Background: an optimization exercise with open tools, aiming at small area. Do not read the settings as production practice. At most, simulation tests tie the RTL to the original design; equivalence was not proved. Not every run is shown, and edits may drop behaviour that the tests do not exercise. Only the layout flow was run in run 1; the RTL was not checked for function there.

## flow/design.v in outline (module list and top-level ports)
// module ALU: 124 lines
// module rca32: 18 lines
// module cdiv125: 31 lines
// module mdarr: 1887 lines
// module RegisterFile: 29 lines
// module ControlUnit: 19 lines
// module InstructionFetch: 61 lines
// module RV32I_Processor: 61 lines
module RV32I_Processor (
    input clk,
    input reset,
    input [31:0] branch_target,
    input [31:0] jump_target,
    input interrupt_taken,
    input [31:0] interrupt_vector,
    input stall,
    input [255:0] instruction_memory_input,
    output [31:0] pc,
    output [31:0] alu_result,
    output wire [31:0] instruction,
    output reg_write,
    output [31:0] read_data1,
    output [31:0] read_data2,
    output zero,
    input [5:0] alu_control,
    output exception
);
  // ...
==> flow/run.sh <==
#!/bin/bash
# synth_recipe.tcl (not shown) runs the flow's synth.tcl, then flattens the netlist and writes it again
# the make line also repeats each setting of config.mk as NAME=value (left out here)
make -C /OpenROAD-flow-scripts/flow DESIGN_CONFIG=/design/flow/config.mk WORK_HOME=/design/flow/orfs CLKGATE_MAP_FILE= SYNTH_SCRIPT=/design/flow/synth_recipe.tcl finish
==> flow/config.mk <==
export PLATFORM = sky130hd
export DESIGN_NAME = RV32I_Processor
export DESIGN_NICKNAME = RV32I_Processor
export VERILOG_FILES = /design/flow/design.v
export SDC_FILE = /design/flow/constraint.sdc
export NUM_CORES = 8
export LEC_CHECK = 0
export ABC_AREA = 1
export CAP_MARGIN = 20
export CORE_MARGIN = 2
export CORE_UTILIZATION = 35
export PLACE_DENSITY = 0.4
export SLEW_MARGIN = 20
==> flow/constraint.sdc <==
create_clock -name core_clock -period 240.0 [get_ports {clk}]
set_input_delay 48.0000 -clock core_clock [delete_from_list [all_inputs] [get_ports {clk}]]
set_output_delay 48.0000 -clock core_clock [all_outputs]
set_load 0.01 [all_outputs]
==> run_1/congestion.png <==
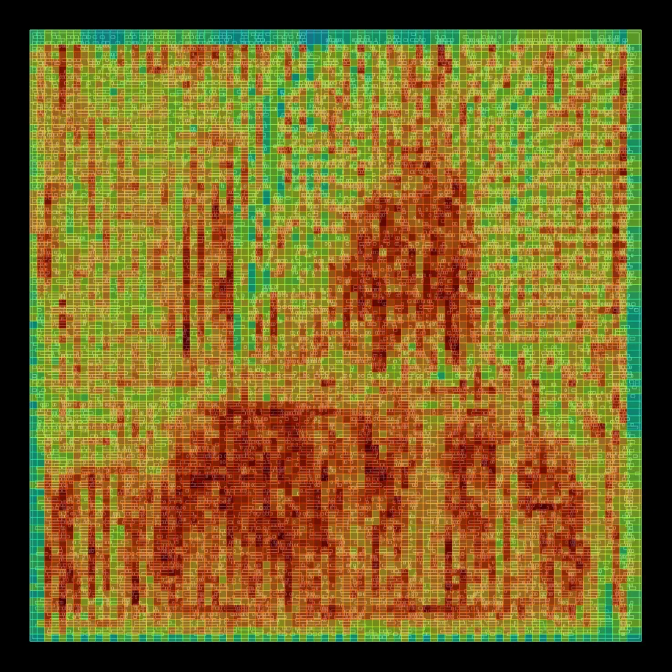
Layout Utilization: 39.6%
GRT met1 Usage: 49.4%

==> run_1/detail.png <==
Region (120, 120) to (170, 170) µm. Cells in grey, sequential cells in the stronger grey; small squares are vias.
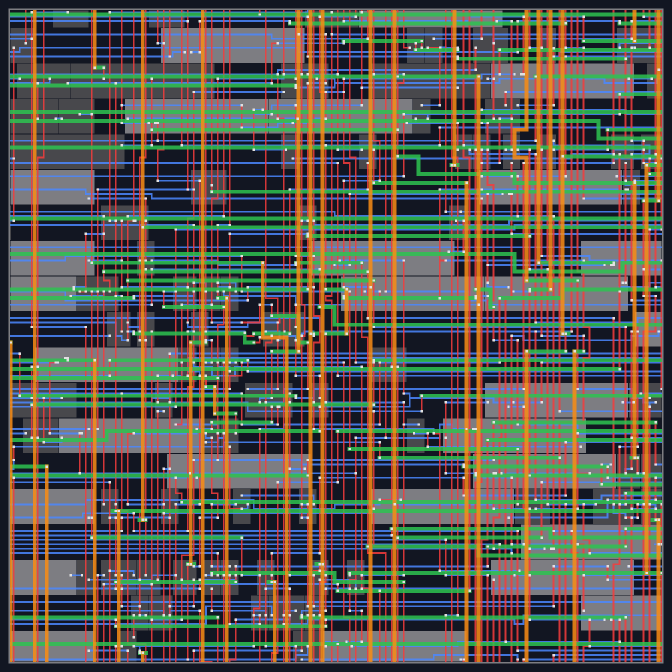
metal 3: drawn in green. metal 2: drawn in red. metal 4: drawn in orange. metal 1: drawn in blue.
Most frequent: nand2_1 (29), edfxtp_1 (24), nor2_1 (10). Sequential cells in the window: 24. 101 logic cells have their middle in the window.

==> run_1/clocks.png <==
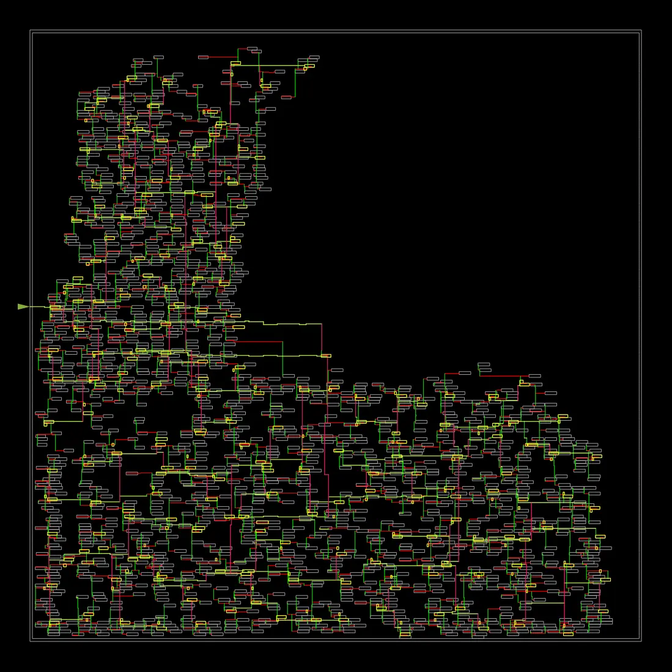
sequential cell count: 1,583
clock latency on the worst-skew pair: 980 ps
largest clock skew in the final design: 182 ps
clock buffers created by TritonCTS: 186

==> implementation parameters, run 1 <==
Parameter                              Value

Floorplan
  Die extent in y    579 µm
  Die span in x    579 µm
  CORE AREA    330,000 µm²

Yosys
  Leading cell types by total area after synthesis    edfxtp_1, nand2_1, inv_1, nand3_1, xor2_1
  Synth top area share    39.0%
  Post-synth design cell area    116,000 µm²
  Adder and majority gate portion of the synthesized area    2.00%
  Asr flop ratio synth    4.99%
  Distinct cells, synth    91
  Average footprint of a synthesized cell    8.11 µm²
  Count of flip-flops with a built-in enable after synthesis    1,504
  Leading area contributor after synthesis    edfxtp_1

Run
  Max_cap viols    0

Cells and area
  Area taken by flip-flops and latches    47,100 µm²
  Post-route non-filler standard cell count    19,400
  Final Net Count    15,400
  Seq/total area    36.1%
  Fraction of area in clock buffers and inverters    4.46%

Critical path
  Cells on worst reg2reg path    866
  Required time reported for the critical path endpoint    192,000 ps
  Worst path slowest cell    a41oi_2
  Crit. End Element    output pin
  Number of buffers and inverters on the critical path    50

Place
  Placed standard-cell area    125,000 µm²
  Placement-stage worst setup slack    35,030 ps
  Number of cells after detailed placement    19,000

Timing
  Final period demand of the worst path    205,980 ps
  Final Slew Violations    0
  Hold Fails Final Rpt    0

Detailed routing
  Amount of wire on met3 after detailed routing    67,700 µm
  Wire length the detailed router placed on met1    261,000 µm
  Wire length on met2    271,000 µm
  Routed wire length    635,000 µm

Global route
  Residual overflow from global routing    0

CTS
  Clock root buffer    clkbuf_16

Status
  Run status    complete, no violations
==> run 1: Yosys cell counts, types with 20 or more instances <==
| cell | instances |
|---|---|
| ha_1 | 134 |
| inv_2 | 73 |
| clkinv_1 | 40 |
| a22o_1 | 92 |
| xor2_1 | 540 |
| inv_1 | 1502 |
| or2_2 | 52 |
| buf_4 | 26 |
| a22o_2 | 74 |
| nand2_1 | 4247 |
| nor2_1 | 1238 |
| a21oi_1 | 254 |
| dfrtp_1 | 79 |
| nand3b_1 | 28 |
| a221oi_1 | 206 |
| nand2_2 | 313 |
| o2111ai_1 | 58 |
| clkbuf_8 | 279 |
| buf_2 | 20 |
| nand3_2 | 396 |
| nor2_4 | 43 |
| nor2_2 | 78 |
| nand2_4 | 65 |
| nor3_1 | 85 |
| o221ai_1 | 27 |
| edfxtp_1 | 1504 |
| nand4_1 | 232 |
| o211ai_1 | 76 |
| o21ai_1 | 43 |
| fa_1 | 32 |
| buf_6 | 128 |
| xnor2_1 | 60 |
| o22ai_1 | 115 |
| nor4_1 | 72 |
| o21ai_0 | 652 |
| nand3_1 | 1048 |
| clkbuf_1 | 133 |
--- run 2 (diff from run 1) ---
--- a/flow/design.v
+++ b/flow/design.v
@@ -122,24 +122,6 @@
         {31'd0, bit0};
     assign zero = ~|alu_result;
 endmodule
-module rca32 (
-    input  [31:0] x,
-    input  [31:0] y,
-    input         ci,
-    output [31:0] s,
-    output        co
-);
-    wire [32:0] c;
-    assign c[0] = ci;
-    genvar k;
-    generate
-        for (k = 0; k < 32; k = k + 1) begin : g_fa
-            assign s[k]   = x[k] ^ y[k] ^ c[k];
-            assign c[k+1] = (x[k] & y[k]) | (x[k] & c[k]) | (y[k] & c[k]);
-        end
-    endgenerate
-    assign co = c[32];
-endmodule
 module cdiv125 (
     input  [28:0] y,
     output [22:0] q
==> run 2 against run 1 <==
Global-route usage unchanged. First-iteration DRC count unchanged. Synthesized cell count unchanged. Core utilization unchanged. Worst setup slack unchanged. Count of clock-buffer cells in the layout unchanged. Clock skew unchanged. Flip-flop and latch count unchanged. Largest cell class unchanged.
==> implementation parameters, run 2 <==
Parameter                              Value

Timing
  Largest clock skew in the final design    182 ps (unchanged)
  Final period demand of the worst path    205,980 ps (unchanged)
  Final Slew Violations    0 (unchanged)
  Maximum clock rate    0.00485 GHz (unchanged)
  Hold Fails Final Rpt    0 (unchanged)

Cells and area
  Most frequent standard cell in the layout excluding fill and tap cells    nand2_1 (unchanged)
  Commonest cells after routing, fill and taps aside    nand2_1, edfxtp_1, inv_1, nor2_1, nand3_1 (unchanged)
  Share of post-route cells with drive strength above 1    13.4% (unchanged)
  Final Net Count    15,400 (unchanged)

Yosys
  Top post-synthesis cells by count    nand2_1, edfxtp_1, inv_1, nor2_1, nand3_1 (unchanged)
  Sequential element share of the synthesized area    40.7% (unchanged)
  Synth Area in Compound Gates    9.51% (unchanged)
  Most frequent cell after synthesis    nand2_1 (unchanged)
  Adder and majority gate portion of the synthesized area    2.00% (unchanged)
  Post-synth design cell area    116,000 µm² (unchanged)
  Dominant combinational cell family by area after synthesis    simple AND/OR/NAND/NOR gates (unchanged)
  Post-synthesis instance total    14,300 (unchanged)
  Leading cell types by total area after synthesis    edfxtp_1, nand2_1, inv_1, nand3_1, xor2_1 (unchanged)
  Count of flip-flops with a built-in enable after synthesis    1,504 (unchanged)
  Asr flop ratio synth    4.99% (unchanged)
  Share of synthesized area spent on multiplexers    0.0605% (unchanged)
  Synthesized net count    14,800 (unchanged)
  Distinct cells, synth    91 (unchanged)
  Synth top area share    39.0% (unchanged)
  Average footprint of a synthesized cell    8.11 µm² (unchanged)
  Leading area contributor after synthesis    edfxtp_1 (unchanged)

Global route
  Maximum number of pins on one net before global-route repair    74 (unchanged)
  Residual overflow from global routing    0 (unchanged)
  Global Route Usage Sum    36.8% (unchanged)

Critical path
  Cells on worst reg2reg path    866 (unchanged)
  Crit. End Element    output pin (unchanged)
  CP peak stage delay    940 ps (about the same)
  Worst path slowest cell    a41oi_2 (unchanged)
  Worst path top cell family by delay    simple AND/OR/NAND/NOR gates (unchanged)
  Required time reported for the critical path endpoint    192,000 ps (about the same)
  Number of buffers and inverters on the critical path    50 (unchanged)
  Crit start category    primary input (unchanged)

CTS
  Number of buffers between clock root and the deepest sink    4 (unchanged)
  Clock root buffer    clkbuf_16 (unchanged)
  Clock latency on the worst-skew pair    980 ps (about the same)
  Clock buffers created by TritonCTS    186 (unchanged)

Run
  Max_cap viols    0 (unchanged)

Floorplan
  Die span in x    579 µm (unchanged)
  Die extent in y    579 µm (unchanged)
  CORE AREA    330,000 µm² (unchanged)

Detailed routing
  DRC violations left    0 (unchanged)
  Drt first pass iters    8 (unchanged)
  Routed WL per cell    32.8 µm (unchanged)

Status
  Run status    complete, no violations (unchanged)

Place
  Placed standard-cell area    125,000 µm² (unchanged)
-- run 2: layer usage --
metal / track usage [%] / part of all wire [%]
met4: 16.9 / 5.5
met2: 55.4 / 43
met3: 9.19 / 11
met1: 49.4 / 41
met5: 0.340 / 0.048
-- run 2: cell type report --
cell class	count	area (µm²)	share of cell area [%]
Multi-Input combinational cell	10500	57400	43.9
Sequential cell	1583	47100	36.1
Timing Repair Buffer	952	8570	6.56
Inverter	1628	6140	4.70
Tap cell	4366	5460	4.18
Clock buffer	229	4870	3.73
Clock inverter	112	957	0.733
Antenna cell	37	92.6	0.0709
-- run 2: per-stage QoR --
stage	util, %	std cells	setup WS [ps]
2_1_floorplan	-	14300	57140
3_3_place_gp	37.7	19000	37100
3_5_place_dp	37.8	19000	35030
4_1_cts	39.6	19300	34900
5_1_grt	39.6	19300	23030
6_report	39.6	19400	34020
==> run_2/layer_met3.png <==
Drawn at 1 px/µm. Cells faint in the background.
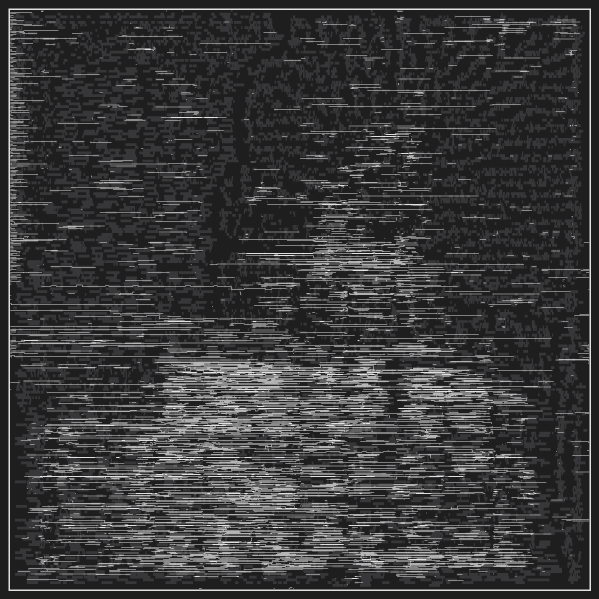
The longest straight run is 307 µm. 1,560 nets have wire on it. The wires run mostly horizontal.
GR Util met3: 9.19%
routed wire length: 635,000 µm

==> run_2/layer_met1.png <==
Drawn at 1 px/µm. Supply wires on this layer in grey. Cells faint in the background.
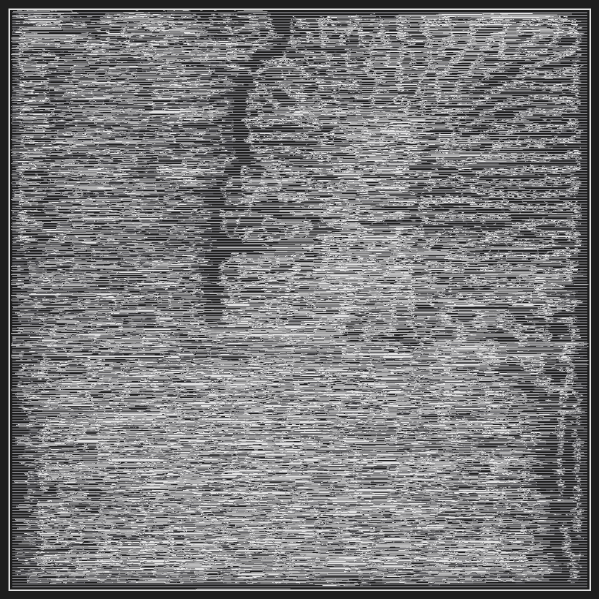
The longest straight run is 242 µm. The layer carries 261 mm of wire. The wires run mostly horizontal. 14,387 nets have wire on it.
via count of the routed design: 111,000

--- run 3 (diff from run 2) ---
--- a/flow/config.mk
+++ b/flow/config.mk
@@ -9,5 +9,7 @@
 export CAP_MARGIN = 20
 export CORE_MARGIN = 2
 export CORE_UTILIZATION = 35
+export CTS_BUF_LIST = sky130_fd_sc_hd__clkbuf_4 sky130_fd_sc_hd__clkbuf_8
+export CTS_CLUSTER_SIZE = 30
 export PLACE_DENSITY = 0.4
 export SLEW_MARGIN = 20
==> run_3/congestion.png <==
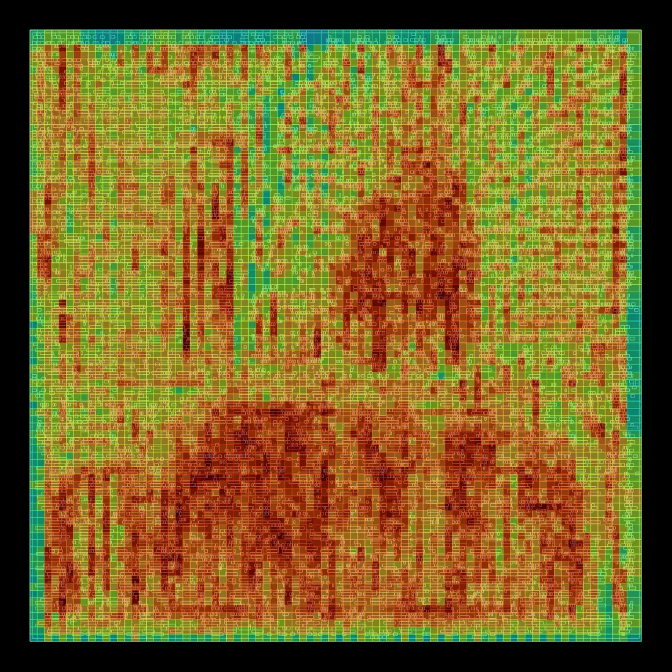
Layout Utilization: 39.6%
Routed WL per cell: 32.5 µm
Global Route Usage Sum: 36.8%
GRT met1 Usage: 49.5%

==> run 3 against run 2 <==
Still clean. Die area unchanged. Via count grew 0.46%. Design area hardly changed. Core utilization about the same. Wire length is 0.18% higher. First-iteration DRC count increased by 1.7%. Synthesized area unchanged.
==> implementation parameters, run 3 <==
Parameter                              Value

Run
  Max_cap viols    0 (unchanged)

Yosys
  Leading area contributor after synthesis    edfxtp_1 (unchanged)
  Count of flip-flops with a built-in enable after synthesis    1,504 (unchanged)
  Distinct cells, synth    91 (unchanged)
  Post-synth design cell area    116,000 µm² (unchanged)
  Leading cell types by total area after synthesis    edfxtp_1, nand2_1, inv_1, nand3_1, xor2_1 (unchanged)
  Synth top area share    39.0% (unchanged)
  Most frequent cell after synthesis    nand2_1 (unchanged)
  Synthesized net count    14,800 (unchanged)
  Top post-synthesis cells by count    nand2_1, edfxtp_1, inv_1, nor2_1, nand3_1 (unchanged)
  Average footprint of a synthesized cell    8.11 µm² (unchanged)
  Sequential element share of the synthesized area    40.7% (unchanged)
  Asr flop ratio synth    4.99% (unchanged)

Global route
  Maximum number of pins on one net before global-route repair    74 (unchanged)

Cells and area
  Share of post-route cells with drive strength above 1    14.5% (was 13.4%)
  Final Net Count    15,500 (was 15,400)
  Ant diodes    45 (was 37)
  Area taken by flip-flops and latches    47,100 µm² (unchanged)
  Fraction of area in clock buffers and inverters    4.44% (was 4.46%)
  Non-clock buffering overhead    6.57% (was 6.56%)
  Clkbuf count    392 (was 229)
  Number of combinational gates with multiple inputs    10,500 (unchanged)
  Top cell category    multi-input combinational cells (unchanged)
  Number of ordinary and repair buffers in the finished layout    953 (was 952)
  Sequential cell count    1,583 (unchanged)
  Area taken by multi-input logic gates    57,400 µm² (unchanged)
  Non-clock inverter count    1,628 (unchanged)
  Seq/total area    36.1% (about the same)

Critical path
  Worst path slowest cell    a41oi_2 (unchanged)
  Crit. End Element    output pin (unchanged)
  Number of buffers and inverters on the critical path    49 (was 50)
  Required time reported for the critical path endpoint    192,000 ps (about the same)

Timing
  Final period demand of the worst path    205,890 ps (was 205,980 ps)
  Largest clock skew in the final design    174 ps (was 182 ps)
  Hold Fails Final Rpt    0 (unchanged)
  Maximum clock rate    0.00486 GHz (was 0.00485 GHz)

Floorplan
  CORE AREA    330,000 µm² (unchanged)
  Taps Inserted    4,366 (unchanged)
  Die extent in y    579 µm (unchanged)

Detailed routing
  Routed wire length    636,000 µm (was 635,000 µm)
  Drt first pass iters    7 (was 8)
  DRC violations left    0 (unchanged)

Status
  Run status    complete, no violations (unchanged)

CTS
  Clock latency on the worst-skew pair    1120 ps (was 980 ps)
  Number of buffers between clock root and the deepest sink    4 (unchanged)
==> run_3/layer_met3.png <==
Drawn at 1 px/µm. Cells faint in the background.
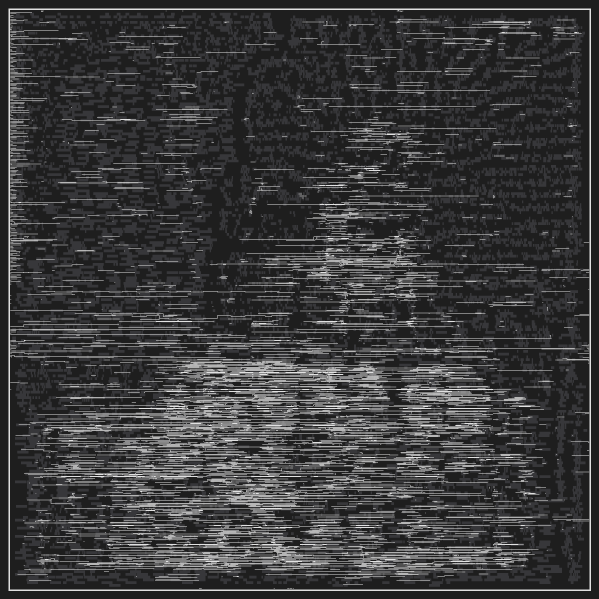
The longest straight run is 261 µm. The wires run mostly horizontal. The layer holds 11% of the routed length. 1,531 nets have wire on it. The layer carries 68.0 mm of wire.
via count of the routed design: 112,000
GR Util met3: 9.32%

==> run 3: cell counts after synthesis <==
No cell type changed its count.
==> run 3: per-stage QoR <==
| stage | utilization (%) | setup slack [ps] | area (µm²) | hold slack, ps | instances |
|---|---|---|---|---|---|
| 2_1_floorplan | - | 57140 | 116000 | 428 | 14300 |
| 3_3_place_gp | 37.7 | 37100 | 125000 | 440 | 19000 |
| 3_5_place_dp | 37.8 | 35030 | 125000 | 448 | 19000 |
| 4_1_cts | 39.5 | 34890 | 130000 | 462 | 19500 |
| 5_1_grt | 39.6 | 23070 | 131000 | 495 | 19500 |
| 6_report | 39.6 | 34110 | 131000 | 458 | 19600 |
==> run 3: logic make-up after synthesis <==
kind of cell,synth area share [%]
AOI/OAI and AO/OA,9.51
muxes,0.0605
buffers and inverters,10.7
adders and majority gates,2.00
DFF,40.7
and+or+nand+nor,32.0
xor gates and xnor gates,5.02
==> run 3: routing by layer <==
metal  global-route usage (%)  vias to the layer above
met5                    0.241                        -
met4                     16.9                       24
met1                     49.5                    54800
met2                     55.5                     6684
met3                     9.32                     1386
li1                         -                    49000
--- run 4 (diff from run 3) ---
--- a/flow/config.mk
+++ b/flow/config.mk
@@ -9,7 +9,8 @@
 export CAP_MARGIN = 20
 export CORE_MARGIN = 2
 export CORE_UTILIZATION = 35
-export CTS_BUF_LIST = sky130_fd_sc_hd__clkbuf_4 sky130_fd_sc_hd__clkbuf_8
-export CTS_CLUSTER_SIZE = 30
+export CTS_BUF_LIST = sky130_fd_sc_hd__clkbuf_16
+export CTS_CLUSTER_DIAMETER = 80
+export CTS_CLUSTER_SIZE = 20
 export PLACE_DENSITY = 0.4
 export SLEW_MARGIN = 20
==> run_4/congestion.png <==
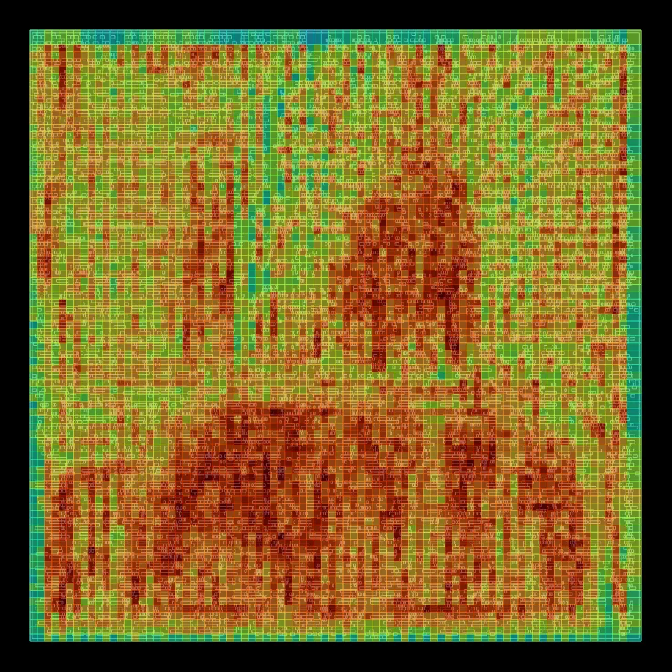
GRT met1 Usage: 49.4%
GR Util met3: 9.08%
global routing usage on met2: 55.4%
Routed WL per cell: 32.9 µm

==> run_4/layer_met3.png <==
Drawn at 1 px/µm. Cells faint in the background.
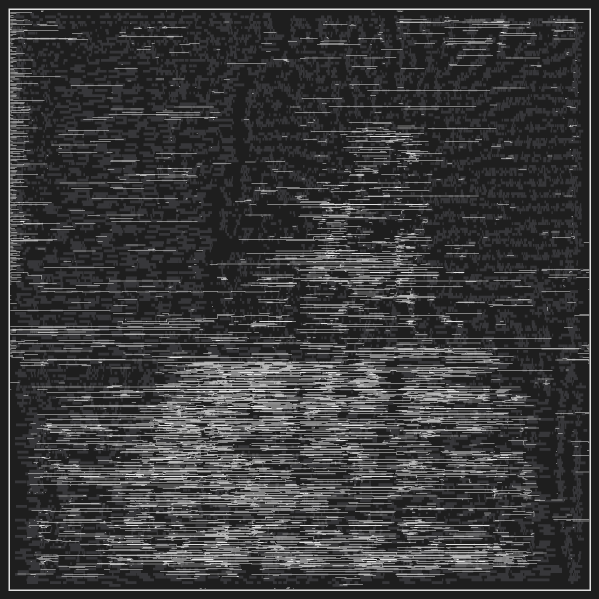
1,548 nets have wire on it. The layer carries 67.1 mm of wire. The wires run mostly horizontal. The layer holds 11% of the routed length.
via count of the routed design: 110,000
routed wire length: 633,000 µm

==> run 4 against run 3 <==
Still clean. Fmax about the same. Design area down 1.7%. Via count down 1.4%. Critical path type unchanged. Largest cell class unchanged.
==> implementation parameters, run 4 <==
Parameter                              Value

Status
  Run status    complete, no violations (unchanged)

Critical path
  Required time reported for the critical path endpoint    192,000 ps (about the same)
  Worst path slowest cell    nand2_1 (was a41oi_2)
  Crit start category    primary input (unchanged)
  Cells on worst reg2reg path    867 (was 865)
  Worst path top cell family by delay    simple AND/OR/NAND/NOR gates (unchanged)
  CP peak stage delay    970 ps (was 960 ps)
  Crit. End Element    output pin (unchanged)

Cells and area
  Most frequent standard cell in the layout excluding fill and tap cells    nand2_1 (unchanged)
  Final Net Count    15,300 (was 15,500)
  Proportion of cell area occupied by multi-input gates    44.7% (was 43.9%)
  Fraction of area in clock buffers and inverters    2.77% (was 4.44%)
  Share of post-route cells with drive strength above 1    12.9% (was 14.5%)
  Number of combinational gates with multiple inputs    10,500 (unchanged)
  Clkbuf count    112 (was 392)
  Commonest cells after routing, fill and taps aside    nand2_1, inv_1, edfxtp_1, nor2_1, nand3_1 (was nand2_1, edfxtp_1, inv_1, nor2_1, nand3_1)
  Non-clock buffering overhead    6.69% (was 6.57%)
  Non-clock inverter count    1,628 (unchanged)
  Number of ordinary and repair buffers in the finished layout    953 (unchanged)
  Sequential cell count    1,583 (unchanged)

Yosys
  Leading cell types by total area after synthesis    edfxtp_1, nand2_1, inv_1, nand3_1, xor2_1 (unchanged)
  Synthesized net count    14,800 (unchanged)
  Synth top area share    39.0% (unchanged)
  Average footprint of a synthesized cell    8.11 µm² (unchanged)
  Sequential element share of the synthesized area    40.7% (unchanged)
  Post-synth design cell area    116,000 µm² (unchanged)
  Top post-synthesis cells by count    nand2_1, edfxtp_1, inv_1, nor2_1, nand3_1 (unchanged)
  Most frequent cell after synthesis    nand2_1 (unchanged)

Timing
  Largest clock skew in the final design    145 ps (was 174 ps)
  Final period demand of the worst path    205,790 ps (was 205,890 ps)
  Hold_ws    464 ps (was 458 ps)
  Final Slew Violations    0 (unchanged)

Floorplan
  CORE AREA    330,000 µm² (unchanged)
  Die extent in y    579 µm (unchanged)
  Taps Inserted    4,366 (unchanged)
  Die span in x    579 µm (unchanged)

CTS
  Number of buffers between clock root and the deepest sink    4 (unchanged)
  Clock latency on the worst-skew pair    960 ps (was 1120 ps)
  Clock root buffer    clkbuf_16 (was clkbuf_8)
  Clock buffers created by TritonCTS    111 (was 297)

Detailed routing
  Drt first pass iters    10 (was 7)

Global route
  Global Route Usage Sum    36.6% (was 36.8%)
  Maximum number of pins on one net before global-route repair    74 (unchanged)
  Residual overflow from global routing    0 (unchanged)

Run
  Max_cap viols    0 (unchanged)
-- run 4: cell counts after synthesis --
No cell type changed its count.
-- run 4: kinds of logic after synthesis --
logic type               count (synthesis)  share of synthesized area [%]
AND/OR/NAND/NOR                       7971                           32.0
buffers and inverters                 2234                           10.7
AO/OA/AOI/OAI                         1702                           9.51
flip-flops                            1583                           40.7
XOR/XNOR                               626                           5.02
adder cells (fa/ha/maj)                166                           2.00
multiplexers                             7                         0.0605
-- run 4: stage by stage --
step,worst slack (ps),util [%],area [µm²],cells
5_1_grt,23040,38.9,128000,19200
3_5_place_dp,35030,37.8,125000,19000
6_report,34210,38.9,128000,19200
2_1_floorplan,57140,-,116000,14300
4_1_cts,34880,38.9,128000,19200
3_3_place_gp,37100,37.7,125000,19000
-- run 4: metal layers --
layer,vias to the layer above,wire (µm)
li1,48500,-
met1,54200,261000
met2,6388,270000
met3,1280,67100
met4,34,34500
met5,-,309
--- run 5 (diff from run 4) ---
==> flow/flow/run.sh (new file) <==
#!/bin/bash
# Own layout flow: the standard flow (standard.sh), with two changes:
#  - synthesis maps logic with an area-oriented ABC script (flow/abc.script,
#    delay-bounded mapping) instead of ORFS's abc_area.script; everything
#    else in synthesis is the standard script (flow/synth.tcl wraps it);
#  - the port buffers are sky130_fd_sc_hd__buf_1 instead of the default.
# Each tool's output goes to the ORFS logs (orfs/logs/...); the make output
# goes to standard.log.
set -euo pipefail
W=$(pwd)
export FLOW_ABC_SCRIPT="$W/flow/abc.script"
bash standard.sh SYNTH_SCRIPT="$W/flow/synth.tcl" \
    "BUFFER_PORTS_ARGS=-buffer_cell sky130_fd_sc_hd__buf_1" finish > standard.log 2>&1
==> flow/flow/abc.script (new file) <==
strash
dc2
dch
map -D 95000
topo
stime -c
buffer -c
upsize -c
dnsize -c
==> flow/flow/synth.tcl (new file) <==
# synth_recipe.tcl, with ORFS's synth.tcl run so that its abc call uses
# $FLOW_ABC_SCRIPT as the ABC script (all other abc arguments unchanged).
proc synth {args} { yosys synth -nofsm -noshare {*}$args }
set f [open $::env(SCRIPTS_DIR)/synth.tcl]
set txt [read $f]
close $f
set pat {log_cmd abc {*}$abc_args}
if { [string first $pat $txt] < 0 } { error "abc call not found in synth.tcl" }
set txt [string map [list $pat {log_cmd abc {*}[lreplace $abc_args 1 1 $::env(FLOW_ABC_SCRIPT)]}] $txt]
eval $txt
# left out here: clear keep_hierarchy, flatten, clean up, hide names made inside functions, write 1_2_yosys.v
==> flow/standard.sh (new file) <==
#!/bin/bash
# synth_recipe.tcl (not shown) runs the flow's synth.tcl, then flattens the netlist and writes it again
# the make line also repeats each setting of config.mk as NAME=value (left out here)
make -C /OpenROAD-flow-scripts/flow DESIGN_CONFIG=/design/flow/config.mk WORK_HOME=/design/flow/orfs CLKGATE_MAP_FILE= SYNTH_SCRIPT=/design/flow/synth_recipe.tcl "${@:-finish}"
--- a/flow/config.mk
+++ b/flow/config.mk
@@ -9,8 +9,5 @@
 export CAP_MARGIN = 20
 export CORE_MARGIN = 2
 export CORE_UTILIZATION = 35
-export CTS_BUF_LIST = sky130_fd_sc_hd__clkbuf_16
-export CTS_CLUSTER_DIAMETER = 80
-export CTS_CLUSTER_SIZE = 20
 export PLACE_DENSITY = 0.4
 export SLEW_MARGIN = 20
removed: flow/run.sh
==> run_5/clocks.png <==
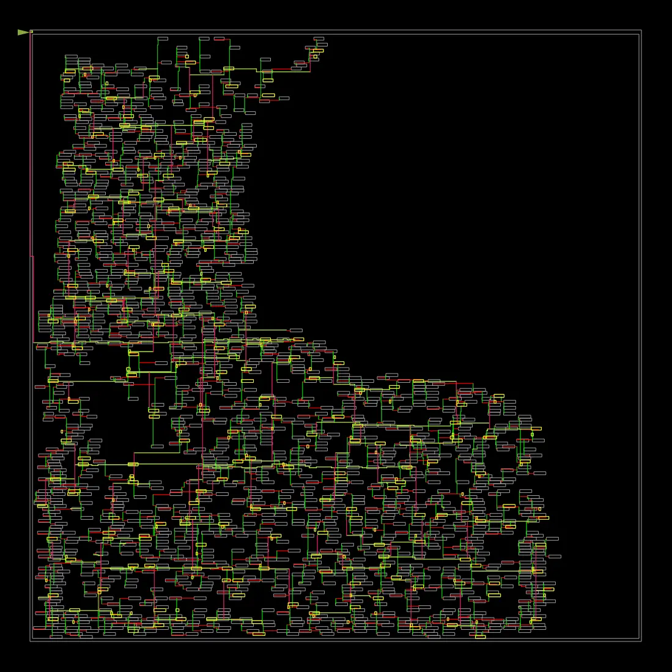
Num Clock Sinks: 1,583

==> run 5 against run 4 <==
Core utilization is 8.1 points higher. Highest routed layer unchanged. Sequential share of layout area is 3.9 points lower. Synthesized cell count is 21% lower. Die area is 7.0% lower. Fmax is 15% lower. Synthesized area is 7.0% lower. Register-to-register slack worse by 39000 ps. The layout now fails its checks (setup timing).
==> implementation parameters, run 5 <==
Parameter                              Value

Status
  Run status    complete, but fails checks (was complete, no violations)
  Reasons for failing layout checks    setup timing

Cells and area
  Most frequent standard cell in the layout excluding fill and tap cells    buf_4 (was nand2_1)
  Share of post-route cells with drive strength above 1    36.6% (was 12.9%)
  Top cell category    multi-input combinational cells (unchanged)
  Area taken by multi-input logic gates    58,100 µm² (was 57,400 µm²)
  Number of ordinary and repair buffers in the finished layout    3,116 (was 953)
  Fraction of area in clock buffers and inverters    3.94% (was 2.77%)
  Commonest cells after routing, fill and taps aside    buf_4, edfxtp_1, nand2_1, inv_1, a22oi_1 (was nand2_1, inv_1, edfxtp_1, nor2_1, nand3_1)
  Non-clock buffering overhead    16.2% (was 6.69%)
  Non-clock inverter count    1,102 (was 1,628)

CTS
  Clock buffers created by TritonCTS    180 (was 111)
  Number of buffers between clock root and the deepest sink    4 (unchanged)

Critical path
  Required time reported for the critical path endpoint    192,000 ps (about the same)
  Cells on worst reg2reg path    1,188 (was 867)
  CP peak stage delay    360 ps (was 970 ps)

Timing
  Largest clock skew in the final design    131 ps (was 145 ps)
  Total of endpoints with negative setup slack in the final report    5 (was 0)
  Worst Slack Setup Final    -1800 ps (was 34,210 ps)

Yosys
  Synthesized net count    11,900 (was 14,800)
  Top post-synthesis cells by count    nand2_1, edfxtp_1, nand3_1, inv_1, a22oi_1 (was nand2_1, edfxtp_1, inv_1, nor2_1, nand3_1)
  Share of synthesized area spent on multiplexers    0.149% (was 0.0605%)
  Synthesized-area fraction occupied by and/or/nand/nor cells    22.8% (was 32.0%)
  Post-synth design cell area    108,000 µm² (was 116,000 µm²)
  Average footprint of a synthesized cell    9.50 µm² (was 8.11 µm²)
  Sequential element share of the synthesized area    43.8% (was 40.7%)
  Most frequent cell after synthesis    nand2_1 (unchanged)
  Synth top area share    41.9% (was 39.0%)
  Adder and majority gate portion of the synthesized area    2.15% (was 2.00%)
  Post-synthesis instance total    11,300 (was 14,300)
  Dominant combinational cell family by area after synthesis    simple AND/OR/NAND/NOR gates (unchanged)

Floorplan
  Die span in x    559 µm (was 579 µm)
  CORE AREA    306,000 µm² (was 330,000 µm²)

Global route
  Residual overflow from global routing    0 (unchanged)
  Maximum number of pins on one net before global-route repair    57 (was 74)

Place
  Placement-stage worst setup slack    -2990 ps (was 35,030 ps)
==> run_5/layer_met1.png <==
Drawn at 1 px/µm. Supply wires on this layer in grey. Cells faint in the background.
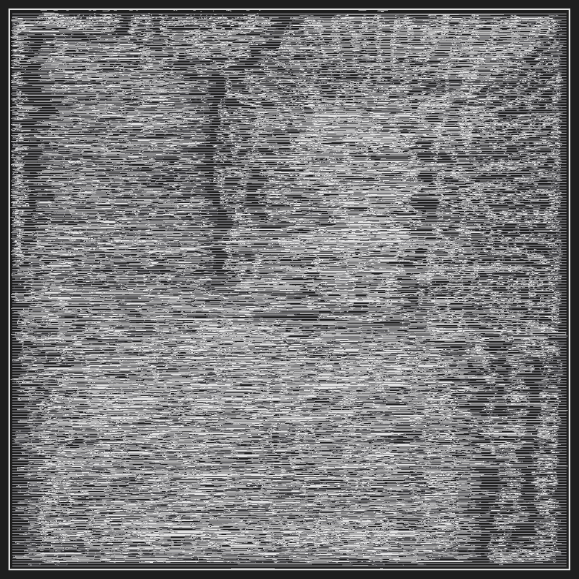
The wires run mostly horizontal. 13,825 nets have wire on it. The layer carries 241 mm of wire.
GRT met1 Usage: 48.3%
via count of the routed design: 110,000
routed wire length: 618,000 µm

[run 5: changes by cell type in the layout (fill, tap and decap cells not counted), moves of 114 or more]
cell             before   now
buf_1                 0   508
nand2_2             313   567
buf_12                6   120
nand3_1            1045   701
inv_1              1517   968
nand3_2             398   631
o21ai_0             643   401
nand3_4               7   126
clkdlybuf4s50_1     524     0
nand2_1            4247  1469
a22oi_1              14   890
nor2_1             1187   509
buf_4               417  2420
[run 5: routing by layer]
metal	vias to the layer above	part of all wire (%)	track usage, %
met5	-	0.020	0
met1	54800	39	48.3
met3	1603	10	9.03
met4	13	6.7	20.6
li1	46800	-	-
met2	6494	44	58.2
[run 5: what timing repair did]
action                                  in CTS  in global routing
gates resized for setup                    137               1409
buffers inserted                            63                165
cloned                                       0                  8
pin swaps                                   59                634
endpoints found under the setup margin       6                 21
[run 5: metrics by stage]
step,util (%),hold WS [ps],area [µm²],cells
after CTS,44.5,489,136000,18200
after floorplan,-,439,108000,11300
after global routing,47.0,508,144000,18300
after detailed placement,42.3,475,129000,17800
after global placement,42.3,463,129000,17800
final,47.0,485,144000,18400
--- run 6 (diff from run 5) ---
--- a/flow/design.v
+++ b/flow/design.v
@@ -46,17 +46,24 @@
     wire o_scl  = (op == 6'b111010);
     wire o_pand = (op == 6'b111100);
     wire o_pxor = (op == 6'b111110);
-    wire divmode = o_div | o_mod;
-    wire mulmode = o_mul | o_sqr | o_scl;
+    wire divmode = o_div | o_mod | o_srl | o_sra | o_crs | o_bsel | o_half;
+    wire mulmode = o_mul | o_sqr | o_scl | o_sll | o_cls;
     wire cmpmode = o_min | o_max | o_eq | o_lt | o_gt | o_le | o_ge;
     wire addmode = o_add | o_sub | o_neg | o_inc | o_dec | cmpmode;
-    wire [31:0] m = o_sqr ? a : b;             
+    wire sh_mul = o_sll | o_cls;
+    wire sh_div = o_srl | o_sra | o_crs | o_bsel | o_half;
+    wire sh_neg = o_cls | o_crs;
+    wire [4:0] nb  = ~b[4:0] + 5'd1;           
+    wire [4:0] amt = sh_neg ? nb : o_half ? 5'd1 : b[4:0];
+    wire [31:0] oh = {32{sh_mul | sh_div}} & (32'd1 << amt);
+    wire [31:0] d  = ({32{~sh_div}} & b) | oh;  
+    wire [31:0] m  = o_sqr ? a : (sh_mul ? oh : b);  
     wire [32:0] big;                           
     assign big[0] = 1'b0;
     genvar gi;
     generate
         for (gi = 1; gi < 32; gi = gi + 1) begin : g_big
-            assign big[gi] = big[gi-1] | b[32-gi];
+            assign big[gi] = big[gi-1] | d[32-gi];
         end
     endgenerate
     wire [31:0] e = {32{divmode}} & ~big[31:0];
@@ -66,7 +73,7 @@
     wire y_a   = mulmode;
     wire y_na  = o_neg;
     wire y_one = o_dec;
-    wire [31:0] arr_y = ({32{y_b}} & b) | ({32{y_nb}} & ~b) | ({32{y_a}} & a) |
+    wire [31:0] arr_y = ({32{y_b}} & b) | ({32{y_nb}} & ~d) | ({32{y_a}} & a) |
                         ({32{y_na}} & ~a) | {32{y_one}};
     wire arr_c = divmode | o_sub | cmpmode | o_neg | o_inc;
     wire [31:0] arr_r0 = {32{divmode | o_add | o_sub | o_inc | o_dec | cmpmode}} & a;
@@ -89,32 +96,35 @@
                     ({4{o_max & ~lt}} & 4'b1100) | ({4{o_max & lt}}  & 4'b1010);
     wire [31:0] lg = (a & b & {32{tt[3]}}) | (a & ~b & {32{tt[2]}}) |
                      (~a & b & {32{tt[1]}}) | (~a & ~b & {32{tt[0]}});
-    wire sh_l   = o_sll | o_cls;
-    wire sh_rev = o_cls | o_crs;
-    wire [4:0] nb = ~b[4:0] + 5'd1;            
-    wire [4:0] amt = sh_rev ? nb : o_half ? 5'd1 : b[4:0];
     wire rev_ok = ~|b[31:6] & (b[5] ? ~|b[4:0] : |b[4:0]);
-    reg  [31:0] a_rev, sh_out_rev;
-    integer k;
-    always @(*) for (k = 0; k < 32; k = k + 1) a_rev[k] = a[31-k];
-    wire [31:0] sh_in = sh_l ? a_rev : a;
-    wire [31:0] sh_out = $signed({o_sra & a[31], sh_in}) >>> amt;
-    always @(*) for (k = 0; k < 32; k = k + 1) sh_out_rev[k] = sh_out[31-k];
-    wire en_shr = o_srl | o_sra | o_half | (o_crs & rev_ok);
-    wire en_shl = o_sll | (o_cls & rev_ok);
+    wire [32:0] suf;                           
+    assign suf[32] = 1'b0;
+    generate
+        for (gi = 31; gi >= 0; gi = gi - 1) begin : g_suf
+            assign suf[gi] = suf[gi+1] | oh[gi];
+        end
+    endgenerate
+    wire [31:0] fill;
+    assign fill[0] = 1'b0;
+    generate
+        for (gi = 1; gi < 32; gi = gi + 1) begin : g_fill
+            assign fill[gi] = suf[32-gi];
+        end
+    endgenerate
+    wire en_q = o_srl | o_sra | o_half | (o_crs & rev_ok);
+    wire en_r = o_sll | (o_cls & rev_ok);
     wire [31:0] ab_and = a & (op[5] ? b : 32'hFFFFFFFF);
     wire red_or  = |ab_and;
     wire red_xor = ^ab_and;
     wire bit0 = ((o_rdor | o_pand) & red_or) | ((o_par | o_pxor) & red_xor) |
                 (o_eq & eq) | (o_lt & lt) | (o_gt & ~lt & ~eq) | (o_le & (lt | eq)) |
-                (o_ge & ~lt) | (o_bsel & sh_out[0]);
+                (o_ge & ~lt) | (o_bsel & arr_q[0]);
     assign alu_result =
-        ({32{o_mul | o_mod | o_sqr | o_add | o_sub | o_neg | o_inc | o_dec}} & arr_r) |
-        ({32{o_div}} & arr_q) |
+        ({32{o_mul | o_mod | o_sqr | o_add | o_sub | o_neg | o_inc | o_dec | en_r}} & arr_r) |
+        ({32{o_div | en_q}} & arr_q) |
+        ({32{o_sra & a[31]}} & fill) |
         ({32{o_scl}} & {9'd0, scaled}) |
         lg |
-        ({32{en_shr}} & sh_out) |
-        ({32{en_shl}} & sh_out_rev) |
         ({32{o_rol}} & {a[30:0], a[31]}) |
         ({32{o_ror}} & {a[0], a[31:1]}) |
         ({32{o_gray}} & (a ^ {1'b0, a[31:1]})) |
==> flow/flow/run.sh (replaced) <==
#!/bin/bash
# Own layout flow: the standard flow (standard.sh, standard synthesis),
# except that the port buffers are sky130_fd_sc_hd__buf_1 instead of the
# default. The ORFS tools write their logs under orfs/logs/; the make output
# goes to standard.log.
set -euo pipefail
bash standard.sh "BUFFER_PORTS_ARGS=-buffer_cell sky130_fd_sc_hd__buf_1" finish > standard.log 2>&1
--- a/flow/config.mk
+++ b/flow/config.mk
@@ -6,8 +6,11 @@
 export NUM_CORES = 8
 export LEC_CHECK = 0
 export ABC_AREA = 1
-export CAP_MARGIN = 20
+export CAP_MARGIN = 30
 export CORE_MARGIN = 2
-export CORE_UTILIZATION = 35
-export PLACE_DENSITY = 0.4
+export CORE_UTILIZATION = 45
+export CTS_BUF_LIST = sky130_fd_sc_hd__clkbuf_16
+export CTS_CLUSTER_DIAMETER = 80
+export CTS_CLUSTER_SIZE = 20
+export PLACE_DENSITY = 0.55
 export SLEW_MARGIN = 20
removed: flow/flow/abc.script
removed: flow/flow/synth.tcl
==> run_6/detail.png <==
Region (102, 102) to (152, 152) µm. Cells in grey, sequential cells in the stronger grey; small squares are vias.
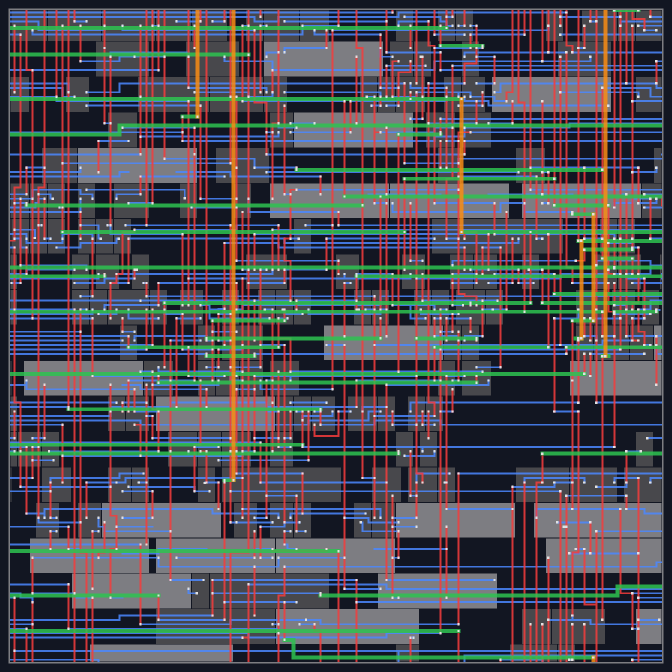
metal 4: drawn in orange. metal 1: drawn in blue. metal 2: drawn in red. metal 3: drawn in green.
Sequential cells in the window: 22. Most frequent: nand2_1 (31), inv_1 (24), o21ai_0 (19). 166 logic cells have their middle in the window.

==> run_6/layer_met3.png <==
Drawn at 1 px/µm. Cells faint in the background.
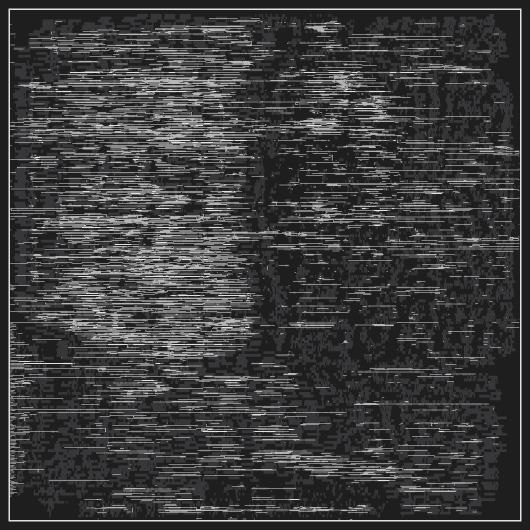
The layer holds 11% of the routed length. The longest straight run is 182 µm.
via count of the routed design: 107,000
GR Util met3: 8.39%
routed wire length: 521,000 µm

==> run 6 against run 5 <==
Now clean on timing, DRC and antenna. Design area down 15%. Die area down 17%. Synthesized area up 6.9%. Non-clock buffer count shrank 2210. Clock skew fell by 46 ps. Count of clock-buffer cells in the layout decreased by 120. Critical path depth is 92 higher. Sequential share of layout area is 5.8 points higher. First-iteration DRC count rose by 8.5%. Register-to-register slack improved by 34000 ps. Fmax rose by 16%. Critical path type unchanged. Largest cell class unchanged.
==> implementation parameters, run 6 <==
Parameter                              Value

Yosys
  Most frequent cell after synthesis    nand2_1 (unchanged)
  Synthesized net count    14,200 (was 11,900)
  Post-synthesis instance total    13,700 (was 11,300)
  Asr flop ratio synth    4.99% (unchanged)
  Synth top area share    39.2% (was 41.9%)
  Count of flip-flops with a built-in enable after synthesis    1,504 (unchanged)
  Leading area contributor after synthesis    edfxtp_1 (unchanged)
  Top post-synthesis cells by count    nand2_1, inv_1, edfxtp_1, nand3_1, nor2_1 (was nand2_1, edfxtp_1, nand3_1, inv_1, a22oi_1)
  Leading cell types by total area after synthesis    edfxtp_1, nand2_1, inv_1, nand3_1, nand3_2 (was edfxtp_1, nand2_1, a22oi_1, nand3_1, xor2_1)

Timing
  Hold Fails Final Rpt    0 (unchanged)
  Total of endpoints with negative setup slack in the final report    0 (was 5)
  Maximum clock rate    0.00480 GHz (was 0.00414 GHz)
  Largest clock skew in the final design    84.8 ps (was 131 ps)
  Final Slew Violations    0 (unchanged)
  Final period demand of the worst path    208,500 ps (was 241,800 ps)

Place
  Placement-stage worst setup slack    32,170 ps (was -2990 ps)
  Placed standard-cell area    119,000 µm² (was 129,000 µm²)
  Number of cells after detailed placement    17,300 (was 17,800)

Critical path
  Crit. End Element    output pin (unchanged)
  Worst path top cell family by delay    simple AND/OR/NAND/NOR gates (unchanged)
  Required time reported for the critical path endpoint    192,000 ps (about the same)
  Worst path slowest cell    nor2_2 (was nor4_4)

Floorplan
  CORE AREA    254,000 µm² (was 306,000 µm²)
  Die extent in y    510 µm (was 559 µm)

CTS
  Clock root buffer    clkbuf_16 (unchanged)
  Num Clock Sinks    1,583 (unchanged)
  Number of buffers between clock root and the deepest sink    3 (was 4)
  Clock buffers created by TritonCTS    98 (was 180)
  Setup Fix Bufs, Post-CTS    0 (was 63)

Global route
  Global routing usage on met2    60.3% (was 58.2%)
  GRT met1 Usage    49.9% (was 48.3%)
  Global Route Usage Sum    39.1% (was 37.6%)
  Maximum number of pins on one net before global-route repair    204 (was 57)
  Most heavily used metal layer in global routing    met2 (unchanged)

Cells and area
  Final Net Count    14,600 (about the same)
  Post-route non-filler standard cell count    17,500 (was 18,400)
  Summed area of non-filler cells in the final layout    122,000 µm² (was 144,000 µm²)
  Area taken by flip-flops and latches    47,100 µm² (unchanged)

Detailed routing
  Drt first pass iters    18 (was 9)
  Routed WL per cell    29.8 µm (was 33.7 µm)

Status
  Run status    complete, no violations (was complete, but fails checks)

Run
  Max_cap viols    0 (unchanged)
-- run 6: stage by stage --
stage	hold WS, ps	utilization [%]
4_1_cts	486	48.0
2_1_floorplan	438	-
6_report	479	48.1
3_3_place_gp	458	46.7
5_1_grt	508	48.1
3_5_place_dp	465	46.8
-- run 6: cells by family (layout without fill, tap and decap cells) --
group           Yosys count  in the layout  share of synthesized area, %
simple gates           6974           6974                          30.2
compound gates         1766           1766                          9.97
xor+xnor                641            641                          5.17
fa+ha+maj               166            166                          2.01
buf+inv                2565           2992                          11.7
flops                  1583           1583                          40.9
other cells               0             10                             0
-- run 6: per-layer routing --
metal | part of all wire [%] | wire length [µm]
met4 | 7.6 | 39600
met3 | 11 | 56800
met5 | 0.010 | 54
met2 | 43 | 227000
met1 | 38 | 198000
-- run 6: cell type report --
cell class                      count  area share, %
Antenna cell                       10         0.0205
Clock buffer                       99           2.03
Clock inverter                     49          0.449
Inverter                         1938           6.15
Multi-Input combinational cell   9547           45.3
Sequential cell                  1583           38.5
Tap cell                         3366           3.44
Timing Repair Buffer              906           4.06
--- run 7 (diff from run 6) ---
--- a/flow/config.mk
+++ b/flow/config.mk
@@ -10,7 +10,7 @@
 export CORE_MARGIN = 2
 export CORE_UTILIZATION = 45
 export CTS_BUF_LIST = sky130_fd_sc_hd__clkbuf_16
-export CTS_CLUSTER_DIAMETER = 80
-export CTS_CLUSTER_SIZE = 20
+export CTS_CLUSTER_DIAMETER = 100
+export CTS_CLUSTER_SIZE = 24
 export PLACE_DENSITY = 0.55
 export SLEW_MARGIN = 20
==> run_7/layer_met1.png <==
Drawn at 1 px/µm. Supply wires on this layer in grey. Cells faint in the background.
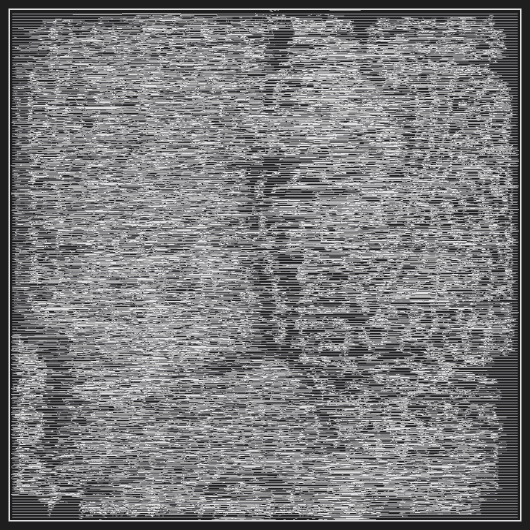
13,638 nets have wire on it. The wires run mostly horizontal.
via count of the routed design: 106,000
routed wire length: 519,000 µm

==> run_7/detail.png <==
Region (102, 102) to (152, 152) µm. Cells in grey, sequential cells in the stronger grey; small squares are vias.
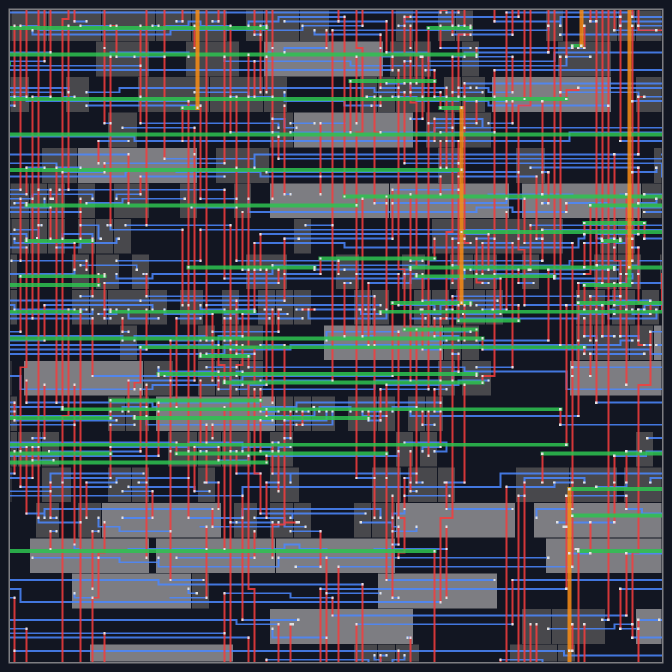
metal 1: drawn in blue. metal 3: drawn in green. metal 2: drawn in red. metal 4: drawn in orange.
165 logic cells have their middle in the window. Most frequent: nand2_1 (32), inv_1 (24), o21ai_0 (19). Sequential cells in the window: 22.

==> run 7 against run 6 <==
Still clean. Worst setup slack improved by 160 ps. Worst hold slack improved by 5.1 ps. Cell count fell by 0.21%. Critical path type unchanged.
==> implementation parameters, run 7 <==
Parameter                              Value

Cells and area
  Final Net Count    14,600 (about the same)
  Share of post-route cells with drive strength above 1    14.8% (was 15.0%)
  Commonest cells after routing, fill and taps aside    nand2_1, inv_1, edfxtp_1, nand3_1, nor2_1 (unchanged)

Global route
  Global Route Usage Sum    39.0% (was 39.1%)
  GRT met1 Usage    50.1% (was 49.9%)
  GR Util met3    7.87% (was 8.39%)
  Residual overflow from global routing    0 (unchanged)
  Maximum number of pins on one net before global-route repair    204 (unchanged)
  Most heavily used metal layer in global routing    met2 (unchanged)
  Global routing usage on met2    60.2% (was 60.3%)

Critical path
  CP peak stage delay    820 ps (was 860 ps)
  Cells on worst reg2reg path    875 (was 872)
  Crit start category    primary input (unchanged)
  Crit. End Element    output pin (unchanged)
  Required time reported for the critical path endpoint    192,000 ps (about the same)
  Worst path top cell family by delay    simple AND/OR/NAND/NOR gates (unchanged)

CTS
  Clock buffers created by TritonCTS    78 (was 98)
  Number of buffers between clock root and the deepest sink    3 (unchanged)
  Resized Gates After CTS    0 (unchanged)
  Clock root buffer    clkbuf_16 (unchanged)
  Setup Fix Bufs, Post-CTS    0 (unchanged)
  Clock latency on the worst-skew pair    810 ps (was 820 ps)
  Num Clock Sinks    1,583 (unchanged)

Yosys
  Top post-synthesis cells by count    nand2_1, inv_1, edfxtp_1, nand3_1, nor2_1 (unchanged)
  Synth top area share    39.2% (unchanged)
  Post-synth design cell area    115,000 µm² (unchanged)
  Post-synthesis instance total    13,700 (unchanged)
  Count of flip-flops with a built-in enable after synthesis    1,504 (unchanged)
  Leading area contributor after synthesis    edfxtp_1 (unchanged)
  Average footprint of a synthesized cell    8.41 µm² (unchanged)
  Sequential element share of the synthesized area    40.9% (unchanged)
  Distinct cells, synth    106 (unchanged)
  Synthesized net count    14,200 (unchanged)

Floorplan
  Die span in x    510 µm (unchanged)
  CORE AREA    254,000 µm² (unchanged)

Timing
  Maximum clock rate    0.00480 GHz (about the same)
  Final period demand of the worst path    208,340 ps (was 208,500 ps)
  Hold Fails Final Rpt    0 (unchanged)
  Total of endpoints with negative setup slack in the final report    0 (unchanged)

Detailed routing
  Wire length on met2    226,000 µm (was 227,000 µm)
  Amount of wire on met3 after detailed routing    54,300 µm (was 56,800 µm)
  DR top layer    met5 (unchanged)
  Drt first pass iters    7 (was 18)
  Wire length the detailed router placed on met1    199,000 µm (was 198,000 µm)
  DRC violations left    0 (unchanged)
  Routed WL per cell    29.7 µm (was 29.8 µm)

Run
  Max_cap viols    0 (unchanged)

Status
  Run status    complete, no violations (unchanged)
[run 7: cell counts after synthesis]
No cell type changed its count.
[run 7: final cells by class]
type	count	area, µm²
well taps	3366	4210
clock inverters	32	282
clock buffers	78	1950
multi-input cells	9547	55400
fillers	24800	133000
repair buffers	906	4960
flip-flops and latches	1583	47100
diodes	12	30.0
inverters	1938	7530
[run 7: per-stage QoR]
stage | worst slack (ps) | hold slack [ps] | util, % | cells | instance area [µm²]
4_1_cts | 31870 | 491 | 47.7 | 17400 | 121000
2_1_floorplan | 56620 | 438 | - | 13700 | 115000
3_5_place_dp | 32170 | 465 | 46.8 | 17300 | 119000
6_report | 31660 | 484 | 47.8 | 17500 | 122000
5_1_grt | 20960 | 513 | 47.8 | 17500 | 121000
3_3_place_gp | 35150 | 458 | 46.7 | 17300 | 119000
[run 7: logic make-up (layout without fill, tap and decap cells)]
kind of cell    Yosys count  count (layout)  share of synthesized area, %
fa+ha+maj               166             166                          2.01
simple gates           6974            6974                          30.2
flops                  1583            1583                          40.9
compound gates         1766            1766                          9.97
other cells               0              12                             0
buf+inv                2565            2954                          11.7
xor+xnor                641             641                          5.17
--- run 8 (diff from run 7) ---
--- a/flow/design.v
+++ b/flow/design.v
@@ -143,22 +143,14 @@
     generate
         for (k = 28; k >= 0; k = k - 1) begin : g_row
             wire [7:0] v = {r[k+1], y[k]};
-            wire [6:0] c;
-            wire [6:0] s;
-            assign qq[k] = v[7] | (&v[6:2] & (v[1] | v[0]));
-            assign s[0] = ~v[0];
-            assign s[1] = ~(v[1] ^ v[0]);
+            wire [6:2] c;
             assign c[2] = v[1] | v[0];
-            assign s[2] = v[2] ^ c[2];
             assign c[3] = v[2] & c[2];
-            assign s[3] = v[3] ^ c[3];
             assign c[4] = v[3] & c[3];
-            assign s[4] = v[4] ^ c[4];
             assign c[5] = v[4] & c[4];
-            assign s[5] = v[5] ^ c[5];
             assign c[6] = v[5] & c[5];
-            assign s[6] = v[6] ^ c[6];
-            assign r[k] = qq[k] ? s : v[6:0];
+            assign qq[k] = v[7] | (v[6] & c[6]);
+            assign r[k] = v[6:0] ^ ({7{qq[k]}} & {c[6:2], ~v[0], 1'b1});
         end
     endgenerate
     assign q = qq[22:0];
==> run 8 against run 7 <==
Still clean. Fmax is 0.57% higher. Design area is 2.1% lower. Sequential share of layout area is 0.82 points higher. Cell count is 1.7% lower. Flip-flop and latch count stayed put. Core utilization is 0.13 points higher. Wire length is 5.8% higher. Synthesized cell count is 2.4% lower. Critical endpoint unchanged.
==> implementation parameters, run 8 <==
Parameter                              Value

Cells and area
  Most frequent standard cell in the layout excluding fill and tap cells    nand2_1 (unchanged)
  Area taken by multi-input logic gates    53,200 µm² (was 55,400 µm²)
  Area taken by flip-flops and latches    47,100 µm² (unchanged)

Global route
  Residual overflow from global routing    0 (unchanged)
  Maximum number of pins on one net before global-route repair    258 (was 204)

CTS
  Setup Fix Bufs, Post-CTS    0 (unchanged)
  Clock root buffer    clkbuf_16 (unchanged)
  Resized Gates After CTS    0 (unchanged)

Yosys
  Post-synth design cell area    112,000 µm² (was 115,000 µm²)
  Asr flop ratio synth    4.99% (unchanged)
  Synthesized-area fraction occupied by and/or/nand/nor cells    30.2% (about the same)
  Sequential element share of the synthesized area    41.9% (was 40.9%)
  Synth top area share    40.2% (was 39.2%)
  Adder and majority gate portion of the synthesized area    1.08% (was 2.01%)
  Post-synthesis instance total    13,400 (was 13,700)
  Leading cell types by total area after synthesis    edfxtp_1, nand2_1, nand3_1, inv_1, nand3_2 (was edfxtp_1, nand2_1, inv_1, nand3_1, nand3_2)
  Share of the synthesized netlist area taken by xor and xnor gates    5.02% (was 5.17%)
  Synth Area in Compound Gates    10.4% (was 9.97%)
  Dominant combinational cell family by area after synthesis    simple AND/OR/NAND/NOR gates (unchanged)

Timing
  Final Slew Violations    0 (unchanged)

Floorplan
  CORE AREA    248,000 µm² (was 254,000 µm²)

Critical path
  Crit start category    primary input (unchanged)
  Worst path top cell family by delay    simple AND/OR/NAND/NOR gates (unchanged)
  Number of buffers and inverters on the critical path    37 (was 42)
  Worst path slowest cell    nor2_1 (was nor2_2)

Run
  Max_cap viols    0 (unchanged)

Status
  Run status    complete, no violations (unchanged)

Detailed routing
  Drt first pass iters    6 (was 7)
run 8: cell count changes after synthesis, sizes merged, moves of 23 or more:
cell and change:
nand3 -28, inv -132, buf -41, o21ai -95, o221ai +30, ha -88, a211oi +39, nand4 +25
a22oi +38, nor2 -23, o22ai -63, clkbuf +31
run 8: stage by stage:
| step | instances | instance area [µm²] | hold slack [ps] | setup WS (ps) |
|---|---|---|---|---|
| floorplan | 13400 | 112000 | 428 | 55730 |
| global placement | 17000 | 116000 | 464 | 37430 |
| detailed placement | 17000 | 116000 | 464 | 34560 |
| CTS | 17100 | 119000 | 484 | 34300 |
| global route | 17200 | 119000 | 516 | 21880 |
| finish | 17200 | 119000 | 480 | 32840 |
run 8: area by class of cell:
class / instances / share of cell area [%]
multi-input cells: 9390 / 44.7
clock inverters: 39 / 0.333
repair buffers: 939 / 4.36
flip-flops and latches: 1583 / 39.6
diodes: 23 / 0.0484
inverters: 1780 / 5.67
clock buffers: 84 / 1.77
well taps: 3330 / 3.50
run 8: metal layers:
layer	track usage (%)	share of wire, %
met5	0.357	0.045
met4	29.2	8.6
met3	11.0	11
met2	63.1	43
met1	52.1	37
==> run_8/congestion.png <==
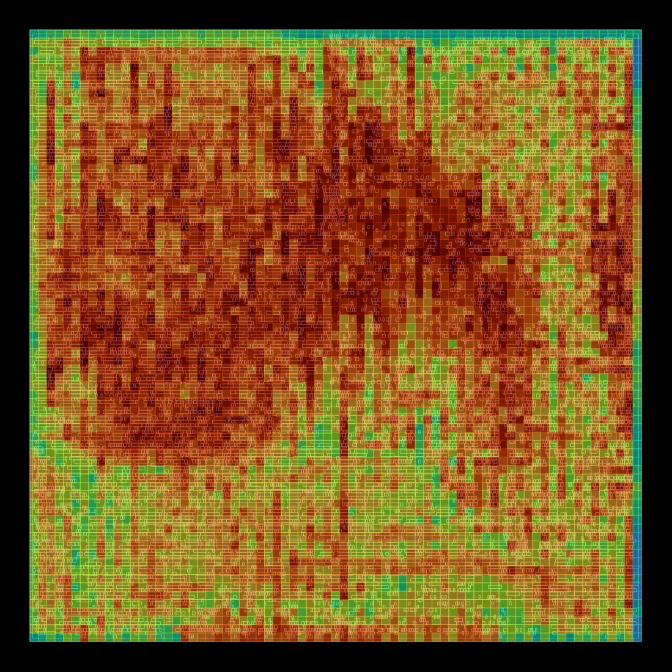
GRT met1 Usage: 52.1%
global routing usage on met2: 63.1%
Routed WL per cell: 32.0 µm
most heavily used metal layer in global routing: met2

==> run_8/clocks.png <==
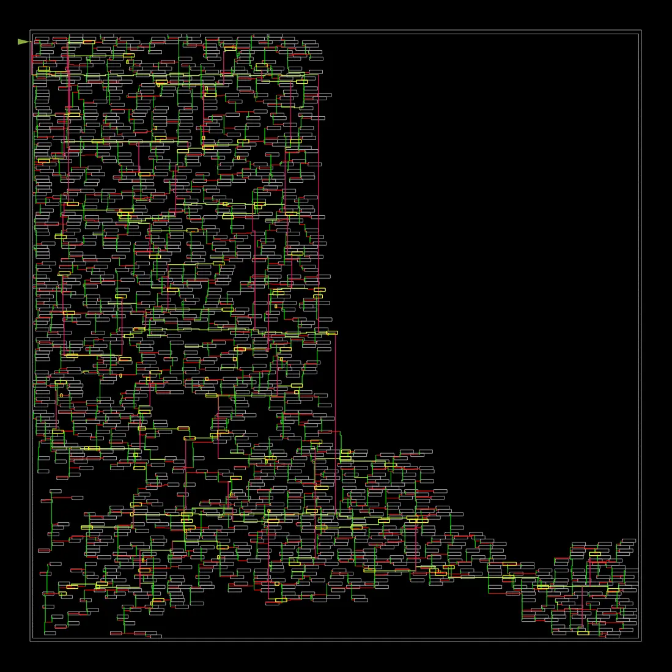
largest clock skew in the final design: 79.0 ps
clkbuf count: 84

--- run 9 (diff from run 8) ---
--- a/flow/config.mk
+++ b/flow/config.mk
@@ -8,9 +8,9 @@
 export ABC_AREA = 1
 export CAP_MARGIN = 30
 export CORE_MARGIN = 2
-export CORE_UTILIZATION = 45
+export CORE_UTILIZATION = 55
 export CTS_BUF_LIST = sky130_fd_sc_hd__clkbuf_16
 export CTS_CLUSTER_DIAMETER = 100
 export CTS_CLUSTER_SIZE = 24
-export PLACE_DENSITY = 0.55
+export PLACE_DENSITY = 0.65
 export SLEW_MARGIN = 20
==> run_9/detail.png <==
Region (89, 89) to (139, 139) µm. Cells in grey, sequential cells in the stronger grey; small squares are vias.
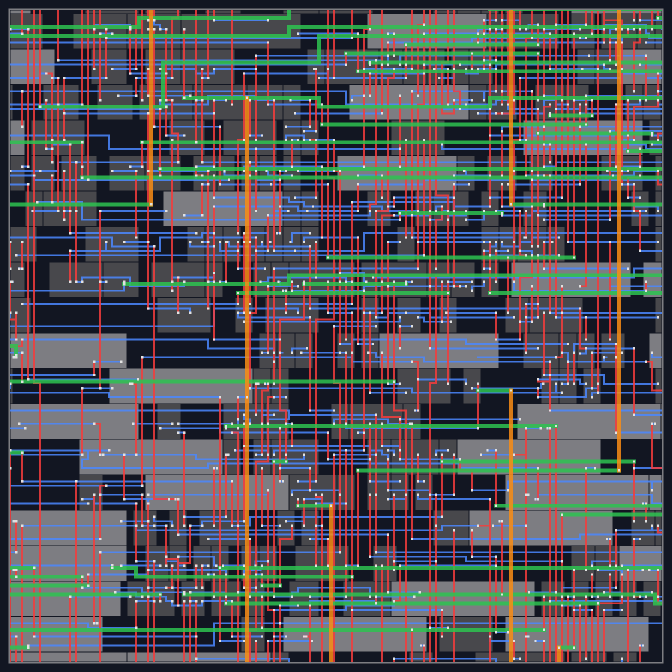
metal 3: drawn in green. metal 2: drawn in red. metal 1: drawn in blue. metal 4: drawn in orange.
Sequential cells in the window: 23. 191 logic cells have their middle in the window. Most frequent: nand2_1 (41), inv_1 (25), nor2_4 (19).

==> run 9 against run 8 <==
Non-clock buffer count fell by 49. Design area fell by 1.2%. Die area fell by 18%. Worst setup slack improved by 1200 ps. Cell count fell by 4.1%. Register-to-register slack improved by 1100 ps.
==> implementation parameters, run 9 <==
Parameter                              Value

Run
  Max_cap viols    0 (unchanged)

Yosys
  Adder and majority gate portion of the synthesized area    1.08% (unchanged)
  Dominant combinational cell family by area after synthesis    simple AND/OR/NAND/NOR gates (unchanged)
  Synthesized net count    13,800 (unchanged)
  Count of flip-flops with a built-in enable after synthesis    1,504 (unchanged)
  Synth top area share    40.2% (unchanged)
  Distinct cells, synth    111 (unchanged)

Status
  Run status    complete, no violations (unchanged)

Timing
  Final Slew Violations    0 (unchanged)
  Maximum clock rate    0.00486 GHz (was 0.00483 GHz)
  Largest clock skew in the final design    74.8 ps (was 79.0 ps)
  Total of endpoints with negative setup slack in the final report    0 (unchanged)

CTS
  Clock buffers created by TritonCTS    80 (was 82)
  Setup Fix Bufs, Post-CTS    0 (unchanged)
  Resized Gates After CTS    0 (unchanged)
  Num Clock Sinks    1,583 (unchanged)
  Clock latency on the worst-skew pair    810 ps (was 800 ps)

Detailed routing
  Drt first pass iters    10 (was 6)
  Amount of wire on met3 after detailed routing    69,200 µm (was 62,300 µm)
  Wire length the detailed router placed on met1    171,000 µm (was 205,000 µm)
  Wire length on met2    210,000 µm (was 235,000 µm)

Global route
  GR Util met3    15.4% (was 11.0%)
  Maximum number of pins on one net before global-route repair    98 (was 258)

Critical path
  Number of buffers and inverters on the critical path    40 (was 37)

Floorplan
  Die span in x    456 µm (was 504 µm)
==> run_9/layer_met1.png <==
Drawn at 1 px/µm. Supply wires on this layer in grey. Cells faint in the background.
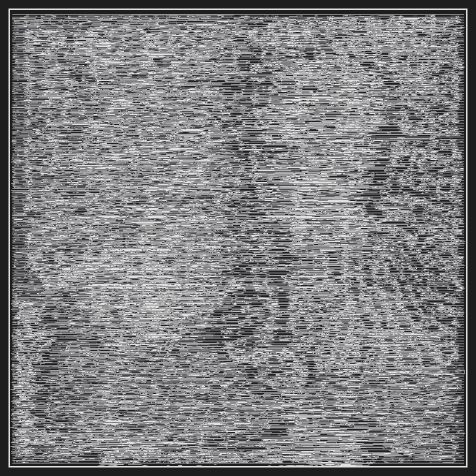
13,277 nets have wire on it. The layer holds 35% of the routed length. The longest straight run is 102 µm. The wires run mostly horizontal.
via count of the routed design: 108,000
routed wire length: 496,000 µm
GRT met1 Usage: 55.6%

[run 9: cell types whose count changed in the layout (fill, tap and decap cells not counted), sizes merged]
cell / before / now
buf: 931 / 888
clkinv: 71 / 62
diode: 23 / 32
clkbuf: 89 / 83
clkdlybuf4s15: 2 / 0
clkinvlp: 3 / 1
dlymetal6s2s: 1 / 0
inv: 1742 / 1743
[run 9: cells by family after synthesis]
group / after synthesis
and+or+nand+nor: 6938
buffers and inverters: 2394
AOI/OAI and AO/OA: 1753
DFF: 1583
xor gates and xnor gates: 621
adders and majority gates: 78
[run 9: metrics by stage]
step | util (%) | setup slack (ps) | hold WS (ps) | area (µm²)
2_1_floorplan | - | 55730 | 428 | 112000
3_3_place_gp | 56.7 | 40310 | 460 | 115000
3_5_place_dp | 56.8 | 35940 | 474 | 115000
4_1_cts | 57.9 | 35590 | 496 | 117000
5_1_grt | 58.0 | 24120 | 522 | 117000
6_report | 58.0 | 34080 | 496 | 118000
[run 9: area by class of cell]
class | instances | area, µm²
timing repair buffer | 890 | 4790
antenna | 32 | 80.1
clock buffer | 81 | 2030
multi-input combinational | 9390 | 53100
fill | 18300 | 85200
tap | 2672 | 3340
inverter | 1780 | 6750
clock inverter | 29 | 299
sequential | 1583 | 47100
==> run_9/clocks.png <==
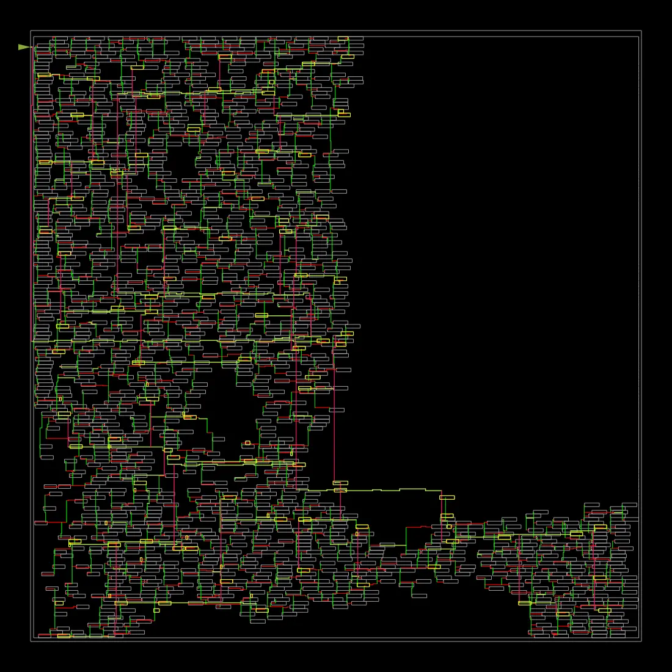

--- run 10 (diff from run 9) ---
--- a/flow/design.v
+++ b/flow/design.v
@@ -143,14 +143,22 @@
     generate
         for (k = 28; k >= 0; k = k - 1) begin : g_row
             wire [7:0] v = {r[k+1], y[k]};
-            wire [6:2] c;
+            wire [6:0] c;
+            wire [6:0] s;
+            assign qq[k] = v[7] | (&v[6:2] & (v[1] | v[0]));
+            assign s[0] = ~v[0];
+            assign s[1] = ~(v[1] ^ v[0]);
             assign c[2] = v[1] | v[0];
+            assign s[2] = v[2] ^ c[2];
             assign c[3] = v[2] & c[2];
+            assign s[3] = v[3] ^ c[3];
             assign c[4] = v[3] & c[3];
+            assign s[4] = v[4] ^ c[4];
             assign c[5] = v[4] & c[4];
+            assign s[5] = v[5] ^ c[5];
             assign c[6] = v[5] & c[5];
-            assign qq[k] = v[7] | (v[6] & c[6]);
-            assign r[k] = v[6:0] ^ ({7{qq[k]}} & {c[6:2], ~v[0], 1'b1});
+            assign s[6] = v[6] ^ c[6];
+            assign r[k] = qq[k] ? s : v[6:0];
         end
     endgenerate
     assign q = qq[22:0];
==> flow/flow/run.sh (replaced) <==
#!/bin/bash
# Own layout flow: the standard flow (standard.sh, standard synthesis),
# with two changes:
#  - the port buffers are sky130_fd_sc_hd__buf_1 instead of the default;
#  - after global routing, ORFS's power recovery (RECOVER_POWER) downsizes
#    gates on paths with positive slack.
# The ORFS tools write their logs under orfs/logs/; the make output goes to
# standard.log.
set -euo pipefail
bash standard.sh "BUFFER_PORTS_ARGS=-buffer_cell sky130_fd_sc_hd__buf_1" \
    RECOVER_POWER=100 finish > standard.log 2>&1
--- a/flow/config.mk
+++ b/flow/config.mk
@@ -8,9 +8,9 @@
 export ABC_AREA = 1
 export CAP_MARGIN = 30
 export CORE_MARGIN = 2
-export CORE_UTILIZATION = 55
+export CORE_UTILIZATION = 45
 export CTS_BUF_LIST = sky130_fd_sc_hd__clkbuf_16
 export CTS_CLUSTER_DIAMETER = 100
 export CTS_CLUSTER_SIZE = 24
-export PLACE_DENSITY = 0.65
+export PLACE_DENSITY = 0.55
 export SLEW_MARGIN = 20
==> run_10/clocks.png <==
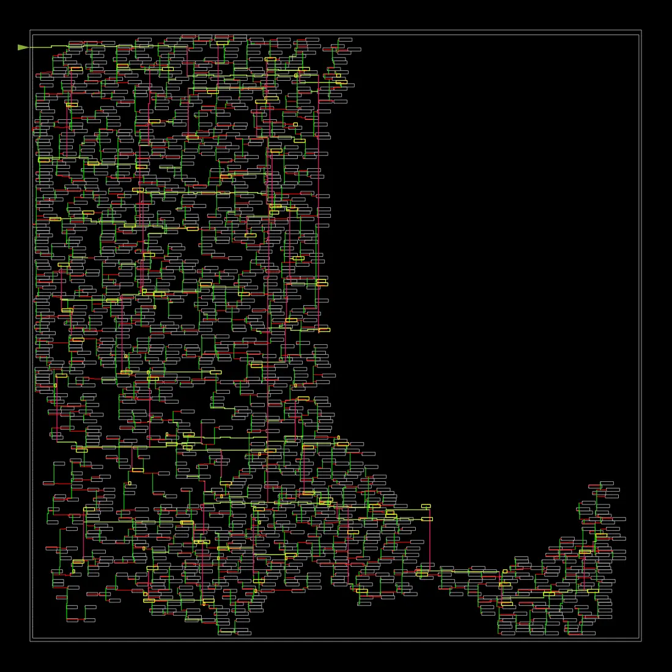
largest clock skew in the final design: 74.4 ps
clock buffers created by TritonCTS: 78

==> run_10/layer_met3.png <==
Drawn at 1 px/µm. Cells faint in the background.
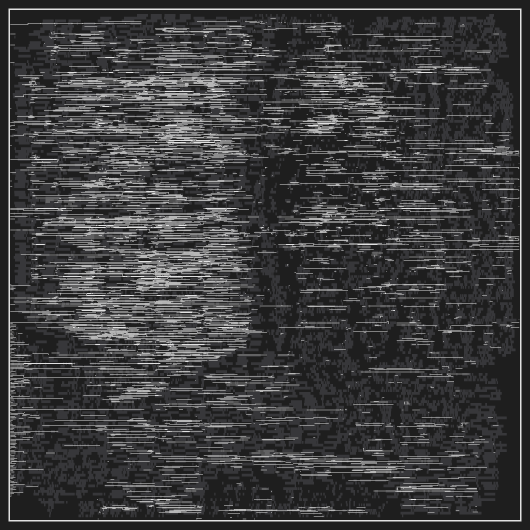
The wires run mostly horizontal. 1,608 nets have wire on it.
via count of the routed design: 106,000
routed wire length: 519,000 µm
GR Util met3: 7.87%

==> run 10 against run 9 <==
The layout now fails its checks (capacitance limit, slew limit). Core utilization down 11 points. Fmax down 5.8%. Count of clock-buffer cells in the layout down 3. First-iteration DRC count down 15%. Die area up 25%. Critical path depth down 883.
==> implementation parameters, run 10 <==
Parameter                              Value

Yosys
  Leading cell types by total area after synthesis    edfxtp_1, nand2_1, inv_1, nand3_1, nand3_2 (was edfxtp_1, nand2_1, nand3_1, inv_1, nand3_2)
  Share of synthesized area spent on multiplexers    0% (unchanged)
  Post-synthesis instance total    13,700 (was 13,400)
  Count of flip-flops with a built-in enable after synthesis    1,504 (unchanged)
  Dominant combinational cell family by area after synthesis    simple AND/OR/NAND/NOR gates (unchanged)
  Sequential element share of the synthesized area    40.9% (was 41.9%)

Critical path
  Crit start category    primary input (unchanged)
  Number of buffers and inverters on the critical path    3 (was 40)

CTS
  Resized Gates After CTS    0 (unchanged)
  Clock latency on the worst-skew pair    800 ps (was 810 ps)
  Clock root buffer    clkbuf_16 (unchanged)

Status
  Run status    complete, but fails checks (was complete, no violations)
  Reasons for failing layout checks    capacitance limit, slew limit

Timing
  Final period demand of the worst path    218,650 ps (was 205,920 ps)
  Total of endpoints with negative setup slack in the final report    0 (unchanged)
  Final Slew Violations    2,968 (was 0)

Detailed routing
  Routed WL per cell    29.7 µm (was 30.1 µm)
  Drt first pass iters    6 (was 10)

Cells and area
  Final Net Count    14,600 (was 14,200)
  Number of fill cells    24,900 (was 18,300)

Floorplan
  Die extent in y    510 µm (was 456 µm)

Run
  Max_cap viols    94 (was 0)
-- run 10: final cells by class --
class	instances	area [µm²]	area share, %
inverter	1938	7530	6.23
clock buffer	78	1950	1.62
multi-input combinational	9547	55100	45.6
timing repair buffer	906	4500	3.73
clock inverter	32	282	0.233
sequential	1583	47100	39.1
tap	3366	4210	3.49
antenna	13	32.5	0.0270
-- run 10: cells by family (layout without fill, tap and decap cells) --
family | count (synthesis) | after routing
and+or+nand+nor | 6974 | 6974
buffers and inverters | 2565 | 2954
AOI/OAI and AO/OA | 1766 | 1766
DFF | 1583 | 1583
xor gates and xnor gates | 641 | 641
adders and majority gates | 166 | 166
other | 0 | 13
-- run 10: metrics by stage --
stage / std cells / cell area, µm²
after global placement: 17300 / 119000
after CTS: 17400 / 121000
after detailed placement: 17300 / 119000
after global routing: 17500 / 121000
final: 17500 / 121000
after floorplan: 13700 / 115000
-- run 10: routing by layer --
| metal | vias up | wire length, µm | GRT usage, % |
|---|---|---|---|
| met5 | - | 69 | 0 |
| met4 | 10 | 39800 | 24.7 |
| met3 | 1441 | 55400 | 7.87 |
| met2 | 6443 | 226000 | 60.2 |
| met1 | 51400 | 198000 | 50.1 |
| li1 | 47000 | - | - |

==> notes/layouts.md <==
Pictures saved along the way, in no particular order.

Met3 routing.
Drawn at 1 px/µm. Cells faint in the background.
Plate I
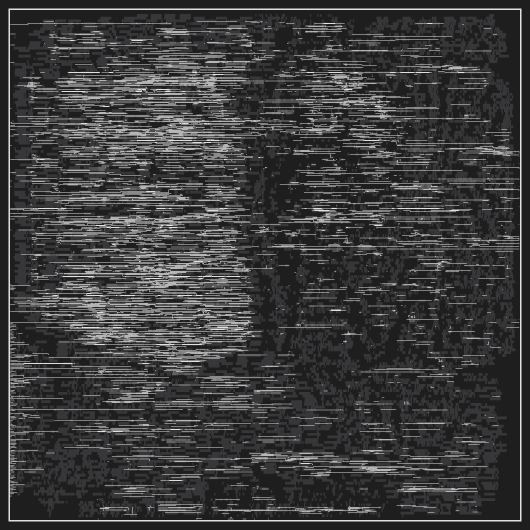
Plate II
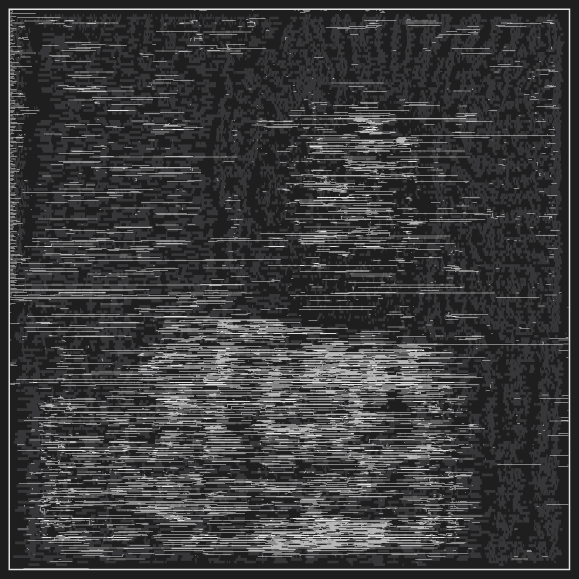
Plate III
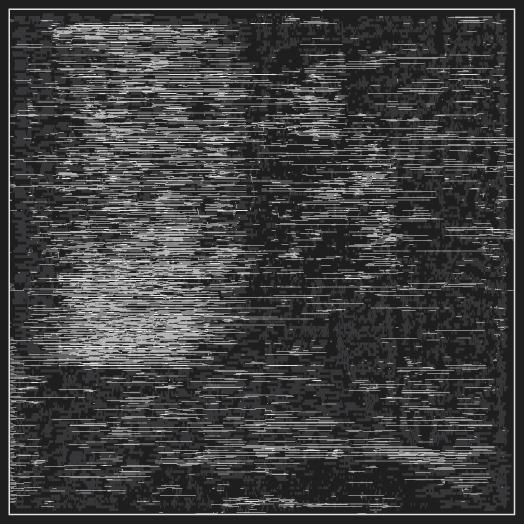
Plate IV
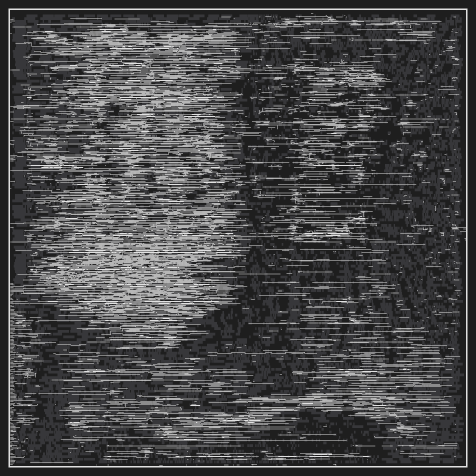
Of these, largest die: Plate II
Of these, smallest die: Plate IV
| from | picture |
|---|---|
| run 8 | Plate III |
| run 5 | Plate II |
| run 9 | Plate IV |
| run 7 | Plate I |

-- re-timing with driven ports --
Ports are ideal in the flow. The routed layouts listed here were re-timed in OpenROAD.
Step 1: set_driving_cell puts a clkbuf_16 on clk and a buf_2 on each other input, an assumption about the parent block.
Step 2 times the ports against the registers' clock, not the clock port: input delays grow and output delays shrink by t, the midpoint of the rising clock arrivals with the driver on.
a / b / c = ideal / step 1 / step 2; a / b = the first two.
run	t, ns	slack for setup (ns)	worst setup path at the end	worst data-port slew with drivers (ns)	cell pins on the clock port's net
run 1	0.974	34.017 / 33.995 / 33.995	input to output	0.19	1
run 2	0.974	34.017 / 33.995 / 33.995	input to output	0.19	1
run 3	1.103	34.106 / 34.083 / 34.083	input to output	0.19	1
run 4	0.964	34.206 / 34.161 / 34.161	input to output	0.19	1
run 5	0.956	-1.795 / -1.817 / -1.817	input to output	0.18	1
run 6	0.878	31.500 / 31.469 / 31.469	input to output	0.08	1
run 7	0.874	31.663 / 31.632 / 31.632	input to output	0.07	1
run 8	0.881	32.842 / 32.803 / 32.803	input to output	0.12	1
run 9	0.879	34.076 / 34.056 / 34.056	input to output	0.13	1
run 10	0.873	21.352 / 21.320 / 21.320	input to output	0.07	1
For run 4, which loses most, drivers alone change the setup slack by -0.045 ns; drivers and shift together by -0.045 ns.
